This design comes from an exercise in tuning for small area and a short achievable clock period on the open sky130 flow, not from production work.
Only simulation tests tie the RTL to the original design; equivalence was not proved.
Some runs may be left out. An edit can pass the tests and still lose a function that they never use.

Figure 1. Cell classes on the final placement (run 1).
Bar = 50 µm.
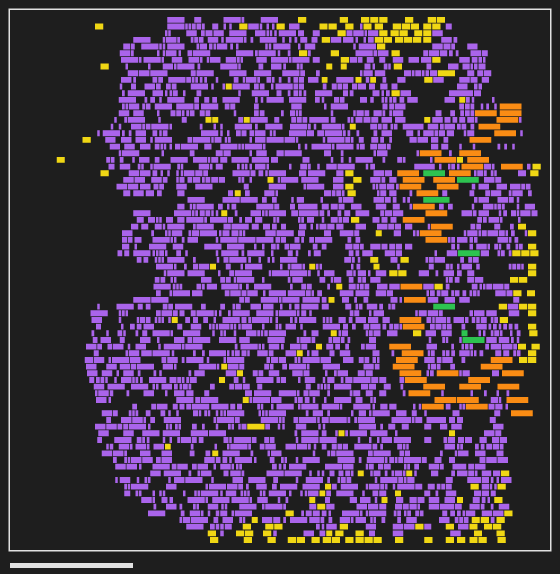
Figure 2. Port wiring (run 1).
Bar = 50 µm.
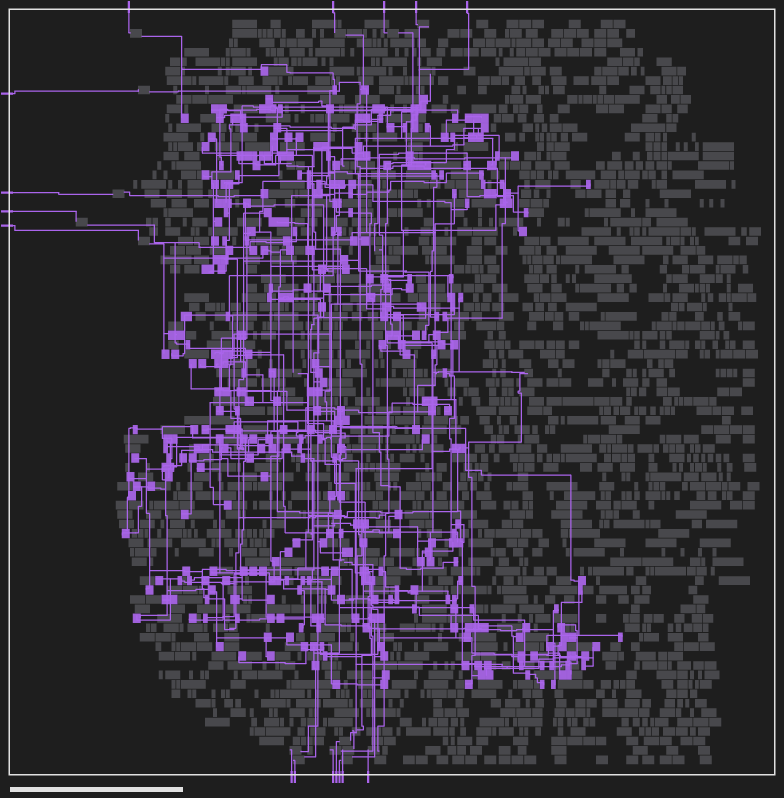
Figure 3. Selected gate families (run 1).
Bar = 50 µm.
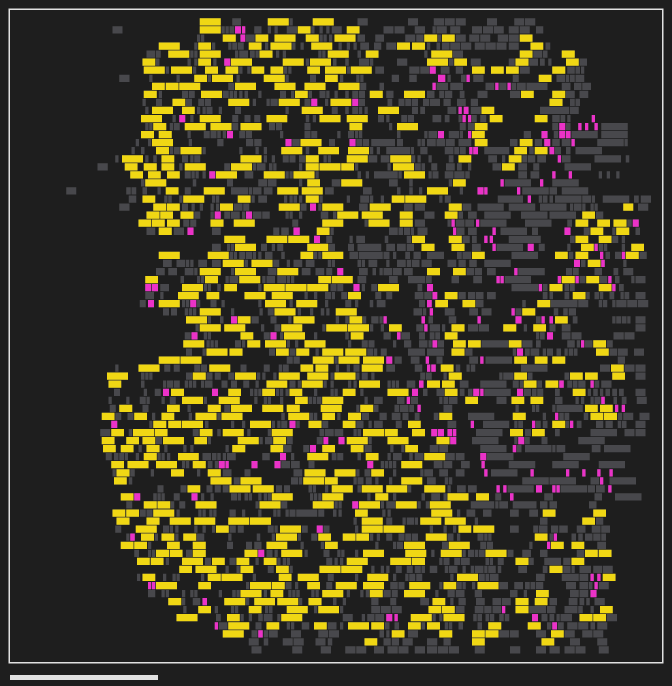
Figure 4. Full-chip view from the flow's report step (run 1).
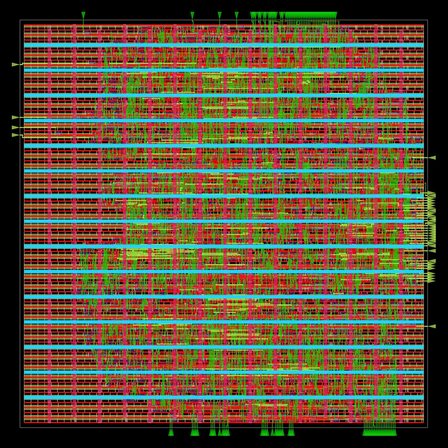
==> design.v <==
`timescale 1ns / 1ps
module fixed_point_q8_8 (
    input signed [15:0] a,  
    input signed [15:0] b,  
    input wire [1:0] op,    
    output reg signed [15:0] result
);
    wire signed [31:0] mul_temp;  
    reg signed [15:0] temp_result;
    always @(*) begin
        case (op)
            2'b00: temp_result = a + b;   
            2'b01: temp_result = a - b;   
            2'b10: temp_result = (a * b) >>> 8;  
            default: temp_result = 16'b0;
        endcase
        if (temp_result > 16'sh7FFF) 
            result = 16'sh7FFF;   
        else if (temp_result < 16'sh8000) 
            result = 16'sh8000;   
        else
            result = temp_result;
    end
endmodule
`timescale 1ns / 1ps
module lif_neuron_q8_8 (
    input signed [15:0] V_in,    
    input signed [15:0] I_in,    
    input signed [15:0] dt_tau,  
    input wire clk, rst,         
    output reg signed [15:0] V_out,  
    output reg spike               
);
    wire signed [15:0] delta_V, V_updated;
    localparam signed [15:0] threshold = 16'sh3200;  
    fixed_point_q8_8 adder (.a(I_in), .b(-V_in), .op(2'b01), .result(delta_V));  
    fixed_point_q8_8 multiplier (.a(delta_V), .b(dt_tau), .op(2'b10), .result(V_updated));  
    always @(posedge clk or posedge rst) begin
        if (rst) begin
            V_out <= 16'h0000;  
            spike <= 1'b0;
        end
        else begin
            V_out <= V_in + V_updated;  
            if (V_out >= threshold) begin
                spike <= 1;
                V_out <= 16'h0000;  
            end else
                spike <= 0;
        end
    end
endmodule
`timescale 1ns / 1ps
module tmr_lif_neuron (
    input signed [15:0] V_in1, V_in2, V_in3,   
    input signed [15:0] I_in1, I_in2, I_in3,   
    input signed [15:0] dt_tau,                
    input wire clk, rst,                       
    output reg signed [15:0] V_out,            
    output reg spike                           
);
    wire signed [15:0] V1, V2, V3;
    wire spike1, spike2, spike3;
    lif_neuron_q8_8 neuron1 (.V_in(V_in1), .I_in(I_in1), .dt_tau(dt_tau), .clk(clk), .rst(rst), .V_out(V1), .spike(spike1));
    lif_neuron_q8_8 neuron2 (.V_in(V_in2), .I_in(I_in2), .dt_tau(dt_tau), .clk(clk), .rst(rst), .V_out(V2), .spike(spike2));
    lif_neuron_q8_8 neuron3 (.V_in(V_in3), .I_in(I_in3), .dt_tau(dt_tau), .clk(clk), .rst(rst), .V_out(V3), .spike(spike3));
    always @(*) begin
        if ((V1 >= V2 && V1 <= V3) || (V1 <= V2 && V1 >= V3))
            V_out = V1;
        else if ((V2 >= V1 && V2 <= V3) || (V2 <= V1 && V2 >= V3))
            V_out = V2;
        else
            V_out = V3;
    end
    always @(*) begin
        spike = (spike1 & spike2) | (spike2 & spike3) | (spike1 & spike3);
    end
endmodule
==> run.sh <==
#!/bin/bash
# synth_recipe.tcl (not shown) runs the flow's synth.tcl, then flattens the netlist and writes it again
# the make line also repeats each setting of config.mk as NAME=value (left out here)
make -C /OpenROAD-flow-scripts/flow DESIGN_CONFIG=/design/flow/config.mk WORK_HOME=/design/flow/orfs CLKGATE_MAP_FILE= SYNTH_SCRIPT=/design/flow/synth_recipe.tcl finish
==> config.mk <==
export PLATFORM = sky130hd
export DESIGN_NAME = tmr_lif_neuron
export DESIGN_NICKNAME = tmr_lif_neuron
export VERILOG_FILES = /design/flow/design.v
export SDC_FILE = /design/flow/constraint.sdc
export NUM_CORES = 4
export LEC_CHECK = 0
export CAP_MARGIN = 20
export CORE_MARGIN = 2
export CORE_UTILIZATION = 40
export SLEW_MARGIN = 20
==> constraint.sdc <==
create_clock -name core_clock -period 13.0 [get_ports {clk}]
set_input_delay 2.6000 -clock core_clock [delete_from_list [all_inputs] [get_ports {clk}]]
set_output_delay 2.6000 -clock core_clock [all_outputs]
set_load 0.01 [all_outputs]
==> run notes, run 1 <==
status=timing/DRC/antenna clean; min Tclk post-route=approximately 12000 ps; worst slew pin tran=between 1000 and 1500 ps; RR Startpoint=neuron3.V_out[11]$_DFF_PP0_; Placer Congestion=0.936; Slowest cell on crit path=fa_1; Mapped Nets=approximately 2900; CP startpoint kind=input pin; RR Endpoint=neuron3.V_out[8]$_DFF_PP0_; Area growth, synth to finish=13.2%; Max-Cap Viols=0; first-pass GRT wire length=just over 80 mm; Seq cells post-synth=51; TritonCTS buffer count=5; YS warnings=3; layout cell share with drive strength beyond 1=3.69%; clk buf depth=2; root buffer cell=clkbuf_16; reg-to-reg setup timing slack=approximately 11000 ps; initial antenna violation count=1; Cell variety after synth=56; Crit Path Max Fanout=5; crit path from=V_in3[0]; Buffers on Ports=130; period utilisation layout=between 90% and 100%; worst path arrival time=about 13000 ps; TritonCTS Sinks=between 50 and 60; required time at the worst-slack endpoint=between 10000 and 15000 ps; placed wire-length estimate=43.4 mm; WL final=between 50 and 60 mm; Vias/cell=just over 5; Worst-Skew Late Latency=between 200 and 300 ps; path category of the worst min-delay check=reg2reg; commonest cells after routing, fill and taps aside=inv_1, ha_1, fa_1; antenna-violating nets left=0; syn_area_per_cell=between 8 and 9 µm²; Pins Over Slew Limit=0; placed cell count=2929; die area=just under 50000 µm²; hold_buf cts=0; Peak Freq=between 80 and 90 MHz; setup violators final=0; clk_skew=approximately 4.1 ps; crit end category=flop; nets@finish=between 3000 and 4000; via count=14800; Hold Violations, Final=0; core area=46400 µm²; Slowest Stage Delay on Critical Path=540 ps; RSZ-0062 raised after global routing=true; H-tree levels=2; Gate Count Post-Synth=2212; CP endpoint=neuron3.V_out[15]$_DFF_PP0_; DRC Markers=0; Main synth FF type=dfrtp_1; total grt overflow=0; critical path class=in2reg; clock-pin slew on the worst setup and hold paths=roughly 60 ps; post-place setup slack=-245 ps; CTS tree=built; sequential share of the synthesized area=a little under 7%; 1st-iter DRT viols=between 700 and 800; Initial Util=40.4%; Final WS setup=approximately 510 ps; Post-synth ARST share=100%; cell area after synthesis=between 15000 and 20000 µm²; Worst R2R Path Depth=4; final std cells w/o fill=about 2900; pin count of the biggest net entering global routing=52; per-cell routed wire length=between 15 and 20 µm; drt pass-1 iters=5; GRT Total Usage=a little over a fifth; Max-slew headroom=~20%; number of flops mapped to enable cells by yosys=0; vias in the first global route=between 15000 and 20000
Notes on Figure 1 above:
color	class	cells	share of their area
green	clock drivers and dummy loads	7	0.80%
yellow	remaining buffers and delay cells	176	8.2%
purple	remaining logic cells	2096	85%
orange	sequential cells	51	6.3%

Notes on Figure 2 above:
color	port	bits	direction	end cells	wire
purple	dt_tau	16	input	405	9120 µm

Notes on Figure 3 above:
color	family	cells
magenta	nor cells	179
yellow	fa/ha/maj cells	563
fraction of area in multi-input gates: 73.8%
most common cell after layout, fill and taps aside: inv_1

Notes on Figure 4 above:
fin util: 45.7%
Die Wd: 220 µm
# rows: 79
IO Count: 131

## run 1: worst min path at each step
stage | from | end | slack [ps] | cells past startpoint
3_3_place_gp | neuron3.V_out[15]$_DFF_PP0_ | neuron3.spike$_DFF_PP0_ | 690 | 1
3_5_place_dp | neuron3.V_out[15]$_DFF_PP0_ | neuron3.V_out[15]$_DFF_PP0_ | 600 | 2
6_report | neuron3.V_out[15]$_DFF_PP0_ | neuron3.V_out[1]$_DFF_PP0_ | 610 | 2
4_1_cts | neuron3.V_out[15]$_DFF_PP0_ | neuron3.V_out[14]$_DFF_PP0_ | 610 | 2
5_1_grt | neuron3.V_out[15]$_DFF_PP0_ | neuron3.V_out[15]$_DFF_PP0_ | 660 | 2
2_1_floorplan | neuron3.V_out[15]$_DFF_PP0_ | neuron3.V_out[15]$_DFF_PP0_ | 560 | 2
## run 1: cell families (layout without fill, tap and decap cells)
logic type | after synthesis | after routing | share of synthesized area (%)
AO/OA/AOI/OAI | 251 | 251 | 8.33
flip-flops | 51 | 51 | 6.82
AND/OR/NAND/NOR | 646 | 646 | 17.6
buffers and inverters | 510 | 628 | 10.3
adder cells (fa/ha/maj) | 563 | 563 | 47.3
multiplexers | 1 | 1 | 0.0535
XOR/XNOR | 190 | 190 | 9.64
other | 0 | 2 | 0
## run 1: synth_stat cells, drive strengths merged, types with 17 or more instances
library cell	instances	area share, %
a21o	49	2.0
ha	322	22
inv	445	8.9
dfrtp	51	6.8
xnor2	146	6.9
fa	240	26
nand2	195	3.9
clkbuf	63	1.3
nor2b	67	2.2
nand2b	31	1.0
nor3	17	0.45
and2	190	6.4
nor2	94	1.9
xor2	35	1.6
a21oi	90	2.4
o21ai	54	1.4
## run 1: worst max-delay path, delay by kind of cell
kind / cells / cell delay (ps)
buffers and inverters: 8 / 980
AND/OR/NAND/NOR: 6 / 810
AO/OA/AOI/OAI: 10 / 2020
XOR/XNOR: 12 / 2450
adder cells (fa/ha/maj): 9 / 3840
## run 1: what timing repair did
action | CTS | global route
endpoints found under the setup margin | 0 | 8
setup buffers | 0 | 1
resized for setup | 0 | 24
hold endpoints to repair | 0 | 0
## run 1: per-stage QoR
step / setup TNS [ps] / hold WS (ps) / area [µm²]
after global routing: -140 / 662 / 21200
after floorplan: 0 / 556 / 18700
after global placement: 0 / 695 / 20900
final: 0 / 608 / 21200
after detailed placement: -245 / 596 / 20900
after CTS: 0 / 609 / 21000
## run 1: state kept, by name, summed over array words and instances, names as in the netlist
register / flops
neuron1.V_out: 16
neuron1.spike: 1
neuron2.V_out: 16
neuron2.spike: 1
neuron3.V_out: 16
neuron3.spike: 1
## run 1: cell type report
type | instances | area, µm²
Sequential cell | 51 | 1280
Clock inverter | 2 | 37.5
Tap cell | 607 | 759
Fill cell | 4554 | 25200
Inverter | 445 | 1670
Multi-Input combinational cell | 1651 | 15600
Antenna cell | 2 | 5.00
Timing Repair Buffer | 176 | 1670
Clock buffer | 5 | 125
## run 1: metal layers
layer | up-vias | GRT usage (%) | wire length, µm
met5 | - | 0 | 0
met3 | 43 | 1.70 | 2840
met1 | 7303 | 29.9 | 22800
met4 | 0 | 4.94 | 1110
met2 | 400 | 37.2 | 24800
li1 | 7093 | - | -
Figure 5. The metal 4 layer (run 1).
Supply wires on this layer in gray.
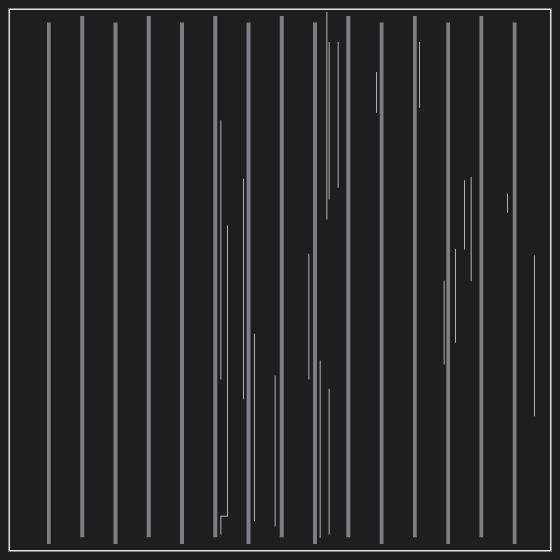

--- run 2 (changed files replaced; the others as in run 1) ---
==> design.v <==
`timescale 1ns / 1ps
module fixed_point_q8_8 (
    input wire [15:0] V_in,
    input wire [15:0] I_in,
    input wire [15:0] dt_tau,
    input wire [7:0] one,
    input wire [7:0] two,
    input wire [7:0] neg,
    output wire [7:0] X
);
    wire [15:0] s = I_in + V_in;
    wire pp1 = (one[0] & s[0]) ^ neg[0];
    wire pp2 = ((one[0] & s[1]) | (two[0] & s[0])) ^ neg[0];
    wire pp3 = ((one[0] & s[2]) | (two[0] & s[1])) ^ neg[0];
    wire pp4 = ((one[0] & s[3]) | (two[0] & s[2])) ^ neg[0];
    wire pp5 = ((one[0] & s[4]) | (two[0] & s[3])) ^ neg[0];
    wire pp6 = ((one[0] & s[5]) | (two[0] & s[4])) ^ neg[0];
    wire pp7 = ((one[0] & s[6]) | (two[0] & s[5])) ^ neg[0];
    wire pp8 = ((one[0] & s[7]) | (two[0] & s[6])) ^ neg[0];
    wire pp9 = ((one[0] & s[8]) | (two[0] & s[7])) ^ neg[0];
    wire pp10 = ((one[0] & s[9]) | (two[0] & s[8])) ^ neg[0];
    wire pp11 = ((one[0] & s[10]) | (two[0] & s[9])) ^ neg[0];
    wire pp12 = ((one[0] & s[11]) | (two[0] & s[10])) ^ neg[0];
    wire pp13 = ((one[0] & s[12]) | (two[0] & s[11])) ^ neg[0];
    wire pp14 = ((one[0] & s[13]) | (two[0] & s[12])) ^ neg[0];
    wire pp15 = ((one[0] & s[14]) | (two[0] & s[13])) ^ neg[0];
    wire pp16 = ((one[0] & s[15]) | (two[0] & s[14])) ^ neg[0];
    wire pp17 = (one[1] & s[0]) ^ neg[1];
    wire pp18 = ((one[1] & s[1]) | (two[1] & s[0])) ^ neg[1];
    wire pp19 = ((one[1] & s[2]) | (two[1] & s[1])) ^ neg[1];
    wire pp20 = ((one[1] & s[3]) | (two[1] & s[2])) ^ neg[1];
    wire pp21 = ((one[1] & s[4]) | (two[1] & s[3])) ^ neg[1];
    wire pp22 = ((one[1] & s[5]) | (two[1] & s[4])) ^ neg[1];
    wire pp23 = ((one[1] & s[6]) | (two[1] & s[5])) ^ neg[1];
    wire pp24 = ((one[1] & s[7]) | (two[1] & s[6])) ^ neg[1];
    wire pp25 = ((one[1] & s[8]) | (two[1] & s[7])) ^ neg[1];
    wire pp26 = ((one[1] & s[9]) | (two[1] & s[8])) ^ neg[1];
    wire pp27 = ((one[1] & s[10]) | (two[1] & s[9])) ^ neg[1];
    wire pp28 = ((one[1] & s[11]) | (two[1] & s[10])) ^ neg[1];
    wire pp29 = ((one[1] & s[12]) | (two[1] & s[11])) ^ neg[1];
    wire pp30 = ((one[1] & s[13]) | (two[1] & s[12])) ^ neg[1];
    wire pp31 = (one[2] & s[0]) ^ neg[2];
    wire pp32 = ((one[2] & s[1]) | (two[2] & s[0])) ^ neg[2];
    wire pp33 = ((one[2] & s[2]) | (two[2] & s[1])) ^ neg[2];
    wire pp34 = ((one[2] & s[3]) | (two[2] & s[2])) ^ neg[2];
    wire pp35 = ((one[2] & s[4]) | (two[2] & s[3])) ^ neg[2];
    wire pp36 = ((one[2] & s[5]) | (two[2] & s[4])) ^ neg[2];
    wire pp37 = ((one[2] & s[6]) | (two[2] & s[5])) ^ neg[2];
    wire pp38 = ((one[2] & s[7]) | (two[2] & s[6])) ^ neg[2];
    wire pp39 = ((one[2] & s[8]) | (two[2] & s[7])) ^ neg[2];
    wire pp40 = ((one[2] & s[9]) | (two[2] & s[8])) ^ neg[2];
    wire pp41 = ((one[2] & s[10]) | (two[2] & s[9])) ^ neg[2];
    wire pp42 = ((one[2] & s[11]) | (two[2] & s[10])) ^ neg[2];
    wire pp43 = (one[3] & s[0]) ^ neg[3];
    wire pp44 = ((one[3] & s[1]) | (two[3] & s[0])) ^ neg[3];
    wire pp45 = ((one[3] & s[2]) | (two[3] & s[1])) ^ neg[3];
    wire pp46 = ((one[3] & s[3]) | (two[3] & s[2])) ^ neg[3];
    wire pp47 = ((one[3] & s[4]) | (two[3] & s[3])) ^ neg[3];
    wire pp48 = ((one[3] & s[5]) | (two[3] & s[4])) ^ neg[3];
    wire pp49 = ((one[3] & s[6]) | (two[3] & s[5])) ^ neg[3];
    wire pp50 = ((one[3] & s[7]) | (two[3] & s[6])) ^ neg[3];
    wire pp51 = ((one[3] & s[8]) | (two[3] & s[7])) ^ neg[3];
    wire pp52 = ((one[3] & s[9]) | (two[3] & s[8])) ^ neg[3];
    wire pp53 = (one[4] & s[0]) ^ neg[4];
    wire pp54 = ((one[4] & s[1]) | (two[4] & s[0])) ^ neg[4];
    wire pp55 = ((one[4] & s[2]) | (two[4] & s[1])) ^ neg[4];
    wire pp56 = ((one[4] & s[3]) | (two[4] & s[2])) ^ neg[4];
    wire pp57 = ((one[4] & s[4]) | (two[4] & s[3])) ^ neg[4];
    wire pp58 = ((one[4] & s[5]) | (two[4] & s[4])) ^ neg[4];
    wire pp59 = ((one[4] & s[6]) | (two[4] & s[5])) ^ neg[4];
    wire pp60 = ((one[4] & s[7]) | (two[4] & s[6])) ^ neg[4];
    wire pp61 = (one[5] & s[0]) ^ neg[5];
    wire pp62 = ((one[5] & s[1]) | (two[5] & s[0])) ^ neg[5];
    wire pp63 = ((one[5] & s[2]) | (two[5] & s[1])) ^ neg[5];
    wire pp64 = ((one[5] & s[3]) | (two[5] & s[2])) ^ neg[5];
    wire pp65 = ((one[5] & s[4]) | (two[5] & s[3])) ^ neg[5];
    wire pp66 = ((one[5] & s[5]) | (two[5] & s[4])) ^ neg[5];
    wire pp67 = (one[6] & s[0]) ^ neg[6];
    wire pp68 = ((one[6] & s[1]) | (two[6] & s[0])) ^ neg[6];
    wire pp69 = ((one[6] & s[2]) | (two[6] & s[1])) ^ neg[6];
    wire pp70 = ((one[6] & s[3]) | (two[6] & s[2])) ^ neg[6];
    wire pp71 = (one[7] & s[0]) ^ neg[7];
    wire pp72 = ((one[7] & s[1]) | (two[7] & s[0])) ^ neg[7];
    wire fs73 = neg[1] ^ pp17 ^ pp3;
    wire fc74 = (neg[1] & pp17) | (neg[1] & pp3) | (pp17 & pp3);
    wire fs75 = pp18 ^ pp4 ^ fc74;
    wire fc76 = (pp18 & pp4) | (pp18 & fc74) | (pp4 & fc74);
    wire fs77 = neg[2] ^ pp19 ^ pp31;
    wire fc78 = (neg[2] & pp19) | (neg[2] & pp31) | (pp19 & pp31);
    wire fs79 = pp5 ^ fs77 ^ fc76;
    wire fc80 = (pp5 & fs77) | (pp5 & fc76) | (fs77 & fc76);
    wire fs81 = pp20 ^ pp32 ^ pp6;
    wire fc82 = (pp20 & pp32) | (pp20 & pp6) | (pp32 & pp6);
    wire fs83 = fc78 ^ fs81 ^ fc80;
    wire fc84 = (fc78 & fs81) | (fc78 & fc80) | (fs81 & fc80);
    wire fs85 = neg[3] ^ pp21 ^ pp33;
    wire fc86 = (neg[3] & pp21) | (neg[3] & pp33) | (pp21 & pp33);
    wire fs87 = pp43 ^ pp7 ^ fc82;
    wire fc88 = (pp43 & pp7) | (pp43 & fc82) | (pp7 & fc82);
    wire fs89 = fs85 ^ fs87 ^ fc84;
    wire fc90 = (fs85 & fs87) | (fs85 & fc84) | (fs87 & fc84);
    wire fs91 = pp22 ^ pp34 ^ pp44;
    wire fc92 = (pp22 & pp34) | (pp22 & pp44) | (pp34 & pp44);
    wire fs93 = pp8 ^ fc86 ^ fs91;
    wire fc94 = (pp8 & fc86) | (pp8 & fs91) | (fc86 & fs91);
    wire fs95 = fc88 ^ fs93 ^ fc90;
    wire fc96 = (fc88 & fs93) | (fc88 & fc90) | (fs93 & fc90);
    wire fs97 = neg[4] ^ pp23 ^ pp35;
    wire fc98 = (neg[4] & pp23) | (neg[4] & pp35) | (pp23 & pp35);
    wire fs99 = pp45 ^ pp53 ^ pp9;
    wire fc100 = (pp45 & pp53) | (pp45 & pp9) | (pp53 & pp9);
    wire fs101 = fc92 ^ fs97 ^ fs99;
    wire fc102 = (fc92 & fs97) | (fc92 & fs99) | (fs97 & fs99);
    wire fs103 = fc94 ^ fs101 ^ fc96;
    wire fc104 = (fc94 & fs101) | (fc94 & fc96) | (fs101 & fc96);
    wire fs105 = pp10 ^ pp24 ^ pp36;
    wire fc106 = (pp10 & pp24) | (pp10 & pp36) | (pp24 & pp36);
    wire fs107 = pp46 ^ pp54 ^ fc100;
    wire fc108 = (pp46 & pp54) | (pp46 & fc100) | (pp54 & fc100);
    wire fs109 = fc98 ^ fs105 ^ fc102;
    wire fc110 = (fc98 & fs105) | (fc98 & fc102) | (fs105 & fc102);
    wire fs111 = fs107 ^ fs109 ^ fc104;
    wire fc112 = (fs107 & fs109) | (fs107 & fc104) | (fs109 & fc104);
    wire fs113 = neg[5] ^ pp11 ^ pp25;
    wire fc114 = (neg[5] & pp11) | (neg[5] & pp25) | (pp11 & pp25);
    wire fs115 = pp37 ^ pp47 ^ pp55;
    wire fc116 = (pp37 & pp47) | (pp37 & pp55) | (pp47 & pp55);
    wire fs117 = pp61 ^ fc106 ^ fs113;
    wire fc118 = (pp61 & fc106) | (pp61 & fs113) | (fc106 & fs113);
    wire fs119 = fs115 ^ fc108 ^ fs117;
    wire fc120 = (fs115 & fc108) | (fs115 & fs117) | (fc108 & fs117);
    wire fs121 = fc110 ^ fs119 ^ fc112;
    wire fc122 = (fc110 & fs119) | (fc110 & fc112) | (fs119 & fc112);
    wire fs123 = pp12 ^ pp26 ^ pp38;
    wire fc124 = (pp12 & pp26) | (pp12 & pp38) | (pp26 & pp38);
    wire fs125 = pp48 ^ pp56 ^ pp62;
    wire fc126 = (pp48 & pp56) | (pp48 & pp62) | (pp56 & pp62);
    wire fs127 = fc114 ^ fc116 ^ fs123;
    wire fc128 = (fc114 & fc116) | (fc114 & fs123) | (fc116 & fs123);
    wire fs129 = fs125 ^ fc118 ^ fs127;
    wire fc130 = (fs125 & fc118) | (fs125 & fs127) | (fc118 & fs127);
    wire fs131 = fc120 ^ fs129 ^ fc122;
    wire fc132 = (fc120 & fs129) | (fc120 & fc122) | (fs129 & fc122);
    wire fs133 = neg[6] ^ pp13 ^ pp27;
    wire fc134 = (neg[6] & pp13) | (neg[6] & pp27) | (pp13 & pp27);
    wire fs135 = pp39 ^ pp49 ^ pp57;
    wire fc136 = (pp39 & pp49) | (pp39 & pp57) | (pp49 & pp57);
    wire fs137 = pp63 ^ pp67 ^ fc124;
    wire fc138 = (pp63 & pp67) | (pp63 & fc124) | (pp67 & fc124);
    wire fs139 = fc126 ^ fs133 ^ fs135;
    wire fc140 = (fc126 & fs133) | (fc126 & fs135) | (fs133 & fs135);
    wire fs141 = fc128 ^ fs137 ^ fs139;
    wire fc142 = (fc128 & fs137) | (fc128 & fs139) | (fs137 & fs139);
    wire fs143 = fc130 ^ fs141 ^ fc132;
    wire fc144 = (fc130 & fs141) | (fc130 & fc132) | (fs141 & fc132);
    wire fs145 = pp14 ^ pp28 ^ pp40;
    wire fc146 = (pp14 & pp28) | (pp14 & pp40) | (pp28 & pp40);
    wire fs147 = pp50 ^ pp58 ^ pp64;
    wire fc148 = (pp50 & pp58) | (pp50 & pp64) | (pp58 & pp64);
    wire fs149 = pp68 ^ fc134 ^ fc136;
    wire fc150 = (pp68 & fc134) | (pp68 & fc136) | (fc134 & fc136);
    wire fs151 = fs145 ^ fs147 ^ fc138;
    wire fc152 = (fs145 & fs147) | (fs145 & fc138) | (fs147 & fc138);
    wire fs153 = fc140 ^ fs149 ^ fs151;
    wire fc154 = (fc140 & fs149) | (fc140 & fs151) | (fs149 & fs151);
    wire fs155 = fc142 ^ fs153 ^ fc144;
    wire fc156 = (fc142 & fs153) | (fc142 & fc144) | (fs153 & fc144);
    wire fs157 = neg[7] ^ pp15 ^ pp29;
    wire fc158 = (neg[7] & pp15) | (neg[7] & pp29) | (pp15 & pp29);
    wire fs159 = pp41 ^ pp51 ^ pp59;
    wire fc160 = (pp41 & pp51) | (pp41 & pp59) | (pp51 & pp59);
    wire fs161 = pp65 ^ pp69 ^ pp71;
    wire fc162 = (pp65 & pp69) | (pp65 & pp71) | (pp69 & pp71);
    wire fs163 = fc146 ^ fc148 ^ fs157;
    wire fc164 = (fc146 & fc148) | (fc146 & fs157) | (fc148 & fs157);
    wire fs165 = fs159 ^ fs161 ^ fc150;
    wire fc166 = (fs159 & fs161) | (fs159 & fc150) | (fs161 & fc150);
    wire fs167 = fs163 ^ fc152 ^ fs165;
    wire fc168 = (fs163 & fc152) | (fs163 & fs165) | (fc152 & fs165);
    wire fs169 = fc154 ^ fs167 ^ fc156;
    wire fc170 = (fc154 & fs167) | (fc154 & fc156) | (fs167 & fc156);
    wire fs171 = pp16 ^ pp30 ^ pp42;
    wire fs173 = pp52 ^ pp60 ^ pp66;
    wire fs175 = pp70 ^ pp72 ^ fc158;
    wire fs177 = fc160 ^ fc162 ^ fs171;
    wire fs179 = fs173 ^ fc164 ^ fs175;
    wire fs181 = fs177 ^ fc166 ^ fs179;
    wire fs183 = fc168 ^ fs181 ^ fc170;
    wire [15:0] ra = {fs183, fs169, fs155, fs143, fs131, fs121, fs111, fs103, fs95, fs89, fs83, fs79, fs75, fs73, pp2, neg[0]};
    wire [15:0] rb = {1'b0, 1'b0, 1'b0, 1'b0, 1'b0, 1'b0, 1'b0, 1'b0, 1'b0, 1'b0, 1'b0, 1'b0, 1'b0, 1'b0, 1'b0, pp1};
    wire [15:0] p = ra + rb;
    assign X = p[15:8];
endmodule
`timescale 1ns / 1ps
module lif_neuron_q8_8 (
    input  wire signed [15:0] a, b, c,
    output wire signed [15:0] m
);
    wire ab = a < b;
    wire bc = b < c;
    wire ac = a < c;
    assign m = (ab == ac) ? ((ab == bc) ? b : c) : a;
endmodule
`timescale 1ns / 1ps
module tmr_lif_neuron (
    input signed [15:0] V_in1, V_in2, V_in3,
    input signed [15:0] I_in1, I_in2, I_in3,
    input signed [15:0] dt_tau,
    input wire clk, rst,
    output wire signed [15:0] V_out,
    output wire spike
);
    wire [16:0] dx = {dt_tau, 1'b0};
    wire [7:0] one, two, neg;
    genvar g;
    generate for (g = 0; g < 8; g = g + 1) begin : enc
        assign one[g] = dx[2*g+1] ^ dx[2*g];
        assign two[g] = (dx[2*g+2] & ~dx[2*g+1] & ~dx[2*g]) | (~dx[2*g+2] & dx[2*g+1] & dx[2*g]);
        assign neg[g] = dx[2*g+2];
    end endgenerate
    reg [2:0] c;
    wire [7:0] x1_d;
    fixed_point_q8_8 l1 (.V_in(V_in1), .I_in(I_in1), .dt_tau(dt_tau), .one(one), .two(two), .neg(neg), .X(x1_d));
    reg [7:0] x1;
    reg [15:0] v1;
    wire [15:0] u1 = v1 + {{8{x1[7]}}, x1};
    wire signed [15:0] r1 = c[0] ? 16'h0000 : u1;
    wire [7:0] x2_d;
    fixed_point_q8_8 l2 (.V_in(V_in2), .I_in(I_in2), .dt_tau(dt_tau), .one(one), .two(two), .neg(neg), .X(x2_d));
    reg [7:0] x2;
    reg [15:0] v2;
    wire [15:0] u2 = v2 + {{8{x2[7]}}, x2};
    wire signed [15:0] r2 = c[1] ? 16'h0000 : u2;
    wire [7:0] x3_d;
    fixed_point_q8_8 l3 (.V_in(V_in3), .I_in(I_in3), .dt_tau(dt_tau), .one(one), .two(two), .neg(neg), .X(x3_d));
    reg [7:0] x3;
    reg [15:0] v3;
    wire [15:0] u3 = v3 + {{8{x3[7]}}, x3};
    wire signed [15:0] r3 = c[2] ? 16'h0000 : u3;
    lif_neuron_q8_8 vote (.a(r1), .b(r2), .c(r3), .m(V_out));
    assign spike = (c[0] & c[1]) | (c[1] & c[2]) | (c[0] & c[2]);
    always @(posedge clk or posedge rst) begin
        if (rst) begin
            c <= 3'b000;
            x1 <= 8'h00;
            v1 <= 16'h0000;
            x2 <= 8'h00;
            v2 <= 16'h0000;
            x3 <= 8'h00;
            v3 <= 16'h0000;
        end else begin
            c <= {r3 >= 16'sh3200, r2 >= 16'sh3200, r1 >= 16'sh3200};
            x1 <= x1_d;
            v1 <= V_in1;
            x2 <= x2_d;
            v2 <= V_in2;
            x3 <= x3_d;
            v3 <= V_in3;
        end
    end
endmodule
==> config.mk <==
export PLATFORM = sky130hd
export DESIGN_NAME = tmr_lif_neuron
export DESIGN_NICKNAME = tmr_lif_neuron
export VERILOG_FILES = /design/flow/design.v
export SDC_FILE = /design/flow/constraint.sdc
export NUM_CORES = 4
export LEC_CHECK = 0
export ABC_AREA = 1
export CAP_MARGIN = 20
export CORE_MARGIN = 2
export CORE_UTILIZATION = 40
export SLEW_MARGIN = 20
Figure 6. The metal 4 layer (run 2).
Supply wires on this layer in gray.
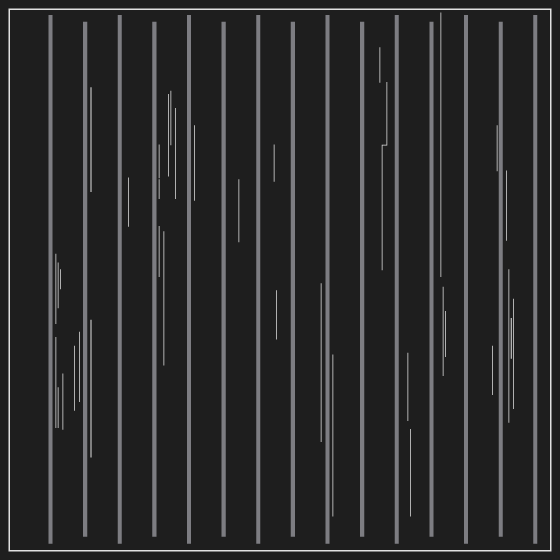
nets with wire on the layer	30
wire length on this layer	1170 µm
main direction	vertical
longest straight run	103 µm

==> run 2 against run 1 <==
  * Critical path type unchanged
  * First-iteration DRC count is 92% higher
  * Final area is 8.5% lower
  * Final cell count is 7.2% higher
  * Fmax is 18% higher
  * Clock-buffer cell count is 5 higher
  * Die area is 7.7% lower
  * Critical path depth is 8 lower
==> run notes, run 2 <==
status=timing/DRC/antenna clean; period utilisation layout=81.5%; Initial Util=about 40%; WL final=about 59 mm; Hold Crit Depth=4; Slowest cell on crit path=clkdlybuf4s50_1; RR Endpoint=c[2]$_DFF_PP0_; Area growth, synth to finish=12.4%; clk_skew=roughly 7.7 ps; clock-pin slew on the worst setup and hold paths=approximately 70 ps; Seq cells post-synth=75; Setup Fix Bufs, Post-CTS=0; reg-to-reg setup timing slack=around 10000 ps; Gate Count Post-Synth=around 2500; Hold Path Sink=c[0]$_DFF_PP0_; CP startpoint kind=input pin; Hold Violations, Final=0; crit end category=flop; required time at the worst-slack endpoint=~13000 ps; worst path arrival time=roughly 11000 ps; DRC Markers=0; hold_sp=v1[14]$_DFF_PP0_; number of buffers and inverters on the critical path=10; Slowest Stage Delay on Critical Path=about 730 ps; Cell variety after synth=57; filler cell count=roughly 4400; Max-Cap Viols=0; Peak Freq=approximately 94 MHz; Vias/cell=5.45; chip height=212 µm; setup violators final=0; vias in the first global route=around 17000; placed wire-length estimate=just under 50 mm; Final TNS setup=0 ps; number of flops mapped to enable cells by yosys=0; top flop regs=v1 x16, v2 x16, v3 x16; # rows=76; Worst R2R Path Depth=8; YS warnings=1; Worst-Skew Late Latency=roughly 370 ps; pin count of the biggest net entering global routing=57; RR Startpoint=x3[7]$_DFF_PP0_; Die Wd=around 210 µm; core area=between 40000 and 50000 µm²; Main synth FF type=dfrtp_1; sequential share of the synthesized area=between 10 and 15%; critical path class=in2reg; 1st-iter DRT viols=between 1000 and 1500; Mapped Nets=just under 3000; root buffer cell=clkbuf_16; H-tree levels=3; Pins Over Slew Limit=0; # resized after CTS=0; most common cell in the synthesized netlist=nand2_1; nets@finish=2997; post-synth top area share=between 10% and 20%; Placer Congestion=a little under 1; total grt overflow=0; Crit Path Max Fanout=31; TritonCTS buffer count=9; most used cell, CP=nand2_1; syn_area_per_cell=between 6 and 7 µm²; Buffers on Ports=130; Post-synth top cells=nand2_1, inv_1, xor2_1, nand3_1, o22ai_1; min Tclk post-route=10590 ps; most common cell after layout, fill and taps aside=nand2_1; cell area after synthesis=around 17000 µm²; clk buf depth=2; register area=between 1500 and 2000 µm²; Post-synth ARST share=100%; via count=17200; worst slew pin tran=around 1000 ps; die area=44800 µm²; Max-slew headroom=between 30% and 40%; IO Count=131; cell taking the most area after synthesis=fa_1; synth top area cells=fa_1, nand2_1, dfrtp_1, xor2_1, ha_1; CTS tree=built; first-pass GRT wire length=92.9 mm; path category of the worst min-delay check=reg2reg; TritonCTS Sinks=75; hold_buf cts=0; commonest cells after routing, fill and taps aside=nand2_1, inv_1, xor2_1; drt pass-1 iters=5; antenna-violating nets left=0; initial antenna violation count=2; kind of cell adding the most delay to the critical path=adder cells; layout cell share with drive strength beyond 1=between 3 and 4%; RSZ-0062 raised after global routing=false; area occupied by multi-input gates=13400 µm²
Figure 7. Routing congestion (run 2).
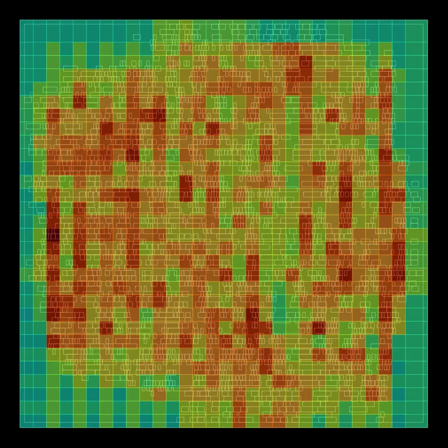
per-cell routed wire length: 18.8 µm
fin util: 45.3%
GRT Total Usage: 26.9%

==> run 2: cell types whose count changed after synthesis, moves of 50 or more <==
| cell | delta |
|---|---|
| and2_1 | -182 |
| fa_1 | -93 |
| ha_1 | -185 |
| inv_1 | -50 |
| nand2_1 | +415 |
| nand3_1 | +181 |
| nor2b_1 | -67 |
| o22ai_1 | +157 |
| xnor2_1 | -131 |
| xor2_1 | +167 |
==> run 2: layout make-up <==
type                    count  share of cell area (%)
diodes                      1                  0.0129
repair buffers            149                    7.45
inverters                 426                    8.31
clock buffers              10                    1.23
multi-input cells        1938                    69.3
clock inverters             6                   0.484
flip-flops and latches     75                    9.69
well taps                 546                    3.53
==> run 2: worst max-delay path by stage <==
| stage | endpoint | cells past startpoint | from |
|---|---|---|---|
| floorplan | x1[7]$_DFF_PP0_ | 40 | V_in1[0] |
| global placement | x1[7]$_DFF_PP0_ | 37 | dt_tau[3] |
| detailed placement | x1[7]$_DFF_PP0_ | 37 | dt_tau[3] |
| CTS | x1[7]$_DFF_PP0_ | 37 | dt_tau[3] |
| global route | x1[7]$_DFF_PP0_ | 35 | dt_tau[3] |
| finish | x1[7]$_DFF_PP0_ | 37 | dt_tau[3] |
==> run 2: through the flow <==
stage | area (µm²) | setup WS [ps] | instances | hold slack, ps
after floorplan | 17200 | 3410 | 2512 | 678
after global placement | 19000 | 2140 | 3134 | 778
after detailed placement | 19000 | 2060 | 3134 | 769
after CTS | 19400 | 2450 | 3150 | 786
after global routing | 19400 | 1970 | 3150 | 825
final | 19400 | 2410 | 3151 | 772
==> run 2: cell families (layout without fill, tap and decap cells) <==
| kind of cell | after synthesis | in the layout | share of synthesized area (%) |
|---|---|---|---|
| other | 0 | 1 | 0 |
| adder cells (fa/ha/maj) | 284 | 284 | 27.0 |
| buffers and inverters | 499 | 591 | 11.3 |
| AND/OR/NAND/NOR | 1053 | 1053 | 26.5 |
| XOR/XNOR | 216 | 216 | 11.1 |
| AO/OA/AOI/OAI | 385 | 385 | 13.2 |
| flip-flops | 75 | 75 | 10.9 |
==> run 2: worst min-delay path, cell delays in order (launching register included) <==
cell,delay [ps]
dfrtp_1,330
ha_1,180
nand2_1,60
nand3_1,90
a21oi_1,70
==> run 2: layer usage <==
layer,share of wire [%],global-route usage (%)
met1,44,36.9
met4,2.0,6.63
met2,48,45.4
met5,0,0
met3,6.7,2.80
Figure 8. Port wiring (run 2).
Bar = 50 µm.
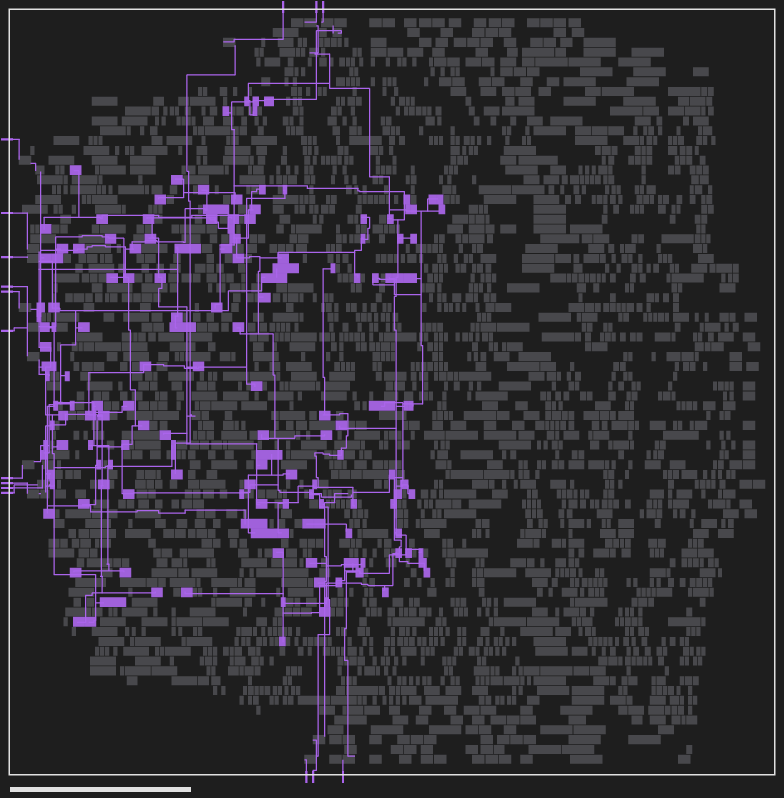

--- run 3 (changed files replaced; the others as in run 2) ---
==> design.v <==
`timescale 1ns / 1ps
module fa (input wire a, b, c, output wire s, co);
    assign s = a ^ b ^ c;
    assign co = (a & b) | (a & c) | (b & c);
endmodule
module ha (input wire a, b, output wire s, co);
    assign s = a ^ b;
    assign co = a & b;
endmodule
module mj (input wire a, b, c, output wire y);
    assign y = (a & b) | (a & c) | (b & c);
endmodule
module c8net (
    input wire [7:0] g,
    input wire [7:0] p,
    output wire [7:0] c
);
    wire g_1 = g[1] | (p[1] & g[0]);
    wire p_1 = p[1] & p[0];
    wire g_2 = g[3] | (p[3] & g[2]);
    wire p_2 = p[3] & p[2];
    wire g_3 = g[5] | (p[5] & g[4]);
    wire p_3 = p[5] & p[4];
    wire g_4 = g[7] | (p[7] & g[6]);
    wire p_4 = p[7] & p[6];
    wire g_5 = g_2 | (p_2 & g_1);
    wire p_5 = p_2 & p_1;
    wire g_6 = g_4 | (p_4 & g_3);
    wire p_6 = p_4 & p_3;
    wire g_7 = g_6 | (p_6 & g_5);
    wire p_7 = p_6 & p_5;
    wire g_8 = g_3 | (p_3 & g_5);
    wire p_8 = p_3 & p_5;
    wire g_9 = g[2] | (p[2] & g_1);
    wire p_9 = p[2] & p_1;
    wire g_10 = g[4] | (p[4] & g_5);
    wire p_10 = p[4] & p_5;
    wire g_11 = g[6] | (p[6] & g_8);
    wire p_11 = p[6] & p_8;
    assign c = {g_7, g_11, g_8, g_10, g_5, g_9, g_1, g[0]};
endmodule
module add_s_c (
    input wire [15:0] g,
    input wire [15:0] p,
    output wire [15:0] c
);
    wire g_1 = g[1] | (p[1] & g[0]);
    wire p_1 = p[1] & p[0];
    wire g_2 = g[3] | (p[3] & g[2]);
    wire p_2 = p[3] & p[2];
    wire g_3 = g[5] | (p[5] & g[4]);
    wire p_3 = p[5] & p[4];
    wire g_4 = g[7] | (p[7] & g[6]);
    wire p_4 = p[7] & p[6];
    wire g_5 = g[9] | (p[9] & g[8]);
    wire p_5 = p[9] & p[8];
    wire g_6 = g[11] | (p[11] & g[10]);
    wire p_6 = p[11] & p[10];
    wire g_7 = g[13] | (p[13] & g[12]);
    wire p_7 = p[13] & p[12];
    wire g_8 = g[15] | (p[15] & g[14]);
    wire p_8 = p[15] & p[14];
    wire g_9 = g_2 | (p_2 & g_1);
    wire p_9 = p_2 & p_1;
    wire g_10 = g_4 | (p_4 & g_3);
    wire p_10 = p_4 & p_3;
    wire g_11 = g_6 | (p_6 & g_5);
    wire p_11 = p_6 & p_5;
    wire g_12 = g_8 | (p_8 & g_7);
    wire p_12 = p_8 & p_7;
    wire g_13 = g_10 | (p_10 & g_9);
    wire p_13 = p_10 & p_9;
    wire g_14 = g_12 | (p_12 & g_11);
    wire p_14 = p_12 & p_11;
    wire g_15 = g_14 | (p_14 & g_13);
    wire p_15 = p_14 & p_13;
    wire g_16 = g_11 | (p_11 & g_13);
    wire p_16 = p_11 & p_13;
    wire g_17 = g_3 | (p_3 & g_9);
    wire p_17 = p_3 & p_9;
    wire g_18 = g_5 | (p_5 & g_13);
    wire p_18 = p_5 & p_13;
    wire g_19 = g_7 | (p_7 & g_16);
    wire p_19 = p_7 & p_16;
    wire g_20 = g[2] | (p[2] & g_1);
    wire p_20 = p[2] & p_1;
    wire g_21 = g[4] | (p[4] & g_9);
    wire p_21 = p[4] & p_9;
    wire g_22 = g[6] | (p[6] & g_17);
    wire p_22 = p[6] & p_17;
    wire g_23 = g[8] | (p[8] & g_13);
    wire p_23 = p[8] & p_13;
    wire g_24 = g[10] | (p[10] & g_18);
    wire p_24 = p[10] & p_18;
    wire g_25 = g[12] | (p[12] & g_16);
    wire p_25 = p[12] & p_16;
    wire g_26 = g[14] | (p[14] & g_19);
    wire p_26 = p[14] & p_19;
    assign c = {g_15, g_26, g_19, g_25, g_16, g_24, g_18, g_23, g_13, g_22, g_17, g_21, g_9, g_20, g_1, g[0]};
endmodule
module add_s (
    input wire [15:0] a,
    input wire [15:0] b,
    output wire [15:0] s
);
    wire [15:0] p0 = a ^ b;
    wire [15:0] g0 = a & b;
    wire [15:0] cc;
    add_s_c cn (.g(g0), .p(p0), .c(cc));
    assign s = p0 ^ {cc[14:0], 1'b0};
endmodule
module add_p_c (
    input wire [7:0] g,
    input wire [7:0] p,
    output wire [7:0] c
);
    wire g_1 = g[1] | (p[1] & g[0]);
    wire p_1 = p[1] & p[0];
    wire g_2 = g[3] | (p[3] & g[2]);
    wire p_2 = p[3] & p[2];
    wire g_3 = g[5] | (p[5] & g[4]);
    wire p_3 = p[5] & p[4];
    wire g_4 = g[7] | (p[7] & g[6]);
    wire p_4 = p[7] & p[6];
    wire g_5 = g_2 | (p_2 & g_1);
    wire p_5 = p_2 & p_1;
    wire g_6 = g_4 | (p_4 & g_3);
    wire p_6 = p_4 & p_3;
    wire g_7 = g_6 | (p_6 & g_5);
    wire p_7 = p_6 & p_5;
    wire g_8 = g_3 | (p_3 & g_5);
    wire p_8 = p_3 & p_5;
    wire g_9 = g[2] | (p[2] & g_1);
    wire p_9 = p[2] & p_1;
    wire g_10 = g[4] | (p[4] & g_5);
    wire p_10 = p[4] & p_5;
    wire g_11 = g[6] | (p[6] & g_8);
    wire p_11 = p[6] & p_8;
    assign c = {g_7, g_11, g_8, g_10, g_5, g_9, g_1, g[0]};
endmodule
module add_p (
    input wire [7:0] a,
    input wire [7:0] b,
    output wire [7:0] s
);
    wire [7:0] p0 = a ^ b;
    wire [7:0] g0 = a & b;
    wire [7:0] cc;
    add_p_c cn (.g(g0), .p(p0), .c(cc));
    assign s = p0 ^ {cc[6:0], 1'b0};
endmodule
module add_u_c (
    input wire [15:0] g,
    input wire [15:0] p,
    output wire [15:0] c
);
    wire g_1 = g[1] | (p[1] & g[0]);
    wire p_1 = p[1] & p[0];
    wire g_2 = g[3] | (p[3] & g[2]);
    wire p_2 = p[3] & p[2];
    wire g_3 = g[5] | (p[5] & g[4]);
    wire p_3 = p[5] & p[4];
    wire g_4 = g[7] | (p[7] & g[6]);
    wire p_4 = p[7] & p[6];
    wire g_5 = g[9] | (p[9] & g[8]);
    wire p_5 = p[9] & p[8];
    wire g_6 = g[11] | (p[11] & g[10]);
    wire p_6 = p[11] & p[10];
    wire g_7 = g[13] | (p[13] & g[12]);
    wire p_7 = p[13] & p[12];
    wire g_8 = g[15] | (p[15] & g[14]);
    wire p_8 = p[15] & p[14];
    wire g_9 = g_2 | (p_2 & g_1);
    wire p_9 = p_2 & p_1;
    wire g_10 = g_4 | (p_4 & g_3);
    wire p_10 = p_4 & p_3;
    wire g_11 = g_6 | (p_6 & g_5);
    wire p_11 = p_6 & p_5;
    wire g_12 = g_8 | (p_8 & g_7);
    wire p_12 = p_8 & p_7;
    wire g_13 = g_10 | (p_10 & g_9);
    wire p_13 = p_10 & p_9;
    wire g_14 = g_12 | (p_12 & g_11);
    wire p_14 = p_12 & p_11;
    wire g_15 = g_14 | (p_14 & g_13);
    wire p_15 = p_14 & p_13;
    wire g_16 = g_11 | (p_11 & g_13);
    wire p_16 = p_11 & p_13;
    wire g_17 = g_3 | (p_3 & g_9);
    wire p_17 = p_3 & p_9;
    wire g_18 = g_5 | (p_5 & g_13);
    wire p_18 = p_5 & p_13;
    wire g_19 = g_7 | (p_7 & g_16);
    wire p_19 = p_7 & p_16;
    wire g_20 = g[2] | (p[2] & g_1);
    wire p_20 = p[2] & p_1;
    wire g_21 = g[4] | (p[4] & g_9);
    wire p_21 = p[4] & p_9;
    wire g_22 = g[6] | (p[6] & g_17);
    wire p_22 = p[6] & p_17;
    wire g_23 = g[8] | (p[8] & g_13);
    wire p_23 = p[8] & p_13;
    wire g_24 = g[10] | (p[10] & g_18);
    wire p_24 = p[10] & p_18;
    wire g_25 = g[12] | (p[12] & g_16);
    wire p_25 = p[12] & p_16;
    wire g_26 = g[14] | (p[14] & g_19);
    wire p_26 = p[14] & p_19;
    assign c = {g_15, g_26, g_19, g_25, g_16, g_24, g_18, g_23, g_13, g_22, g_17, g_21, g_9, g_20, g_1, g[0]};
endmodule
module add_u (
    input wire [15:0] a,
    input wire [15:0] b,
    output wire [15:0] s
);
    wire [15:0] p0 = a ^ b;
    wire [15:0] g0 = a & b;
    wire [15:0] cc;
    add_u_c cn (.g(g0), .p(p0), .c(cc));
    assign s = p0 ^ {cc[14:0], 1'b0};
endmodule
`timescale 1ns / 1ps
module lt16 (input wire [15:0] a, input wire [15:0] b, output wire y);
    wire [15:0] ua = {~a[15], a[14:0]}, ub = {~b[15], b[14:0]};
    wire [15:0] l [0:4];
    wire [15:0] e [0:4];
    assign l[0] = ~ua & ub;
    assign e[0] = ~(ua ^ ub);
    genvar k, i;
    generate for (k = 0; k < 4; k = k + 1) begin : lv
        for (i = 0; i < 16; i = i + 1) begin : bt
            if (i >= (1 << k)) begin : m
                assign l[k+1][i] = l[k][i] | (e[k][i] & l[k][i-(1<<k)]);
                assign e[k+1][i] = e[k][i] & e[k][i-(1<<k)];
            end else begin : p
                assign l[k+1][i] = l[k][i];
                assign e[k+1][i] = e[k][i];
            end
        end
    end endgenerate
    assign y = l[4][15];
endmodule
module lif_neuron_q8_8 (
    input  wire [15:0] a, b, c,
    output wire [15:0] m
);
    wire ab, bc, ac;
    lt16 c0 (.a(a), .b(b), .y(ab));
    lt16 c1 (.a(b), .b(c), .y(bc));
    lt16 c2 (.a(a), .b(c), .y(ac));
    assign m = (ab == ac) ? ((ab == bc) ? b : c) : a;
endmodule
`timescale 1ns / 1ps
module fixed_point_q8_8 (
    input wire [15:0] V_in,
    input wire [15:0] I_in,
    input wire [7:0] one,
    input wire [7:0] two,
    input wire [7:0] neg,
    output wire [7:0] X
);
    wire [15:0] s;
    add_s as (.a(I_in), .b(V_in), .s(s));
    wire pp1 = (one[0] & s[0]) ^ neg[0];
    wire pp2 = ((one[0] & s[1]) | (two[0] & s[0])) ^ neg[0];
    wire pp3 = ((one[0] & s[2]) | (two[0] & s[1])) ^ neg[0];
    wire pp4 = ((one[0] & s[3]) | (two[0] & s[2])) ^ neg[0];
    wire pp5 = ((one[0] & s[4]) | (two[0] & s[3])) ^ neg[0];
    wire pp6 = ((one[0] & s[5]) | (two[0] & s[4])) ^ neg[0];
    wire pp7 = ((one[0] & s[6]) | (two[0] & s[5])) ^ neg[0];
    wire pp8 = ((one[0] & s[7]) | (two[0] & s[6])) ^ neg[0];
    wire pp9 = ((one[0] & s[8]) | (two[0] & s[7])) ^ neg[0];
    wire pp10 = ((one[0] & s[9]) | (two[0] & s[8])) ^ neg[0];
    wire pp11 = ((one[0] & s[10]) | (two[0] & s[9])) ^ neg[0];
    wire pp12 = ((one[0] & s[11]) | (two[0] & s[10])) ^ neg[0];
    wire pp13 = ((one[0] & s[12]) | (two[0] & s[11])) ^ neg[0];
    wire pp14 = ((one[0] & s[13]) | (two[0] & s[12])) ^ neg[0];
    wire pp15 = ((one[0] & s[14]) | (two[0] & s[13])) ^ neg[0];
    wire pp16 = ((one[0] & s[15]) | (two[0] & s[14])) ^ neg[0];
    wire pp17 = (one[1] & s[0]) ^ neg[1];
    wire pp18 = ((one[1] & s[1]) | (two[1] & s[0])) ^ neg[1];
    wire pp19 = ((one[1] & s[2]) | (two[1] & s[1])) ^ neg[1];
    wire pp20 = ((one[1] & s[3]) | (two[1] & s[2])) ^ neg[1];
    wire pp21 = ((one[1] & s[4]) | (two[1] & s[3])) ^ neg[1];
    wire pp22 = ((one[1] & s[5]) | (two[1] & s[4])) ^ neg[1];
    wire pp23 = ((one[1] & s[6]) | (two[1] & s[5])) ^ neg[1];
    wire pp24 = ((one[1] & s[7]) | (two[1] & s[6])) ^ neg[1];
    wire pp25 = ((one[1] & s[8]) | (two[1] & s[7])) ^ neg[1];
    wire pp26 = ((one[1] & s[9]) | (two[1] & s[8])) ^ neg[1];
    wire pp27 = ((one[1] & s[10]) | (two[1] & s[9])) ^ neg[1];
    wire pp28 = ((one[1] & s[11]) | (two[1] & s[10])) ^ neg[1];
    wire pp29 = ((one[1] & s[12]) | (two[1] & s[11])) ^ neg[1];
    wire pp30 = ((one[1] & s[13]) | (two[1] & s[12])) ^ neg[1];
    wire pp31 = (one[2] & s[0]) ^ neg[2];
    wire pp32 = ((one[2] & s[1]) | (two[2] & s[0])) ^ neg[2];
    wire pp33 = ((one[2] & s[2]) | (two[2] & s[1])) ^ neg[2];
    wire pp34 = ((one[2] & s[3]) | (two[2] & s[2])) ^ neg[2];
    wire pp35 = ((one[2] & s[4]) | (two[2] & s[3])) ^ neg[2];
    wire pp36 = ((one[2] & s[5]) | (two[2] & s[4])) ^ neg[2];
    wire pp37 = ((one[2] & s[6]) | (two[2] & s[5])) ^ neg[2];
    wire pp38 = ((one[2] & s[7]) | (two[2] & s[6])) ^ neg[2];
    wire pp39 = ((one[2] & s[8]) | (two[2] & s[7])) ^ neg[2];
    wire pp40 = ((one[2] & s[9]) | (two[2] & s[8])) ^ neg[2];
    wire pp41 = ((one[2] & s[10]) | (two[2] & s[9])) ^ neg[2];
    wire pp42 = ((one[2] & s[11]) | (two[2] & s[10])) ^ neg[2];
    wire pp43 = (one[3] & s[0]) ^ neg[3];
    wire pp44 = ((one[3] & s[1]) | (two[3] & s[0])) ^ neg[3];
    wire pp45 = ((one[3] & s[2]) | (two[3] & s[1])) ^ neg[3];
    wire pp46 = ((one[3] & s[3]) | (two[3] & s[2])) ^ neg[3];
    wire pp47 = ((one[3] & s[4]) | (two[3] & s[3])) ^ neg[3];
    wire pp48 = ((one[3] & s[5]) | (two[3] & s[4])) ^ neg[3];
    wire pp49 = ((one[3] & s[6]) | (two[3] & s[5])) ^ neg[3];
    wire pp50 = ((one[3] & s[7]) | (two[3] & s[6])) ^ neg[3];
    wire pp51 = ((one[3] & s[8]) | (two[3] & s[7])) ^ neg[3];
    wire pp52 = ((one[3] & s[9]) | (two[3] & s[8])) ^ neg[3];
    wire pp53 = (one[4] & s[0]) ^ neg[4];
    wire pp54 = ((one[4] & s[1]) | (two[4] & s[0])) ^ neg[4];
    wire pp55 = ((one[4] & s[2]) | (two[4] & s[1])) ^ neg[4];
    wire pp56 = ((one[4] & s[3]) | (two[4] & s[2])) ^ neg[4];
    wire pp57 = ((one[4] & s[4]) | (two[4] & s[3])) ^ neg[4];
    wire pp58 = ((one[4] & s[5]) | (two[4] & s[4])) ^ neg[4];
    wire pp59 = ((one[4] & s[6]) | (two[4] & s[5])) ^ neg[4];
    wire pp60 = ((one[4] & s[7]) | (two[4] & s[6])) ^ neg[4];
    wire pp61 = (one[5] & s[0]) ^ neg[5];
    wire pp62 = ((one[5] & s[1]) | (two[5] & s[0])) ^ neg[5];
    wire pp63 = ((one[5] & s[2]) | (two[5] & s[1])) ^ neg[5];
    wire pp64 = ((one[5] & s[3]) | (two[5] & s[2])) ^ neg[5];
    wire pp65 = ((one[5] & s[4]) | (two[5] & s[3])) ^ neg[5];
    wire pp66 = ((one[5] & s[5]) | (two[5] & s[4])) ^ neg[5];
    wire pp67 = (one[6] & s[0]) ^ neg[6];
    wire pp68 = ((one[6] & s[1]) | (two[6] & s[0])) ^ neg[6];
    wire pp69 = ((one[6] & s[2]) | (two[6] & s[1])) ^ neg[6];
    wire pp70 = ((one[6] & s[3]) | (two[6] & s[2])) ^ neg[6];
    wire pp71 = (one[7] & s[0]) ^ neg[7];
    wire pp72 = ((one[7] & s[1]) | (two[7] & s[0])) ^ neg[7];
    wire [7:0] la = {hc90, fs87, hc80, fs77, hc74, pp3, pp2, neg[0]};
    wire [7:0] lb = {hs95, hs89, hs83, hs79, hs75, hs73, 1'b0, pp1};
    wire [7:0] lc;
    wire c8 = lc[7];
    c8net cn8 (.g(la & lb), .p(la ^ lb), .c(lc));
    wire hs73, hc74;
    ha uhs73 (.a(neg[1]), .b(pp17), .s(hs73), .co(hc74));
    wire hs75, hc76;
    ha uhs75 (.a(pp18), .b(pp4), .s(hs75), .co(hc76));
    wire fs77, fc78;
    fa ufs77 (.a(neg[2]), .b(pp19), .c(pp31), .s(fs77), .co(fc78));
    wire hs79, hc80;
    ha uhs79 (.a(pp5), .b(hc76), .s(hs79), .co(hc80));
    wire fs81, fc82;
    fa ufs81 (.a(pp20), .b(pp32), .c(pp6), .s(fs81), .co(fc82));
    wire hs83, hc84;
    ha uhs83 (.a(fc78), .b(fs81), .s(hs83), .co(hc84));
    wire fs85, fc86;
    fa ufs85 (.a(neg[3]), .b(pp21), .c(pp33), .s(fs85), .co(fc86));
    wire fs87, fc88;
    fa ufs87 (.a(pp43), .b(pp7), .c(fc82), .s(fs87), .co(fc88));
    wire hs89, hc90;
    ha uhs89 (.a(fs85), .b(hc84), .s(hs89), .co(hc90));
    wire fs91, fc92;
    fa ufs91 (.a(pp22), .b(pp34), .c(pp44), .s(fs91), .co(fc92));
    wire fs93, fc94;
    fa ufs93 (.a(pp8), .b(fc86), .c(fs91), .s(fs93), .co(fc94));
    wire hs95, hc96;
    ha uhs95 (.a(fc88), .b(fs93), .s(hs95), .co(hc96));
    wire fs97, fc98;
    fa ufs97 (.a(neg[4]), .b(pp23), .c(pp35), .s(fs97), .co(fc98));
    wire fs99, fc100;
    fa ufs99 (.a(pp45), .b(pp53), .c(pp9), .s(fs99), .co(fc100));
    wire fs101, fc102;
    fa ufs101 (.a(fc92), .b(fs97), .c(fs99), .s(fs101), .co(fc102));
    wire fs103, fc104;
    fa ufs103 (.a(fc94), .b(fs101), .c(hc96), .s(fs103), .co(fc104));
    wire fs105, fc106;
    fa ufs105 (.a(pp10), .b(pp24), .c(pp36), .s(fs105), .co(fc106));
    wire fs107, fc108;
    fa ufs107 (.a(pp46), .b(pp54), .c(fc100), .s(fs107), .co(fc108));
    wire fs109, fc110;
    fa ufs109 (.a(fc98), .b(fs105), .c(fc102), .s(fs109), .co(fc110));
    wire hs111, hc112;
    ha uhs111 (.a(fs107), .b(fs109), .s(hs111), .co(hc112));
    wire fs113, fc114;
    fa ufs113 (.a(neg[5]), .b(pp11), .c(pp25), .s(fs113), .co(fc114));
    wire fs115, fc116;
    fa ufs115 (.a(pp37), .b(pp47), .c(pp55), .s(fs115), .co(fc116));
    wire fs117, fc118;
    fa ufs117 (.a(pp61), .b(fc106), .c(fs113), .s(fs117), .co(fc118));
    wire fs119, fc120;
    fa ufs119 (.a(fs115), .b(fc108), .c(fs117), .s(fs119), .co(fc120));
    wire hs121, hc122;
    ha uhs121 (.a(fc110), .b(fs119), .s(hs121), .co(hc122));
    wire fs123, fc124;
    fa ufs123 (.a(pp12), .b(pp26), .c(pp38), .s(fs123), .co(fc124));
    wire fs125, fc126;
    fa ufs125 (.a(pp48), .b(pp56), .c(pp62), .s(fs125), .co(fc126));
    wire fs127, fc128;
    fa ufs127 (.a(fc114), .b(fc116), .c(fs123), .s(fs127), .co(fc128));
    wire fs129, fc130;
    fa ufs129 (.a(fs125), .b(fc118), .c(fs127), .s(fs129), .co(fc130));
    wire hs131, hc132;
    ha uhs131 (.a(fc120), .b(fs129), .s(hs131), .co(hc132));
    wire fs133, fc134;
    fa ufs133 (.a(neg[6]), .b(pp13), .c(pp27), .s(fs133), .co(fc134));
    wire fs135, fc136;
    fa ufs135 (.a(pp39), .b(pp49), .c(pp57), .s(fs135), .co(fc136));
    wire fs137, fc138;
    fa ufs137 (.a(pp63), .b(pp67), .c(fc124), .s(fs137), .co(fc138));
    wire fs139, fc140;
    fa ufs139 (.a(fc126), .b(fs133), .c(fs135), .s(fs139), .co(fc140));
    wire fs141, fc142;
    fa ufs141 (.a(fc128), .b(fs137), .c(fs139), .s(fs141), .co(fc142));
    wire hs143, hc144;
    ha uhs143 (.a(fc130), .b(fs141), .s(hs143), .co(hc144));
    wire fs145, fc146;
    fa ufs145 (.a(pp14), .b(pp28), .c(pp40), .s(fs145), .co(fc146));
    wire fs147, fc148;
    fa ufs147 (.a(pp50), .b(pp58), .c(pp64), .s(fs147), .co(fc148));
    wire fs149, fc150;
    fa ufs149 (.a(pp68), .b(fc134), .c(fc136), .s(fs149), .co(fc150));
    wire fs151, fc152;
    fa ufs151 (.a(fs145), .b(fs147), .c(fc138), .s(fs151), .co(fc152));
    wire fs153, fc154;
    fa ufs153 (.a(fc140), .b(fs149), .c(fs151), .s(fs153), .co(fc154));
    wire hs155, hc156;
    ha uhs155 (.a(fc142), .b(hc144), .s(hs155), .co(hc156));
    wire fs157, fc158;
    fa ufs157 (.a(neg[7]), .b(pp15), .c(pp29), .s(fs157), .co(fc158));
    wire fs159, fc160;
    fa ufs159 (.a(pp41), .b(pp51), .c(pp59), .s(fs159), .co(fc160));
    wire fs161, fc162;
    fa ufs161 (.a(pp65), .b(pp69), .c(pp71), .s(fs161), .co(fc162));
    wire fs163, fc164;
    fa ufs163 (.a(fc146), .b(fc148), .c(fs157), .s(fs163), .co(fc164));
    wire fs165, fc166;
    fa ufs165 (.a(fs159), .b(fs161), .c(fc150), .s(fs165), .co(fc166));
    wire fs167, fc168;
    fa ufs167 (.a(fs163), .b(fc152), .c(fs165), .s(fs167), .co(fc168));
    wire hs169, hc170;
    ha uhs169 (.a(fc154), .b(fs167), .s(hs169), .co(hc170));
    wire fs171 = pp16 ^ pp30 ^ pp42;
    wire fs173 = pp52 ^ pp60 ^ pp66;
    wire fs175 = pp70 ^ pp72 ^ fc158;
    wire fs177 = fc160 ^ fc162 ^ fs171;
    wire fs179 = fs173 ^ fc164 ^ fs175;
    wire fs181 = fs177 ^ fc166 ^ fs179;
    wire hs183 = fc168 ^ fs181;
    wire [7:0] ra = {hc170, hc156, fs153, hc132, hc122, hc112, fc104, fs103};
    wire [7:0] rb = {hs183, hs169, hs155, hs143, hs131, hs121, hs111, c8};
    wire [7:0] x;
    add_p ap (.a(ra), .b(rb), .s(x));
    assign X = x;
endmodule
module tmr_lif_neuron (
    input signed [15:0] V_in1, V_in2, V_in3,
    input signed [15:0] I_in1, I_in2, I_in3,
    input signed [15:0] dt_tau,
    input wire clk, rst,
    output wire signed [15:0] V_out,
    output wire spike
);
    wire [16:0] dx = {dt_tau, 1'b0};
    wire [7:0] one, two, neg;
    genvar g;
    generate for (g = 0; g < 8; g = g + 1) begin : enc
        assign one[g] = dx[2*g+1] ^ dx[2*g];
        assign two[g] = (dx[2*g+2] & ~dx[2*g+1] & ~dx[2*g]) | (~dx[2*g+2] & dx[2*g+1] & dx[2*g]);
        assign neg[g] = dx[2*g+2];
    end endgenerate
    reg [2:0] c;
    reg [7:0] x1;
    wire [7:0] x1_d;
    reg [15:0] v1;
    fixed_point_q8_8 l1 (.V_in(V_in1), .I_in(I_in1), .one(one), .two(two), .neg(neg), .X(x1_d));
    wire [15:0] u1;
    add_u au1 (.a(v1), .b({{8{x1[7]}}, x1}), .s(u1));
    wire signed [15:0] r1 = c[0] ? 16'h0000 : u1;
    reg [7:0] x2;
    wire [7:0] x2_d;
    reg [15:0] v2;
    fixed_point_q8_8 l2 (.V_in(V_in2), .I_in(I_in2), .one(one), .two(two), .neg(neg), .X(x2_d));
    wire [15:0] u2;
    add_u au2 (.a(v2), .b({{8{x2[7]}}, x2}), .s(u2));
    wire signed [15:0] r2 = c[1] ? 16'h0000 : u2;
    reg [7:0] x3;
    wire [7:0] x3_d;
    reg [15:0] v3;
    fixed_point_q8_8 l3 (.V_in(V_in3), .I_in(I_in3), .one(one), .two(two), .neg(neg), .X(x3_d));
    wire [15:0] u3;
    add_u au3 (.a(v3), .b({{8{x3[7]}}, x3}), .s(u3));
    wire signed [15:0] r3 = c[2] ? 16'h0000 : u3;
    lif_neuron_q8_8 vote (.a(r1), .b(r2), .c(r3), .m(V_out));
    assign spike = (c[0] & c[1]) | (c[1] & c[2]) | (c[0] & c[2]);
    always @(posedge clk or posedge rst) begin
        if (rst) begin
            c <= 3'b000;
            x1 <= 8'h0;
            v1 <= 16'h0;
            x2 <= 8'h0;
            v2 <= 16'h0;
            x3 <= 8'h0;
            v3 <= 16'h0;
        end else begin
            c <= {r3 >= 16'sh3200, r2 >= 16'sh3200, r1 >= 16'sh3200};
            x1 <= x1_d;
            v1 <= V_in1;
            x2 <= x2_d;
            v2 <= V_in2;
            x3 <= x3_d;
            v3 <= V_in3;
        end
    end
endmodule
==> config.mk <==
export PLATFORM = sky130hd
export DESIGN_NAME = tmr_lif_neuron
export DESIGN_NICKNAME = tmr_lif_neuron
export VERILOG_FILES = /design/flow/design.v
export SDC_FILE = /design/flow/constraint.sdc
export NUM_CORES = 4
export LEC_CHECK = 0
export ABC_AREA = 0
export ABC_CLOCK_PERIOD_IN_PS = 100000
export CAP_MARGIN = 20
export CORE_MARGIN = 2
export CORE_UTILIZATION = 40
export SLEW_MARGIN = 20
export SYNTH_HIERARCHICAL = 1
Figure 9. Port wiring (run 3).
Bar = 50 µm.
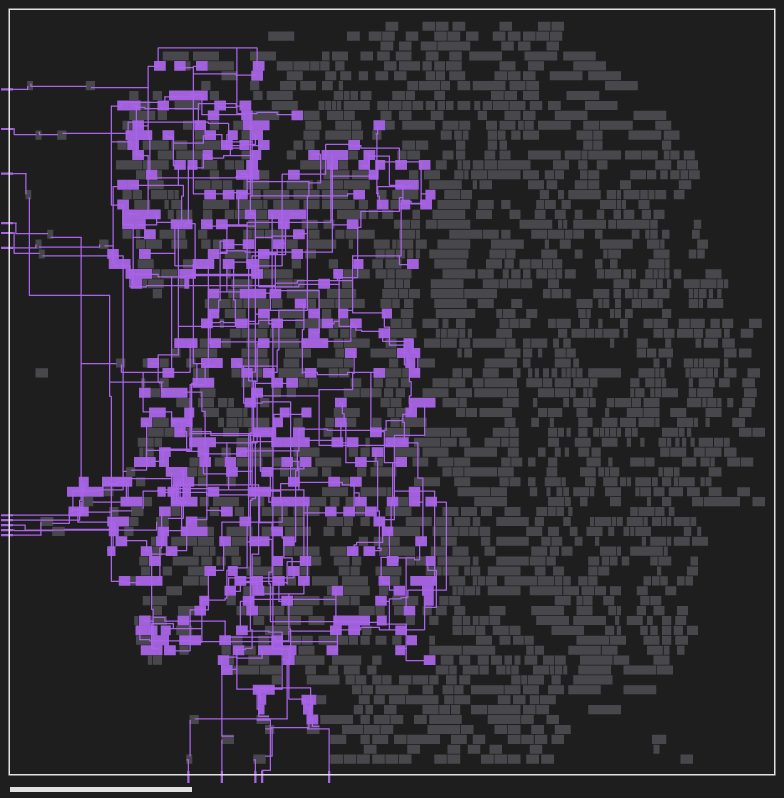
color	port	bits	direction	end cells	wire
purple	dt_tau	16	input	305	5440 µm
Buffers on Ports: 130

Figure 10. The metal 4 layer (run 3).
Supply wires on this layer in gray.
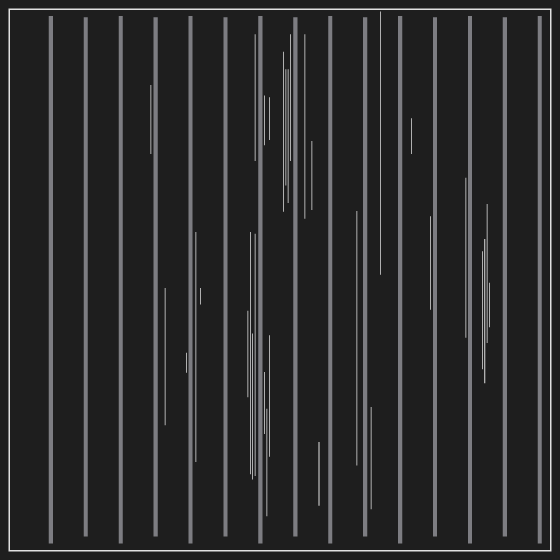
wire length on this layer	1510 µm
main direction	vertical
nets with wire on the layer	29
longest straight run	102 µm

==> run 3 against run 2 <==
  * First-iteration DRC count fell by 32%
  * Clock-buffer cell count fell by 1
  * Flip-flop and latch count did not move
  * Critical endpoint is now V_out[2]
  * Global-route usage fell by 4.6 points
  * Largest cell class unchanged
  * Via count fell by 24%
==> run notes, run 3 <==
die area=44000 µm²; Final TNS setup=0 ps; placed wire-length estimate=36.6 mm; GRT Total Usage=between 20% and 30%; TritonCTS buffer count=9; status=timing/DRC/antenna clean; RR Startpoint=v2[3]$_DFF_PP0_; chip height=210 µm; hold_buf cts=0; Placer Congestion=about 0.9; diodes inserted=0; Hold Violations, Final=0; CP startpoint kind=flop; first-pass GRT wire length=between 70 and 80 mm; RSZ-0062 raised after global routing=false; Slowest Stage Delay on Critical Path=a little over 700 ps; TritonCTS Sinks=between 70 and 80; Setup Fix Bufs, Post-CTS=0; Worst R2R Path Depth=9; core area=around 42000 µm²; top flop regs=v1 x16, v2 x16, v3 x16; required time at the worst-slack endpoint=between 10000 and 15000 ps; IO Count=roughly 130; worst slew pin tran=1110 ps; cell area after synthesis=between 15000 and 20000 µm²; Max-slew headroom=about a quarter; WL final=48.8 mm; filler cell count=around 4000; H-tree levels=3; nets@finish=approximately 2200; YS warnings=8; initial antenna violation count=0; worst hold slack=between 800 and 900 ps; 1st-iter DRT viols=between 900 and 1000; Initial Util=~40%; Vias/cell=5.78; drt pass-1 iters=5; period utilisation layout=between 60% and 70%; RR Endpoint=c[1]$_DFF_PP0_; clk buf depth=2; total grt overflow=0; setup violators final=0; hold_sp=v3[15]$_DFF_PP0_; Hold Crit Depth=4; vias in the first global route=roughly 13000; critical path cell sequence=ha_1, a21o_1, a22o_1, a41o_1, a21o_1, a221o_1, xor2_1, nor2b_1, inv_1, ha_1, nand4_1, nor4_2, a31oi_1, o211ai_1, buf_4, or2_1, o31ai_1, nor3_1, clkdlybuf4s50_1; DRC Markers=0; reg-to-reg setup timing slack=between 10000 and 15000 ps; Die Wd=around 210 µm; root buffer cell=clkbuf_16; most common cell after layout, fill and taps aside=ha_1; layout cell share with drive strength beyond 1=under 10%; Crit Path Max Fanout=34; Mapped Nets=between 2000 and 2500; # resized after CTS=0; Worst-Skew Late Latency=between 300 and 400 ps; CTS tree=built; Area growth, synth to finish=6.86%; path category of the worst min-delay check=reg2reg; via count=about 13000; per-cell routed wire length=roughly 22 µm; antenna-violating nets left=0; crit end category=output port; pin count of the biggest net entering global routing=76; Slowest cell on crit path=or2_1; syn_area_per_cell=9.55 µm²; Hold Path Sink=c[2]$_DFF_PP0_; # rows=75; Peak Freq=113 MHz; clock-pin slew on the worst setup and hold paths=around 60 ps; worst path arrival time=6280 ps; Max-Cap Viols=0; Pins Over Slew Limit=0; min Tclk post-route=approximately 8900 ps; commonest cells after routing, fill and taps aside=ha_1, xnor2_1, a22oi_1; Gate Count Post-Synth=roughly 1800; clk_skew=~7 ps; critical path class=reg2out
## run 3: changes by cell type in the layout (fill, tap and decap cells not counted), sizes merged, moves of 95 or more
| cell | previous run | this run |
|---|---|---|
| inv | 423 | 54 |
| a22oi | 0 | 198 |
| xnor2 | 14 | 226 |
| o22ai | 158 | 0 |
| a21oi | 116 | 21 |
| nand2 | 623 | 48 |
| nand3 | 200 | 12 |
## run 3: critical path: cells and delay by family (launching register included)
kind	cells	cell delay (ps)
buffers and inverters	3	1050
DFF	1	420
AOI/OAI and AO/OA	8	1670
adders and majority gates	2	690
xor gates and xnor gates	1	230
and+or+nand+nor	5	1880
## run 3: layout make-up
type                       instances  area (µm²)  area share (%)
tap                              539         674            3.72
multi-input combinational       1416       13500            74.3
clock buffer                       9         225            1.24
inverter                          55         208            1.15
timing repair buffer             167        1550            8.55
clock inverter                     7         116           0.643
sequential                        75        1880            10.4
## run 3: worst max-delay path by stage
| stage | startpoint | endpoint | slack (ps) | depth (start not counted) |
|---|---|---|---|---|
| 6_report | v2[3]$_DFF_PP0_ | V_out[2] | 4120 | 19 |
| 3_5_place_dp | V_in2[3] | x2[7]$_DFF_PP0_ | 4200 | 20 |
| 2_1_floorplan | I_in1[3] | x1[7]$_DFF_PP0_ | 5100 | 20 |
| 3_3_place_gp | V_in2[1] | x2[7]$_DFF_PP0_ | 4310 | 20 |
| 4_1_cts | v2[3]$_DFF_PP0_ | V_out[2] | 4130 | 19 |
| 5_1_grt | v2[3]$_DFF_PP0_ | V_out[2] | 3810 | 19 |
## run 3: per-layer routing
layer  global-route usage (%)  share of wire, %  vias up
li1                         -                 -     6087
met1                     29.0                42     6496
met2                     38.4                49      443
met3                     2.18               5.5       75
met4                     8.31               3.1        0
met5                        0                 0        -
## run 3: per-stage QoR
step | utilization, % | setup slack [ps] | instance area, µm² | instances
2_1_floorplan | - | 5100 | 16900 | 1775
3_3_place_gp | 42.4 | 4310 | 17800 | 2252
3_5_place_dp | 42.4 | 4200 | 17800 | 2252
4_1_cts | 43.3 | 4130 | 18100 | 2268
5_1_grt | 43.3 | 3810 | 18100 | 2268
6_report | 43.3 | 4120 | 18100 | 2268
Figure 11. Full-chip view from the flow's report step (run 3).
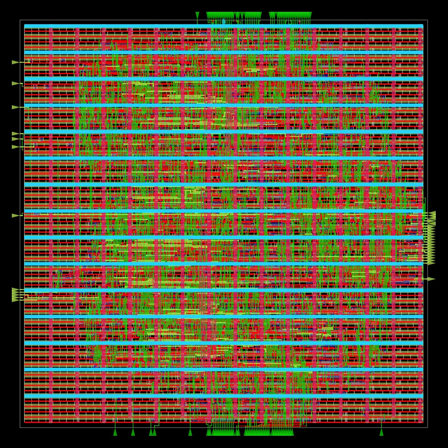

## Run 4: what changed since run 3
--- a/config.mk
+++ b/config.mk
@@ -7,8 +7,8 @@
 export LEC_CHECK = 0
 export ABC_AREA = 0
-export ABC_CLOCK_PERIOD_IN_PS = 100000
 export CAP_MARGIN = 20
 export CORE_MARGIN = 2
 export CORE_UTILIZATION = 40
+export SETUP_SLACK_MARGIN = 5
 export SLEW_MARGIN = 20
 export SYNTH_HIERARCHICAL = 1
Figure 12. Full-chip view from the flow's report step (run 4).
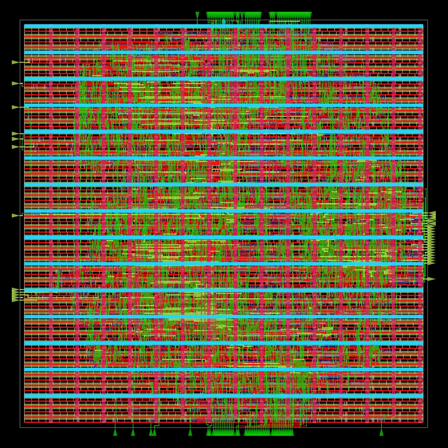
# rows: 75
Die Wd: 210 µm
WL final: 50.5 mm
chip height: 210 µm
die area: 44000 µm²

==> run 4 against run 3 <==
  * Register-to-register slack about the same
  * Still clean on timing, DRC and antenna
  * Setup slack better by 1000 ps
  * Global-route usage up 0.59 points
  * Sequential share of layout area is 0.62 points lower
  * Core utilization up 2.8 points
  * Routed wire length increased by 3.6%
==> run notes, run 4 <==
status=timing/DRC/antenna clean; Peak Freq=127 MHz; cell area after synthesis=between 15000 and 20000 µm²; drt pass-1 iters=7; diodes inserted=0; DRC Markers=0; top flop regs=v1 x16, v2 x16, v3 x16; GRT Total Usage=between 20% and 30%; crit path from=I_in1[3]; nets@finish=about 2200; initial antenna violation count=0; per-cell routed wire length=around 22 µm; Buffers on Ports=130; total grt overflow=0; Vias/cell=~6; CTS tree=built; pin count of the biggest net entering global routing=76; worst slew pin tran=1160 ps; Worst-Skew Late Latency=350 ps; Pins Over Slew Limit=0; TritonCTS buffer count=9; Max-Cap Viols=0; H-tree levels=3; required time at the worst-slack endpoint=13230 ps; antenna-violating nets left=0; hold_sp=v1[15]$_DFF_PP0_; min Tclk post-route=7870 ps; Hold Violations, Final=0; path category of the worst min-delay check=reg2reg; root buffer cell=clkbuf_16; YS warnings=8; commonest cells after routing, fill and taps aside=xnor2_1, ha_1, a22oi_1; Area growth, synth to finish=13.7%; Hold Crit Depth=4; Mapped Nets=2222; period utilisation layout=between 60% and 70%; Max-slew headroom=around 22%; Crit Path Max Fanout=4; RR Startpoint=v1[1]$_DFF_PP0_; clk buf depth=2; worst hold slack=between 800 and 900 ps; clk_skew=roughly 6.2 ps; vias in the first global route=13900; first-pass GRT wire length=~80 mm; RSZ-0062 raised after global routing=true; layout cell share with drive strength beyond 1=between 10% and 20%; Worst R2R Path Depth=9; Final TNS setup=0 ps; most common cell after layout, fill and taps aside=xnor2_1; filler cell count=roughly 3900; placed wire-length estimate=about 37 mm; 1st-iter DRT viols=about 1100; crit end category=flop; Hold Path Sink=c[0]$_DFF_PP0_; setup violators final=0; Initial Util=40.5%; syn_area_per_cell=~9.5 µm²; via count=~14000; worst path arrival time=8100 ps; Gate Count Post-Synth=1775; IO Count=around 130; Placer Congestion=0.926; hold_buf cts=0; RR Endpoint=c[0]$_DFF_PP0_; TritonCTS Sinks=75; CP startpoint kind=input pin; reg-to-reg setup timing slack=10000 ps; critical path class=in2reg; clock-pin slew on the worst setup and hold paths=60 ps
Figure 13. Cell classes on the final placement (run 4).
Bar = 50 µm.
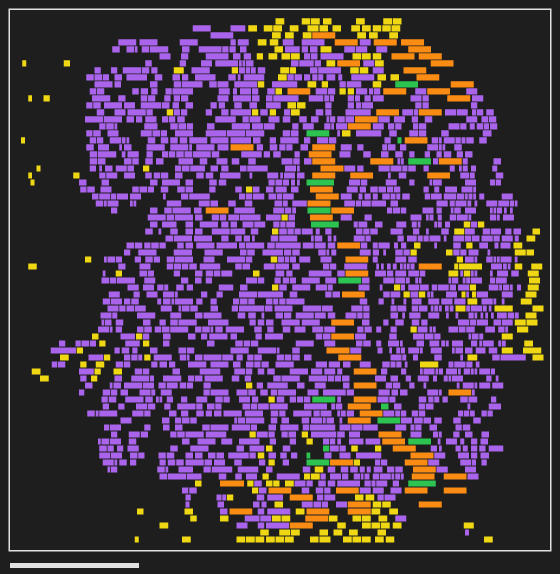
color	class	cells	share of their area
green	clock drivers and dummy loads	16	1.8%
yellow	remaining buffers and delay cells	211	11%
purple	remaining logic cells	1471	77%
orange	sequential cells	75	10%
core area: 41900 µm²
sequential share of cell area: 9.75%
fin util: 46.0%
post-layout instance area: 19300 µm²

## run 4: cell types whose count changed in the layout (fill, tap and decap cells not counted), sizes merged
cell and change:
dlygate4sd2 +3, dlymetal6s2s +19, clkdlybuf4s50 -22, clkbuf +1
buf +43
## run 4: how the worst max path moves through the flow
stage               depth (start not counted)         endpoint  slack [ps]
finish                                     19  x1[7]$_DFF_PP0_        5130
global route                               20  x1[7]$_DFF_PP0_        4930
CTS                                        19  x1[7]$_DFF_PP0_        4980
detailed placement                         20  x2[7]$_DFF_PP0_        4200
global placement                           20  x2[7]$_DFF_PP0_        4310
floorplan                                  20  x1[7]$_DFF_PP0_        5100
## run 4: timing repair
| item | 4_1_cts | 5_1_grt |
|---|---|---|
| buffers inserted | 23 | 16 |
| gates cloned | 5 | 0 |
| pin swaps | 19 | 44 |
| setup endpoints to repair | 29 | 27 |
| gates resized for setup | 61 | 80 |
## run 4: layer usage
layer / wire length [µm] / global-route usage [%] / up-vias
met5: 0 / 0 / -
met4: 1710 / 8.68 / 0
met3: 2950 / 2.84 / 98
met2: 24700 / 39.5 / 497
met1: 21100 / 29.3 / 6739
li1: - / - / 6175
## run 4: worst max-delay path, cell delays in order
cell	delay [ps]
clkdlybuf4s50_1	540
ha_4	240
a21o_1	180
a22o_1	240
a41o_1	260
a21o_1	180
a221o_1	370
xor2_2	290
a22oi_2	160
xnor2_2	190
fa_2	400
fa_1	410
fa_1	510
fa_2	430
ha_1	330
ha_1	340
a21oi_1	170
o21ai_2	110
xor2_1	150
## run 4: per-stage QoR
stage               worst slack, ps  cells  instance area [µm²]  utilization (%)
floorplan                      5100   1775                16900                -
global placement               4310   2252                17800             42.4
detailed placement             4200   2252                17800             42.4
CTS                            4980   2296                18700             44.7
global route                   4930   2312                19300             46.0
finish                         5130   2312                19300             46.0
## run 4: area by class of cell
type,instances,area [µm²],share of cell area (%)
Multi-Input combinational cell,1416,14200,73.6
Clock buffer,9,225,1.17
Sequential cell,75,1880,9.75
Timing Repair Buffer,211,1990,10.3
Clock inverter,7,116,0.604
Inverter,55,208,1.08
Tap cell,539,674,3.50
Figure 14. Routing congestion (run 4).
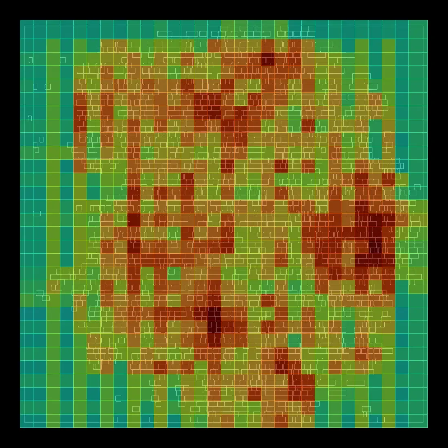

## Run 5: what changed since run 4
--- a/design.v
+++ b/design.v
@@ -11,4 +11,7 @@
     assign y = (a & b) | (a & c) | (b & c);
 endmodule
+module bsel (input wire one, two, neg, a, b, output wire y);
+    assign y = ((one & a) | (two & b)) ^ neg;
+endmodule
 module c8net (
     input wire [7:0] g,
@@ -243,11 +246,22 @@
 module lif_neuron_q8_8 (
     input  wire [15:0] a, b, c,
+    input  wire ca, cb, cc,
     output wire [15:0] m
 );
-    wire ab, bc, ac;
-    lt16 c0 (.a(a), .b(b), .y(ab));
-    lt16 c1 (.a(b), .b(c), .y(bc));
-    lt16 c2 (.a(a), .b(c), .y(ac));
-    assign m = (ab == ac) ? ((ab == bc) ? b : c) : a;
+    wire [15:0] ra = ca ? 16'h0000 : a;
+    wire [15:0] rb = cb ? 16'h0000 : b;
+    wire [15:0] rc = cc ? 16'h0000 : c;
+    wire uab, ubc, uac;
+    lt16 c0 (.a(a), .b(b), .y(uab));
+    lt16 c1 (.a(b), .b(c), .y(ubc));
+    lt16 c2 (.a(a), .b(c), .y(uac));
+    wire pa = ~a[15] & (|a), pb = ~b[15] & (|b), pc = ~c[15] & (|c);
+    wire ab = (ca & cb) ? 1'b0 : ca ? pb : cb ? a[15] : uab;
+    wire bc = (cb & cc) ? 1'b0 : cb ? pc : cc ? b[15] : ubc;
+    wire ac = (ca & cc) ? 1'b0 : ca ? pc : cc ? a[15] : uac;
+    wire sa = ab ^ ac;
+    wire sb = ~sa & ~(ab ^ bc);
+    wire sc = ~sa & (ab ^ bc);
+    assign m = ({16{sa}} & ra) | ({16{sb}} & rb) | ({16{sc}} & rc);
 endmodule
 `timescale 1ns / 1ps
@@ -488,24 +502,23 @@
     add_u au3 (.a(v3), .b({{8{x3[7]}}, x3}), .s(u3));
     wire signed [15:0] r3 = c[2] ? 16'h0000 : u3;
-    lif_neuron_q8_8 vote (.a(r1), .b(r2), .c(r3), .m(V_out));
-    assign spike = (c[0] & c[1]) | (c[1] & c[2]) | (c[0] & c[2]);
+    lif_neuron_q8_8 vote (.a(u1), .b(u2), .c(u3), .ca(c[0]), .cb(c[1]), .cc(c[2]), .m(V_out));
+    reg rs;
+    assign spike = ~rs & ((c[0] & c[1]) | (c[1] & c[2]) | (c[0] & c[2]));
     always @(posedge clk or posedge rst) begin
         if (rst) begin
-            c <= 3'b000;
-            x1 <= 8'h0;
-            v1 <= 16'h0;
-            x2 <= 8'h0;
-            v2 <= 16'h0;
-            x3 <= 8'h0;
-            v3 <= 16'h0;
+            c <= 3'b111;
+            rs <= 1'b1;
         end else begin
             c <= {r3 >= 16'sh3200, r2 >= 16'sh3200, r1 >= 16'sh3200};
-            x1 <= x1_d;
-            v1 <= V_in1;
-            x2 <= x2_d;
-            v2 <= V_in2;
-            x3 <= x3_d;
-            v3 <= V_in3;
+            rs <= 1'b0;
         end
     end
+    always @(posedge clk) begin
+        x1 <= x1_d;
+        v1 <= V_in1;
+        x2 <= x2_d;
+        v2 <= V_in2;
+        x3 <= x3_d;
+        v3 <= V_in3;
+    end
 endmodule
==> flow/run.sh (new file) <==
#!/bin/bash
set -euo pipefail
MARGIN=${MARGIN:-7}
bash standard.sh SETUP_SLACK_MARGIN=$MARGIN finish > make_finish.log 2>&1
==> standard.sh (new file) <==
#!/bin/bash
# synth_recipe.tcl (not shown) runs the flow's synth.tcl, then flattens the netlist and writes it again
# the make line also repeats each setting of config.mk as NAME=value (left out here)
make -C /OpenROAD-flow-scripts/flow DESIGN_CONFIG=/design/flow/config.mk WORK_HOME=/design/flow/orfs CLKGATE_MAP_FILE= SYNTH_SCRIPT=/design/flow/synth_recipe.tcl "${@:-finish}"
removed: run.sh
Figure 15. Routing congestion (run 5).
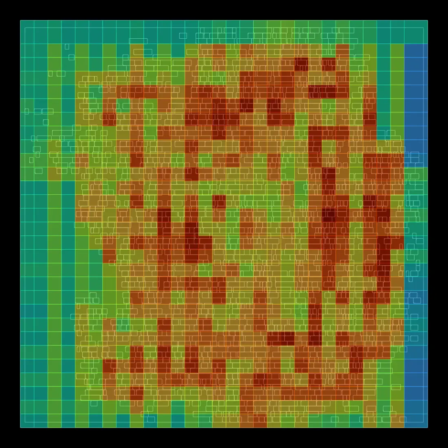
GR peak layer: met2
GRT Total Usage: 24.3%
per-cell routed wire length: 21.9 µm
GRT met3 Usage: 2.96%
fin util: 55.3%

==> run 5 against run 4 <==
  * Via count rose by 2.5%
  * Critical endpoint is now V_out[7]
  * Final cell count grew 4.6%
  * Non-clock buffer count is 144 higher
  * Critical path depth increased by 2
  * Critical path type is now reg2out
  * Flip-flop and latch count grew 1
  * Synthesized cell count is 2.3% lower
  * Worst hold slack got worse by 24 ps
  * Clock skew is 1.9 ps higher
==> run notes, run 5 <==
layout cell share with drive strength beyond 1=39.4%; worst slew pin tran=~1000 ps; first-pass GRT wire length=about 80 mm; syn_area_per_cell=roughly 9.3 µm²; Pins Over Slew Limit=0; Max-Cap Viols=0; Final TNS setup=0 ps; top flop regs=v1 x16, v2 x16, v3 x16; antenna-violating nets left=0; filler cell count=3377; met3 wire len=roughly 3.3 mm; Slowest Stage Delay on Critical Path=roughly 420 ps; TritonCTS Sinks=between 70 and 80; DRC Markers=0; TritonCTS buffer count=9; required time at the worst-slack endpoint=10400 ps; Worst-Skew Late Latency=roughly 360 ps; placed wire-length estimate=between 30 and 40 mm; drt pass-1 iters=5; Area after DPL=roughly 18000 µm²; CP startpoint kind=flop; final std cells w/o fill=about 2400; chip height=between 200 and 250 µm; crit end category=output port; core area=between 30000 and 40000 µm²; via count=around 14000; critical path class=reg2out; most used cell, CP=ha_4; top routing layer used=met4; nets@finish=about 2300; Vias/cell=between 5 and 6; Initial Util=40.6%; total grt overflow=0; worst path arrival time=about 4900 ps; critical path cell sequence=ha_4, and3_4, a22o_1, a41o_1, a31o_2, a21o_1, xor2_2, ha_4, nand4_4, nor4_2, a31oi_1, o211ai_1, buf_4, mux2i_1, nor2_1, a31oi_4, or3_4, a21oi_4, buf_6, a221o_1, buf_2; Placer Congestion=between 0.8 and 0.9; met1 wire length=22.1 mm; root buffer cell=clkbuf_16; YS warnings=8; DR WL met2=between 20 and 30 mm; setup violators final=0; die area=42000 µm²; clk buf depth=2; clk_skew=just over 8 ps; Mapped Nets=around 2200; cell area after synthesis=about 16000 µm²; clock-pin slew on the worst setup and hold paths=around 70 ps; Hold Violations, Final=0; most common cell after layout, fill and taps aside=xnor2_1; register area=roughly 1600 µm²; Max-slew headroom=roughly a third; Gate Count Post-Synth=roughly 1700; Slowest cell on crit path=or3_4; commonest cells after routing, fill and taps aside=xnor2_1, buf_4, a22oi_1; period utilisation layout=between 50 and 60%; placed cell count=~2200; vias in the first global route=around 14000; Die Wd=205 µm; Peak Freq=133 MHz; WL final=~53 mm; Buffers on Ports=between 100 and 150; path category of the worst min-delay check=reg2reg; hold_buf cts=0; IO Count=roughly 130; CTS tree=built; Area growth, synth to finish=36.4%; H-tree levels=3; min Tclk post-route=around 7500 ps; initial antenna violation count=1; Crit Path Max Fanout=8; pin count of the biggest net entering global routing=51; status=timing/DRC/antenna clean; RSZ-0062 raised after global routing=true; area occupied by multi-input gates=about 16000 µm²; 1st-iter DRT viols=slightly below 1000
Figure 16. Cell classes on the final placement (run 5).
Bar = 50 µm.
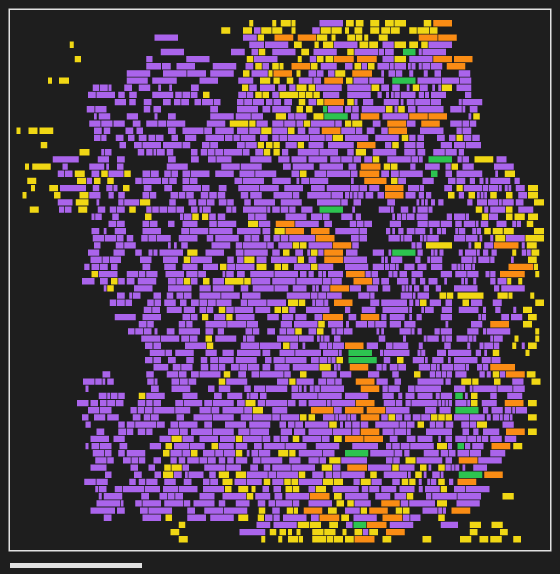
sequential share of cell area: 7.13%
post-layout instance area: 22000 µm²
# rows: 73

## run 5: changes by cell type in the layout (fill, tap and decap cells not counted), sizes merged, moves of 15 or more
cell,delta
o31ai,-32
inv,+16
nor2b,-47
o21ai,+15
clkdlybuf4s50,-64
a21oi,+22
nand4b,-16
dfxtp,+72
buf,+177
dfrtp,-75
dlygate4sd2,+18
## run 5: cell type report
type	count	area share, %
Inverter	69	1.18
Timing Repair Buffer	355	14.2
Clock buffer	11	1.15
Clock inverter	5	0.267
Multi-Input combinational cell	1376	73.1
Tap cell	525	2.98
Antenna cell	1	0.0114
Sequential cell	76	7.13
## run 5: per-layer routing
metal  GRT usage, %  vias up
met3           2.96       91
met2           41.2      515
met1           32.0     6913
li1               -     6324
met5              0        -
met4           8.35        0
## run 5: worst paths after layout
path | startpoint | cells past startpoint | slack (ps) | end
worst max-delay path | v3[2]$_DFF_P_ | 21 | 5470 | V_out[7]
worst min-delay path | c[2]$_DFF_PP1_ | 1 | 790 | c[2]$_DFF_PP1_
worst max register to register | v2[1]$_DFF_P_ | 10 | 10230 | c[1]$_DFF_PP1_
worst min register to register | c[2]$_DFF_PP1_ | 1 | 790 | c[2]$_DFF_PP1_
max in group asynchronous | rst | 2 | 10330 | c[0]$_DFF_PP1_
min in group asynchronous | rst | 2 | 2640 | c[1]$_DFF_PP1_
## run 5: critical path: cells and delay by family, from the launching register on
kind / cells / cell delay (ps)
and+or+nand+nor: 5 / 1100
AOI/OAI and AO/OA: 9 / 1750
DFF: 1 / 340
xor gates and xnor gates: 1 / 380
adders and majority gates: 2 / 460
muxes: 1 / 50
buffers and inverters: 3 / 480
## run 5: repair_timing
item / 4_1_cts / 5_1_grt
pin swaps: 202 / 231
setup buffers: 131 / 54
resized for setup: 473 / 218
setup endpoints to repair: 40 / 40
cloned: 2 / 1
## run 5: stage by stage
| step | hold slack (ps) | util, % | setup slack, ps |
|---|---|---|---|
| after detailed placement | 742 | 44.3 | 4600 |
| after global placement | 736 | 44.3 | 4660 |
| after CTS | 777 | 51.7 | 5440 |
| after global routing | 834 | 55.3 | 5280 |
| final | 795 | 55.3 | 5470 |
| after floorplan | 566 | - | 5920 |
Figure 17. The metal 4 layer (run 5).
Supply wires on this layer in gray.
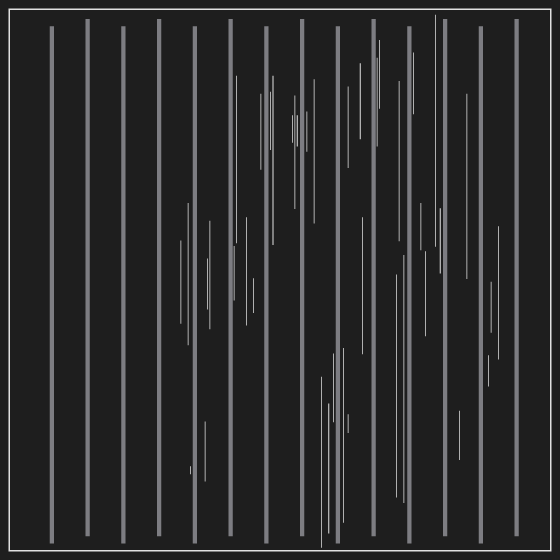

## Run 6: what changed since run 5
==> run.sh (new file) <==
#!/bin/bash
# synth_recipe.tcl (not shown) runs the flow's synth.tcl, then flattens the netlist and writes it again
# the make line also repeats each setting of config.mk as NAME=value (left out here)
make -C /OpenROAD-flow-scripts/flow DESIGN_CONFIG=/design/flow/config.mk WORK_HOME=/design/flow/orfs CLKGATE_MAP_FILE= SYNTH_SCRIPT=/design/flow/synth_recipe.tcl finish
removed: flow/run.sh
removed: standard.sh
Figure 18. The metal 4 layer (run 6).
Supply wires on this layer in gray.
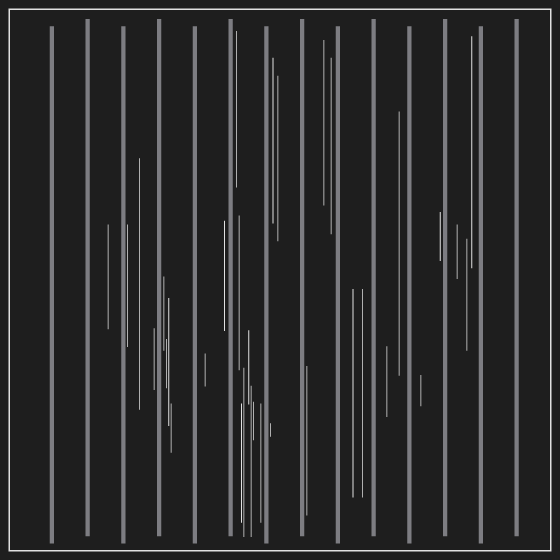
WL final: 46.2 mm
via count: 12900

==> run 6 against run 5 <==
  * Still clean
  * Final area fell by 18%
  * Core utilization down 10 points
==> run notes, run 6 <==
CP startpoint kind=input pin; per-cell routed wire length=20.4 µm; layout cell share with drive strength beyond 1=a little under an eighth; crit end category=flop; Crit Path Max Fanout=9; critical path cell sequence=clkdlybuf4s50_1, ha_1, a21o_1, a31o_4, a21o_1, a31o_1, xor2_4, a22oi_1, xnor2_1, fa_1, fa_1, fa_1, fa_1, xor2_1, xnor2_1, xnor2_1, xnor3_1, ha_1, xor2_1; Slowest cell on crit path=fa_1; most used cell, CP=fa_1; Initial Util=about 41%; cell area after synthesis=16200 µm²; Placer Congestion=0.887; diodes inserted=0; Worst R2R Path Depth=10; Die Wd=between 200 and 250 µm; min Tclk post-route=~8000 ps; Max-Cap Viols=0; RR Endpoint=c[1]$_DFF_PP1_; total grt overflow=0; crit path from=V_in2[1]; root buffer cell=clkbuf_16; Vias/cell=approximately 5.7; Pins Over Slew Limit=0; TritonCTS Sinks=76; kind of cell adding the most delay to the critical path=adder cells; TritonCTS buffer count=9; CP endpoint=x2[7]$_DFF_P_; Worst path depth=19; IO Count=about 130; Worst-Skew Late Latency=about 350 ps; clk_skew=4.47 ps; period utilisation layout=between 60% and 70%; H-tree levels=3; DRC Markers=0; Gate Count Post-Synth=around 1700; GRT Total Usage=~22%; Final WS setup=between 5000 and 6000 ps; hold_buf cts=0; nets@finish=between 2000 and 2500; syn_area_per_cell=9.32 µm²; worst path arrival time=just over 8000 ps; clock-pin slew on the worst setup and hold paths=about 70 ps; # rows=73; post-place setup slack=4380 ps; worst slew pin tran=between 1000 and 1500 ps; drt pass-1 iters=6; number of buffers and inverters on the critical path=1; top flop regs=v1 x16, v2 x16, v3 x16; RR Startpoint=v2[3]$_DFF_P_; antenna-violating nets left=0; Hold Violations, Final=0; Area growth, synth to finish=11.9%; Buffers on Ports=between 100 and 150; commonest cells after routing, fill and taps aside=xnor2_1, ha_1, a22oi_1; Peak Freq=around 130 MHz; YS warnings=8; die area=roughly 42000 µm²; chip height=slightly above 200 µm; setup violators final=0; RSZ-0062 raised after global routing=true; Max-slew headroom=roughly a third; Slowest Stage Delay on Critical Path=about 480 ps; clk buf depth=2; CTS tree=built; path category of the worst min-delay check=reg2reg; critical path class=in2reg; pin count of the biggest net entering global routing=~50; initial antenna violation count=0; 1st-iter DRT viols=1060; filler cell count=3848; required time at the worst-slack endpoint=approximately 13000 ps; status=timing/DRC/antenna clean; reg-to-reg setup timing slack=10130 ps; Final TNS setup=0 ps; vias in the first global route=~13000; placed wire-length estimate=around 35 mm; core area=between 30000 and 40000 µm²; Mapped Nets=between 2000 and 2500; first-pass GRT wire length=just over 70 mm
Figure 19. Selected gate families (run 6).
Bar = 50 µm.
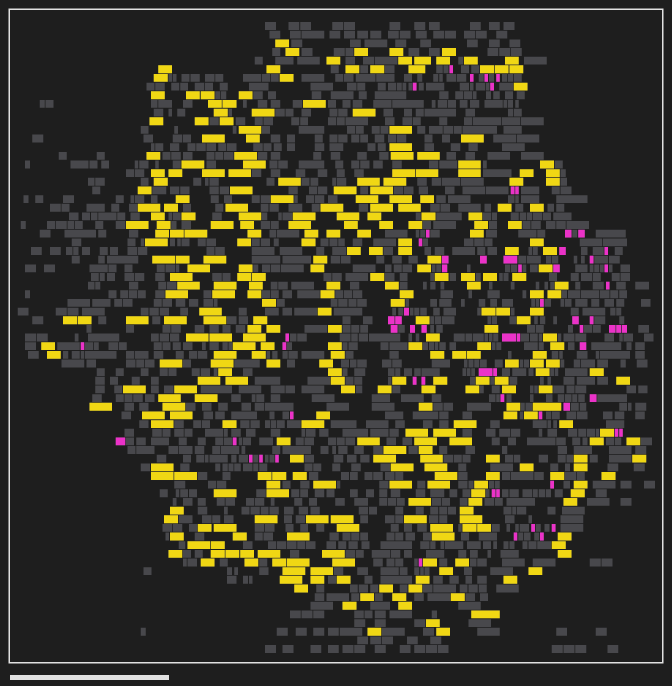
fraction of area in multi-input gates: 74.7%
most common cell after layout, fill and taps aside: xnor2_1
final std cells w/o fill: 2265

run 6: how the worst min path moves through the flow:
stage          cells after the start        endpoint           start  slack, ps
6_report                           1  c[0]$_DFF_PP1_  c[0]$_DFF_PP1_        750
5_1_grt                            1  c[2]$_DFF_PP1_  c[2]$_DFF_PP1_        790
4_1_cts                            1  c[0]$_DFF_PP1_  c[0]$_DFF_PP1_        740
3_5_place_dp                       1  c[0]$_DFF_PP1_  c[0]$_DFF_PP1_        720
3_3_place_gp                       1  c[0]$_DFF_PP1_  c[0]$_DFF_PP1_        710
2_1_floorplan                      1  c[0]$_DFF_PP1_  c[0]$_DFF_PP1_        570
run 6: metrics by stage:
step	area (µm²)	hold WS, ps	cells	util [%]
5_1_grt	18100	794	2265	45.4
4_1_cts	17600	743	2232	44.1
3_5_place_dp	17000	715	2208	42.7
2_1_floorplan	16200	566	1734	-
6_report	18100	746	2265	45.4
3_3_place_gp	17000	714	2208	42.7
run 6: cell type report:
type                            count  area, µm²  area share [%]
Sequential cell                    76       1550            8.56
Clock buffer                       11        233            1.29
Tap cell                          525        657            3.63
Inverter                           69        259            1.43
Timing Repair Buffer              203       1830            10.1
Multi-Input combinational cell   1376      13500            74.7
Clock inverter                      5       52.6           0.291
run 6: what timing repair did:
action | 4_1_cts | 5_1_grt
resized for setup | 44 | 35
gates cloned | 0 | 0
buffers inserted | 8 | 33
endpoints found under the setup margin | 19 | 27
pin swaps | 9 | 13
run 6: metal layers:
layer | vias to the layer above | share of wire, % | wire [µm] | track usage (%)
li1 | 6014 | - | - | -
met2 | 561 | 45 | 21000 | 35.1
met1 | 6203 | 44 | 20300 | 29.9
met5 | - | 0 | 0 | 0
met4 | 0 | 3.3 | 1520 | 8.17
met3 | 76 | 7.6 | 3490 | 2.94
Figure 20. Cell classes on the final placement (run 6).
Bar = 50 µm.
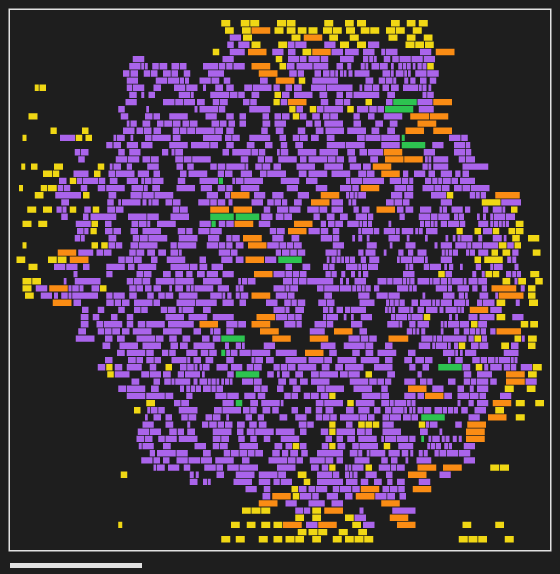

## Run 7: what changed since run 6
--- a/config.mk
+++ b/config.mk
@@ -9,5 +9,5 @@
 export CAP_MARGIN = 20
 export CORE_MARGIN = 2
-export CORE_UTILIZATION = 40
+export CORE_UTILIZATION = 65
 export SETUP_SLACK_MARGIN = 5
 export SLEW_MARGIN = 20
Figure 21. Cell classes on the final placement (run 7).
Bar = 50 µm.
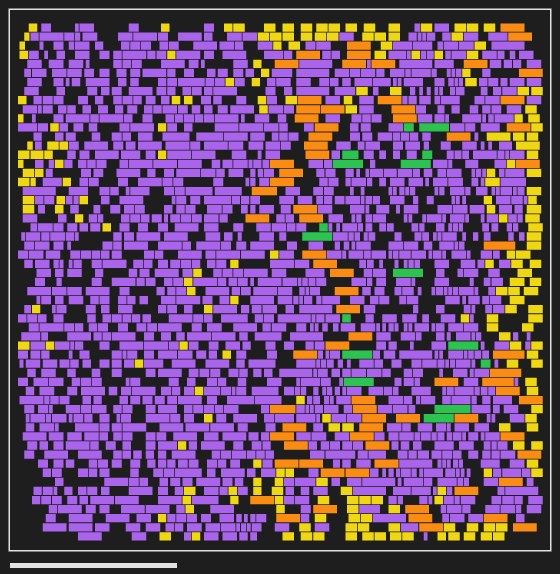
post-layout instance area: 18100 µm²
# rows: 57
fin util: 74.1%
sequential share of cell area: 8.57%

Figure 22. Selected gate families (run 7).
Bar = 50 µm.
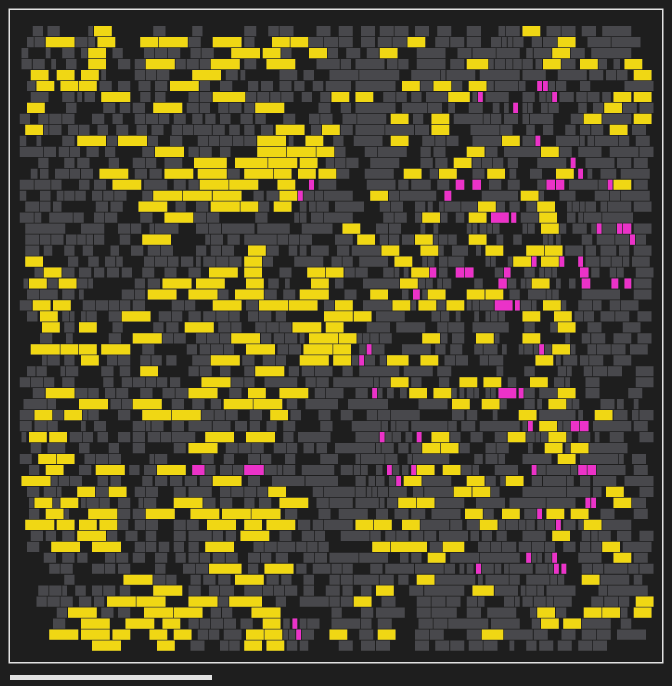
color	family	cells
yellow	fa/ha/maj cells	333
magenta	nor cells	67

==> run 7 against run 6 <==
  * Core utilization increased by 29 points
  * Routed wire length decreased by 3.3%
  * Setup slack got worse by 85 ps
  * Die area decreased by 38%
  * Via count increased by 2.3%
  * Critical endpoint is now V_out[6]
==> run notes, run 7 <==
status=timing/DRC/antenna clean; CTS tree=built; IO Count=~130; YS warnings=8; Max-slew headroom=between 20 and 25%; total grt overflow=0; nets@finish=between 2000 and 2500; path category of the worst min-delay check=reg2reg; Mapped Nets=about 2200; setup violators final=0; top flop regs=v1 x16, v2 x16, v3 x16; Buffers on Ports=130; Die Wd=162 µm; clock-pin slew on the worst setup and hold paths=70 ps; worst path arrival time=5450 ps; required time at the worst-slack endpoint=10400 ps; placed wire-length estimate=roughly 32 mm; placed cell count=2005; Initial Util=66.2%; Hold Violations, Final=0; Crit Path Max Fanout=16; clk buf depth=2; die area=~26000 µm²; vias in the first global route=approximately 13000; DRC Markers=0; most common cell after layout, fill and taps aside=xnor2_1; final std cells w/o fill=about 2100; core area=~24000 µm²; critical path class=reg2out; Final TNS setup=0 ps; layout cell share with drive strength beyond 1=a little over an eighth; TritonCTS buffer count=9; reg-to-reg setup timing slack=approximately 10000 ps; clk_skew=roughly 8.5 ps; Final WS setup=a little under 5000 ps; min Tclk post-route=~8000 ps; CP startpoint kind=flop; hold_buf cts=0; 1st-iter DRT viols=between 1000 and 1500; post-place setup slack=around 4300 ps; Peak Freq=~120 MHz; root buffer cell=clkbuf_16; GRT Total Usage=34.0%; cell area after synthesis=roughly 16000 µm²; worst slew pin tran=between 1000 and 1500 ps; period utilisation layout=61.9%; Placer Congestion=a little under 0.9; drt pass-1 iters=7; filler cell count=around 1800; WL final=between 40 and 50 mm; via count=roughly 13000; antenna-violating nets left=0; area occupied by multi-input gates=13600 µm²; pin count of the biggest net entering global routing=51; syn_area_per_cell=9.32 µm²
[run 7: final cells by class]
| class | instances | area share, % |
|---|---|---|
| Tap cell | 324 | 2.24 |
| Multi-Input combinational cell | 1377 | 75.3 |
| Timing Repair Buffer | 210 | 10.7 |
| Clock buffer | 10 | 1.32 |
| Clock inverter | 6 | 0.394 |
| Sequential cell | 76 | 8.57 |
| Inverter | 69 | 1.43 |
[run 7: critical path: stages, from the launching register on]
cell and delay, ps:
dfxtp_1 320, ha_1 320, a21o_1 220, a22o_1 230
a41o_1 240, a21o_1 210, a221o_1 390, xor2_4 260
inv_1 70, ha_1 320, nand4_1 130, nor4_2 170
a31oi_1 110, o211ai_1 230, mux2i_1 160, nor2_1 160
a31oi_2 90, or3_4 410, a21oi_4 150, buf_12 160
a221o_1 180, clkdlybuf4s50_1 550
[run 7: stage by stage]
step | hold slack, ps | util [%] | cell area [µm²]
finish | 767 | 74.1 | 18100
floorplan | 566 | - | 16200
global route | 794 | 74.1 | 18100
global placement | 729 | 68.5 | 16700
detailed placement | 728 | 68.5 | 16700
CTS | 754 | 71.8 | 17500
[run 7: worst paths after layout]
check                               start        endpoint  cells after the start
setup / recovery            v1[1]$_DFF_P_        V_out[6]                     21
hold reg to reg            c[2]$_DFF_PP1_  c[2]$_DFF_PP1_                      1
setup reg to reg            v2[3]$_DFF_P_  c[1]$_DFF_PP1_                      9
min in group asynchronous             rst  c[2]$_DFF_PP1_                      2
max in group asynchronous             rst    rs$_DFF_PP1_                      2
hold / removal             c[2]$_DFF_PP1_  c[2]$_DFF_PP1_                      1
[run 7: metal layers]
layer	vias up	wire length (µm)	GRT usage [%]
met5	-	0	0
met4	0	1130	10.5
met3	100	3680	4.67
met2	623	20900	55.9
met1	6390	19000	46.6
li1	6031	-	-
[run 7: repair_timing]
action,4_1_cts,5_1_grt
pin swaps,8,25
buffers inserted,12,38
gates resized for setup,49,61
gates cloned,0,1
endpoints found under the setup margin,24,26
Figure 23. The metal 4 layer (run 7).
Supply wires on this layer in gray.
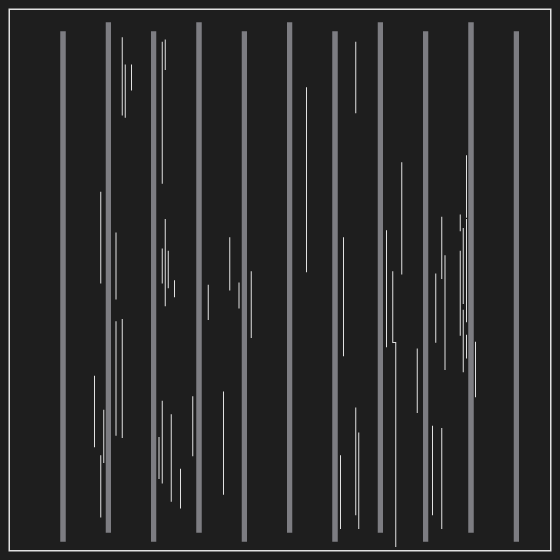

## Run 8: what changed since run 7
--- a/config.mk
+++ b/config.mk
@@ -6,9 +6,9 @@
 export NUM_CORES = 4
 export LEC_CHECK = 0
-export ABC_AREA = 0
+export ABC_AREA = 1
 export CAP_MARGIN = 20
 export CORE_MARGIN = 2
-export CORE_UTILIZATION = 65
-export SETUP_SLACK_MARGIN = 5
+export CORE_UTILIZATION = 40
+export SETUP_SLACK_MARGIN = 5.0
 export SLEW_MARGIN = 20
-export SYNTH_HIERARCHICAL = 1
+export SYNTH_HIERARCHICAL = 0
Figure 24. The metal 4 layer (run 8).
Supply wires on this layer in gray.
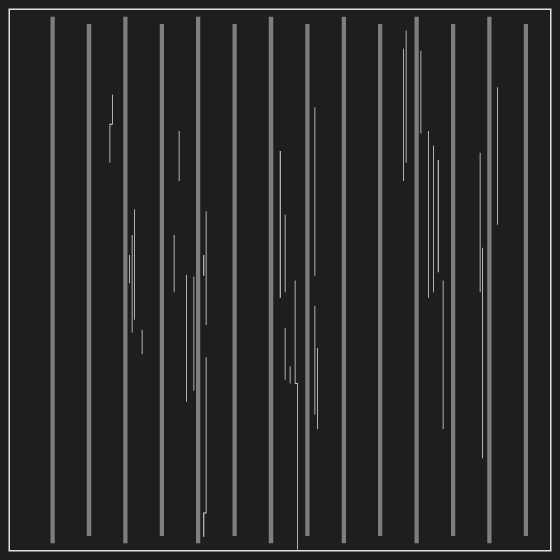
main direction	vertical
longest straight run	78.2 µm
share of all routed wire	2.5%
wire length on this layer	1230 µm
WL final: 49.8 mm
via count: 14200

==> run 8 against run 7 <==
  * Fmax fell by 7.9%
  * Clock-buffer cell count rose by 2
  * Critical path type is now in2reg
  * Worst hold slack got worse by 18 ps
  * Setup slack got worse by 690 ps
  * Synthesized cell count rose by 15%
  * Critical path depth rose by 24
  * Clock skew rose by 5.5 ps
  * Register-to-register slack got worse by 190 ps
  * Final area rose by 6.3%
  * Sequential share of layout area fell by 0.51 points
==> run notes, run 8 <==
Peak Freq=between 100 and 150 MHz; Slowest Stage Delay on Critical Path=roughly 530 ps; crit end category=flop; most common cell after layout, fill and taps aside=inv_1; number of flops mapped to enable cells by yosys=0; period utilisation layout=67.2%; Hold Crit Depth=3; clock-pin slew on the worst setup and hold paths=about 70 ps; cell area after synthesis=15600 µm²; Initial Util=between 40% and 50%; setup violators final=0; Seq cells post-synth=76; worst slew pin tran=between 900 and 1000 ps; top flop regs=v1 x16, v2 x16, v3 x16; critical path class=in2reg; reg-to-reg setup timing slack=slightly below 10000 ps; Vias/cell=~5.4; cell taking the most area after synthesis=fa_1; min Tclk post-route=a little under 9000 ps; commonest cells after routing, fill and taps aside=inv_1, nand2_1, xor2_1; required time at the worst-slack endpoint=13260 ps; diodes inserted=0; post-synth top area share=21.6%; Main synth FF type=dfxtp_1; pin count of the biggest net entering global routing=between 40 and 50; path category of the worst min-delay check=reg2reg; per-cell routed wire length=18.8 µm; IO Count=~130; Final TNS setup=0 ps; # rows=a little over 70; Slowest cell on crit path=fa_1; Post-synth top cells=inv_1, nand2_1, xor2_1, ha_1, o22ai_1; syn_area_per_cell=7.82 µm²; most common cell in the synthesized netlist=inv_1; CTS tree=built; placed wire-length estimate=37.5 mm; YS warnings=2; die area=between 40000 and 50000 µm²; filler cell count=about 3700; Crit Path Max Fanout=3; TritonCTS buffer count=9; Area growth, synth to finish=23.5%; Pins Over Slew Limit=0; Hold Violations, Final=0; H-tree levels=3; GRT Total Usage=~25%; clk buf depth=2; initial antenna violation count=0; first-pass GRT wire length=78.2 mm; Mapped Nets=2465; most used cell, CP=nand2_2; worst path arrival time=9000 ps; RSZ-0062 raised after global routing=true; post-place setup slack=~3200 ps; root buffer cell=clkbuf_16; Worst-Skew Late Latency=~370 ps; synth top area cells=fa_1, ha_1, xor2_1, dfxtp_1, inv_1; vias in the first global route=14500; TritonCTS Sinks=76; antenna-violating nets left=0; Gate Count Post-Synth=about 2000; Max-Cap Viols=0; status=timing/DRC/antenna clean; Worst R2R Path Depth=13; total grt overflow=0; sequential share of the synthesized area=9.93%; drt pass-1 iters=6
Figure 25. Full-chip view from the flow's report step (run 8).
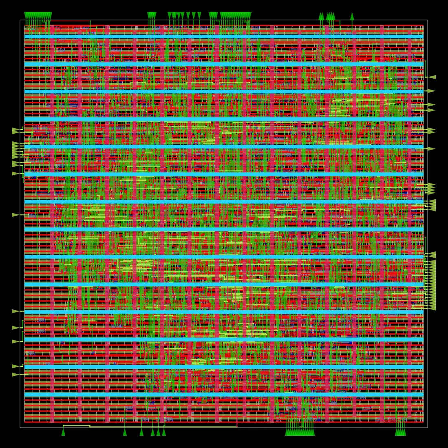
chip height: 201 µm
fin util: 49.8%
Die Wd: 201 µm
post-layout instance area: 19200 µm²

-- run 8: metrics by stage --
step,hold slack (ps),instances
after floorplan,621,1991
final,749,2650
after CTS,793,2628
after global routing,816,2650
after global placement,786,2568
after detailed placement,793,2568
-- run 8: timing repair --
| action | in CTS | in global routing |
|---|---|---|
| gates cloned | 1 | 1 |
| endpoints found under the setup margin | 33 | 26 |
| pin swaps | 106 | 77 |
| gates resized for setup | 227 | 77 |
| setup buffers | 43 | 21 |
-- run 8: area by class of cell --
class	count	area (µm²)	area share, %
flip-flops and latches	76	1550	8.05
inverters	343	1310	6.84
clock buffers	12	267	1.39
well taps	518	648	3.37
multi-input cells	1483	13400	69.9
repair buffers	214	1940	10.1
clock inverters	4	70.1	0.365
-- run 8: critical path, delay by kind of cell --
kind	cells	cell delay, ps
buffers and inverters	8	570
AND/OR/NAND/NOR	20	1600
AO/OA/AOI/OAI	5	550
XOR/XNOR	3	500
adder cells (fa/ha/maj)	9	3180
-- run 8: per-layer routing --
layer,vias to the layer above,global-route usage [%],share of wire [%]
met5,-,0,0
met1,6940,31.8,43
li1,6704,-,-
met2,478,43.0,49
met3,63,2.72,5.5
met4,0,7.51,2.5
-- run 8: path summary, 6_finish.rpt --
kind / start / to
max: V_in2[0] / x2[7]$_DFF_P_
min: v3[14]$_DFF_P_ / c[2]$_DFF_PP1_
max reg2reg: v3[0]$_DFF_P_ / c[2]$_DFF_PP1_
min reg2reg: v3[14]$_DFF_P_ / c[2]$_DFF_PP1_
max in group asynchronous: rst / c[1]$_DFF_PP1_
min in group asynchronous: rst / c[0]$_DFF_PP1_
-- run 8: cells by family (layout without fill, tap and decap cells) --
logic type               after synthesis  after routing  synth area share [%]
AND/OR/NAND/NOR                      558            560                  15.3
buffers and inverters                434            573                  11.0
adder cells (fa/ha/maj)              360            360                  37.0
AO/OA/AOI/OAI                        312            312                  12.5
XOR/XNOR                             250            250                  14.2
flip-flops                            76             76                  9.93
other                                  1              1                0.0241

==> notes/layouts.md <==
Pictures saved along the way, in no particular order.

Cell classes on the final placement.
Bar = 50 µm.
image #1
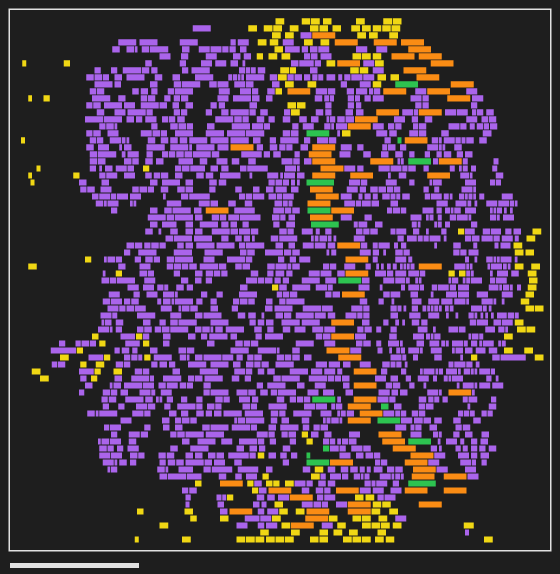
image #2
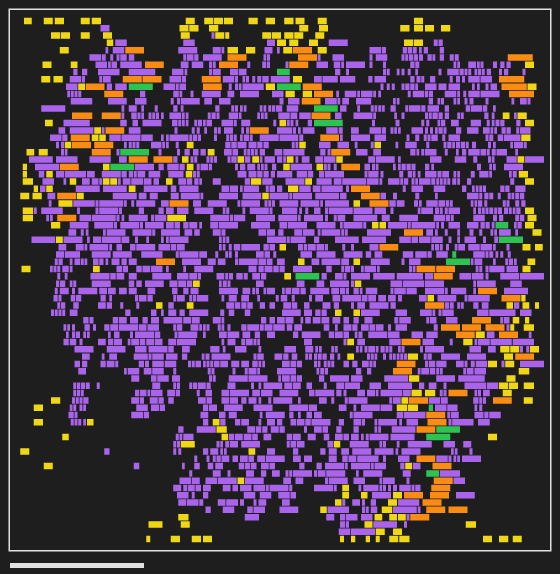
image #3
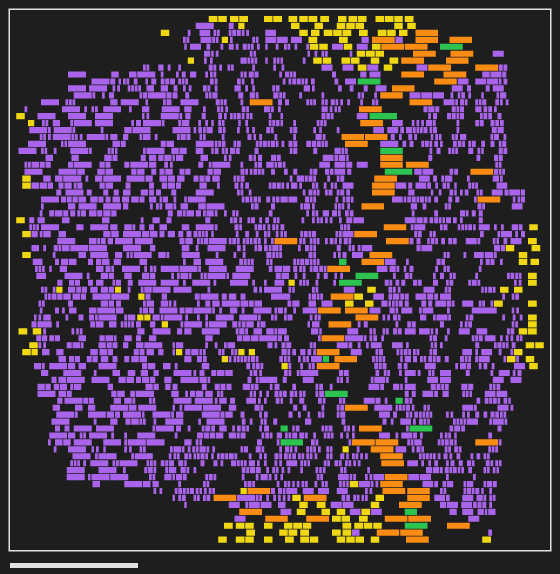
Of these, fewest cells: image #1
Of these, most cells: image #3
- run 8 = image #2
- run 3 = image #1
- run 2 = image #3

Key to image #2:
color	class	cells	share of their area
purple	remaining logic cells	1826	79%
orange	sequential cells	76	8.3%
green	clock drivers and dummy loads	16	1.8%
yellow	remaining buffers and delay cells	214	10%


==> layout pictures side by side <==
Full-chip view from the flow's report step.
panel A
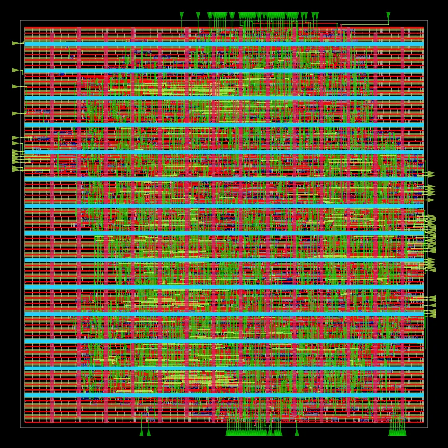
panel B
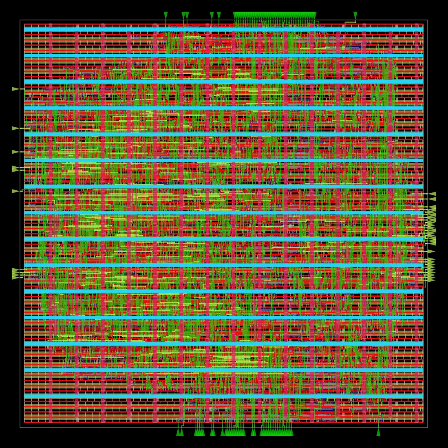
panel C
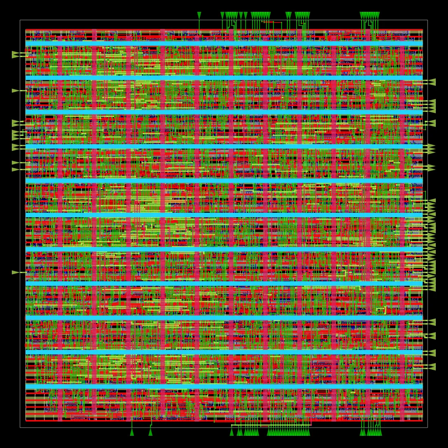
Panel C is run 7.
Panel A is run 5.
Panel B is run 2.
Of these, most cells: panel B
Of these, lowest utilization: panel B

[port drivers added, routing unchanged]
No port has a modelled driver above. Below, the same layouts with a new extraction and two added sets of constraints.
Step 1 sets driving cells, clkbuf_16 on the clock port and buf_2 on the other inputs (assumed; they add their load-dependent delay and slew).
Step 2, shift: input delay + t, output delay - t, t = (earliest + latest rising clock arrival at the registers) / 2. This alone moves slack from input paths to output paths.
Three values: ideal ports, drivers, drivers and shift; two values: the first two.
run | shift t [ns] | setup slack, ns | slew at the worst register clock pin (ns)
run 1 | 0.327 | 0.508 / 0.504 / 0.177 | 0.06 / 0.06
run 2 | 0.407 | 2.408 / 2.430 / 2.023 | 0.07 / 0.07
run 3 | 0.395 | 4.117 / 4.070 / 4.140 | 0.06 / 0.06
run 4 | 0.391 | 5.131 / 5.152 / 4.761 | 0.06 / 0.06
run 5 | 0.399 | 5.473 / 5.428 / 5.557 | 0.07 / 0.07
run 6 | 0.407 | 5.036 / 5.067 / 4.660 | 0.07 / 0.07
run 7 | 0.386 | 4.951 / 4.907 / 4.781 | 0.07 / 0.07
run 8 | 0.411 | 4.264 / 4.275 / 3.864 | 0.07 / 0.07
After both steps setup and hold are still met in every run listed. The setup slack of run 8, which loses most, moves by +0.011 ns with the drivers and by -0.400 ns with both steps.
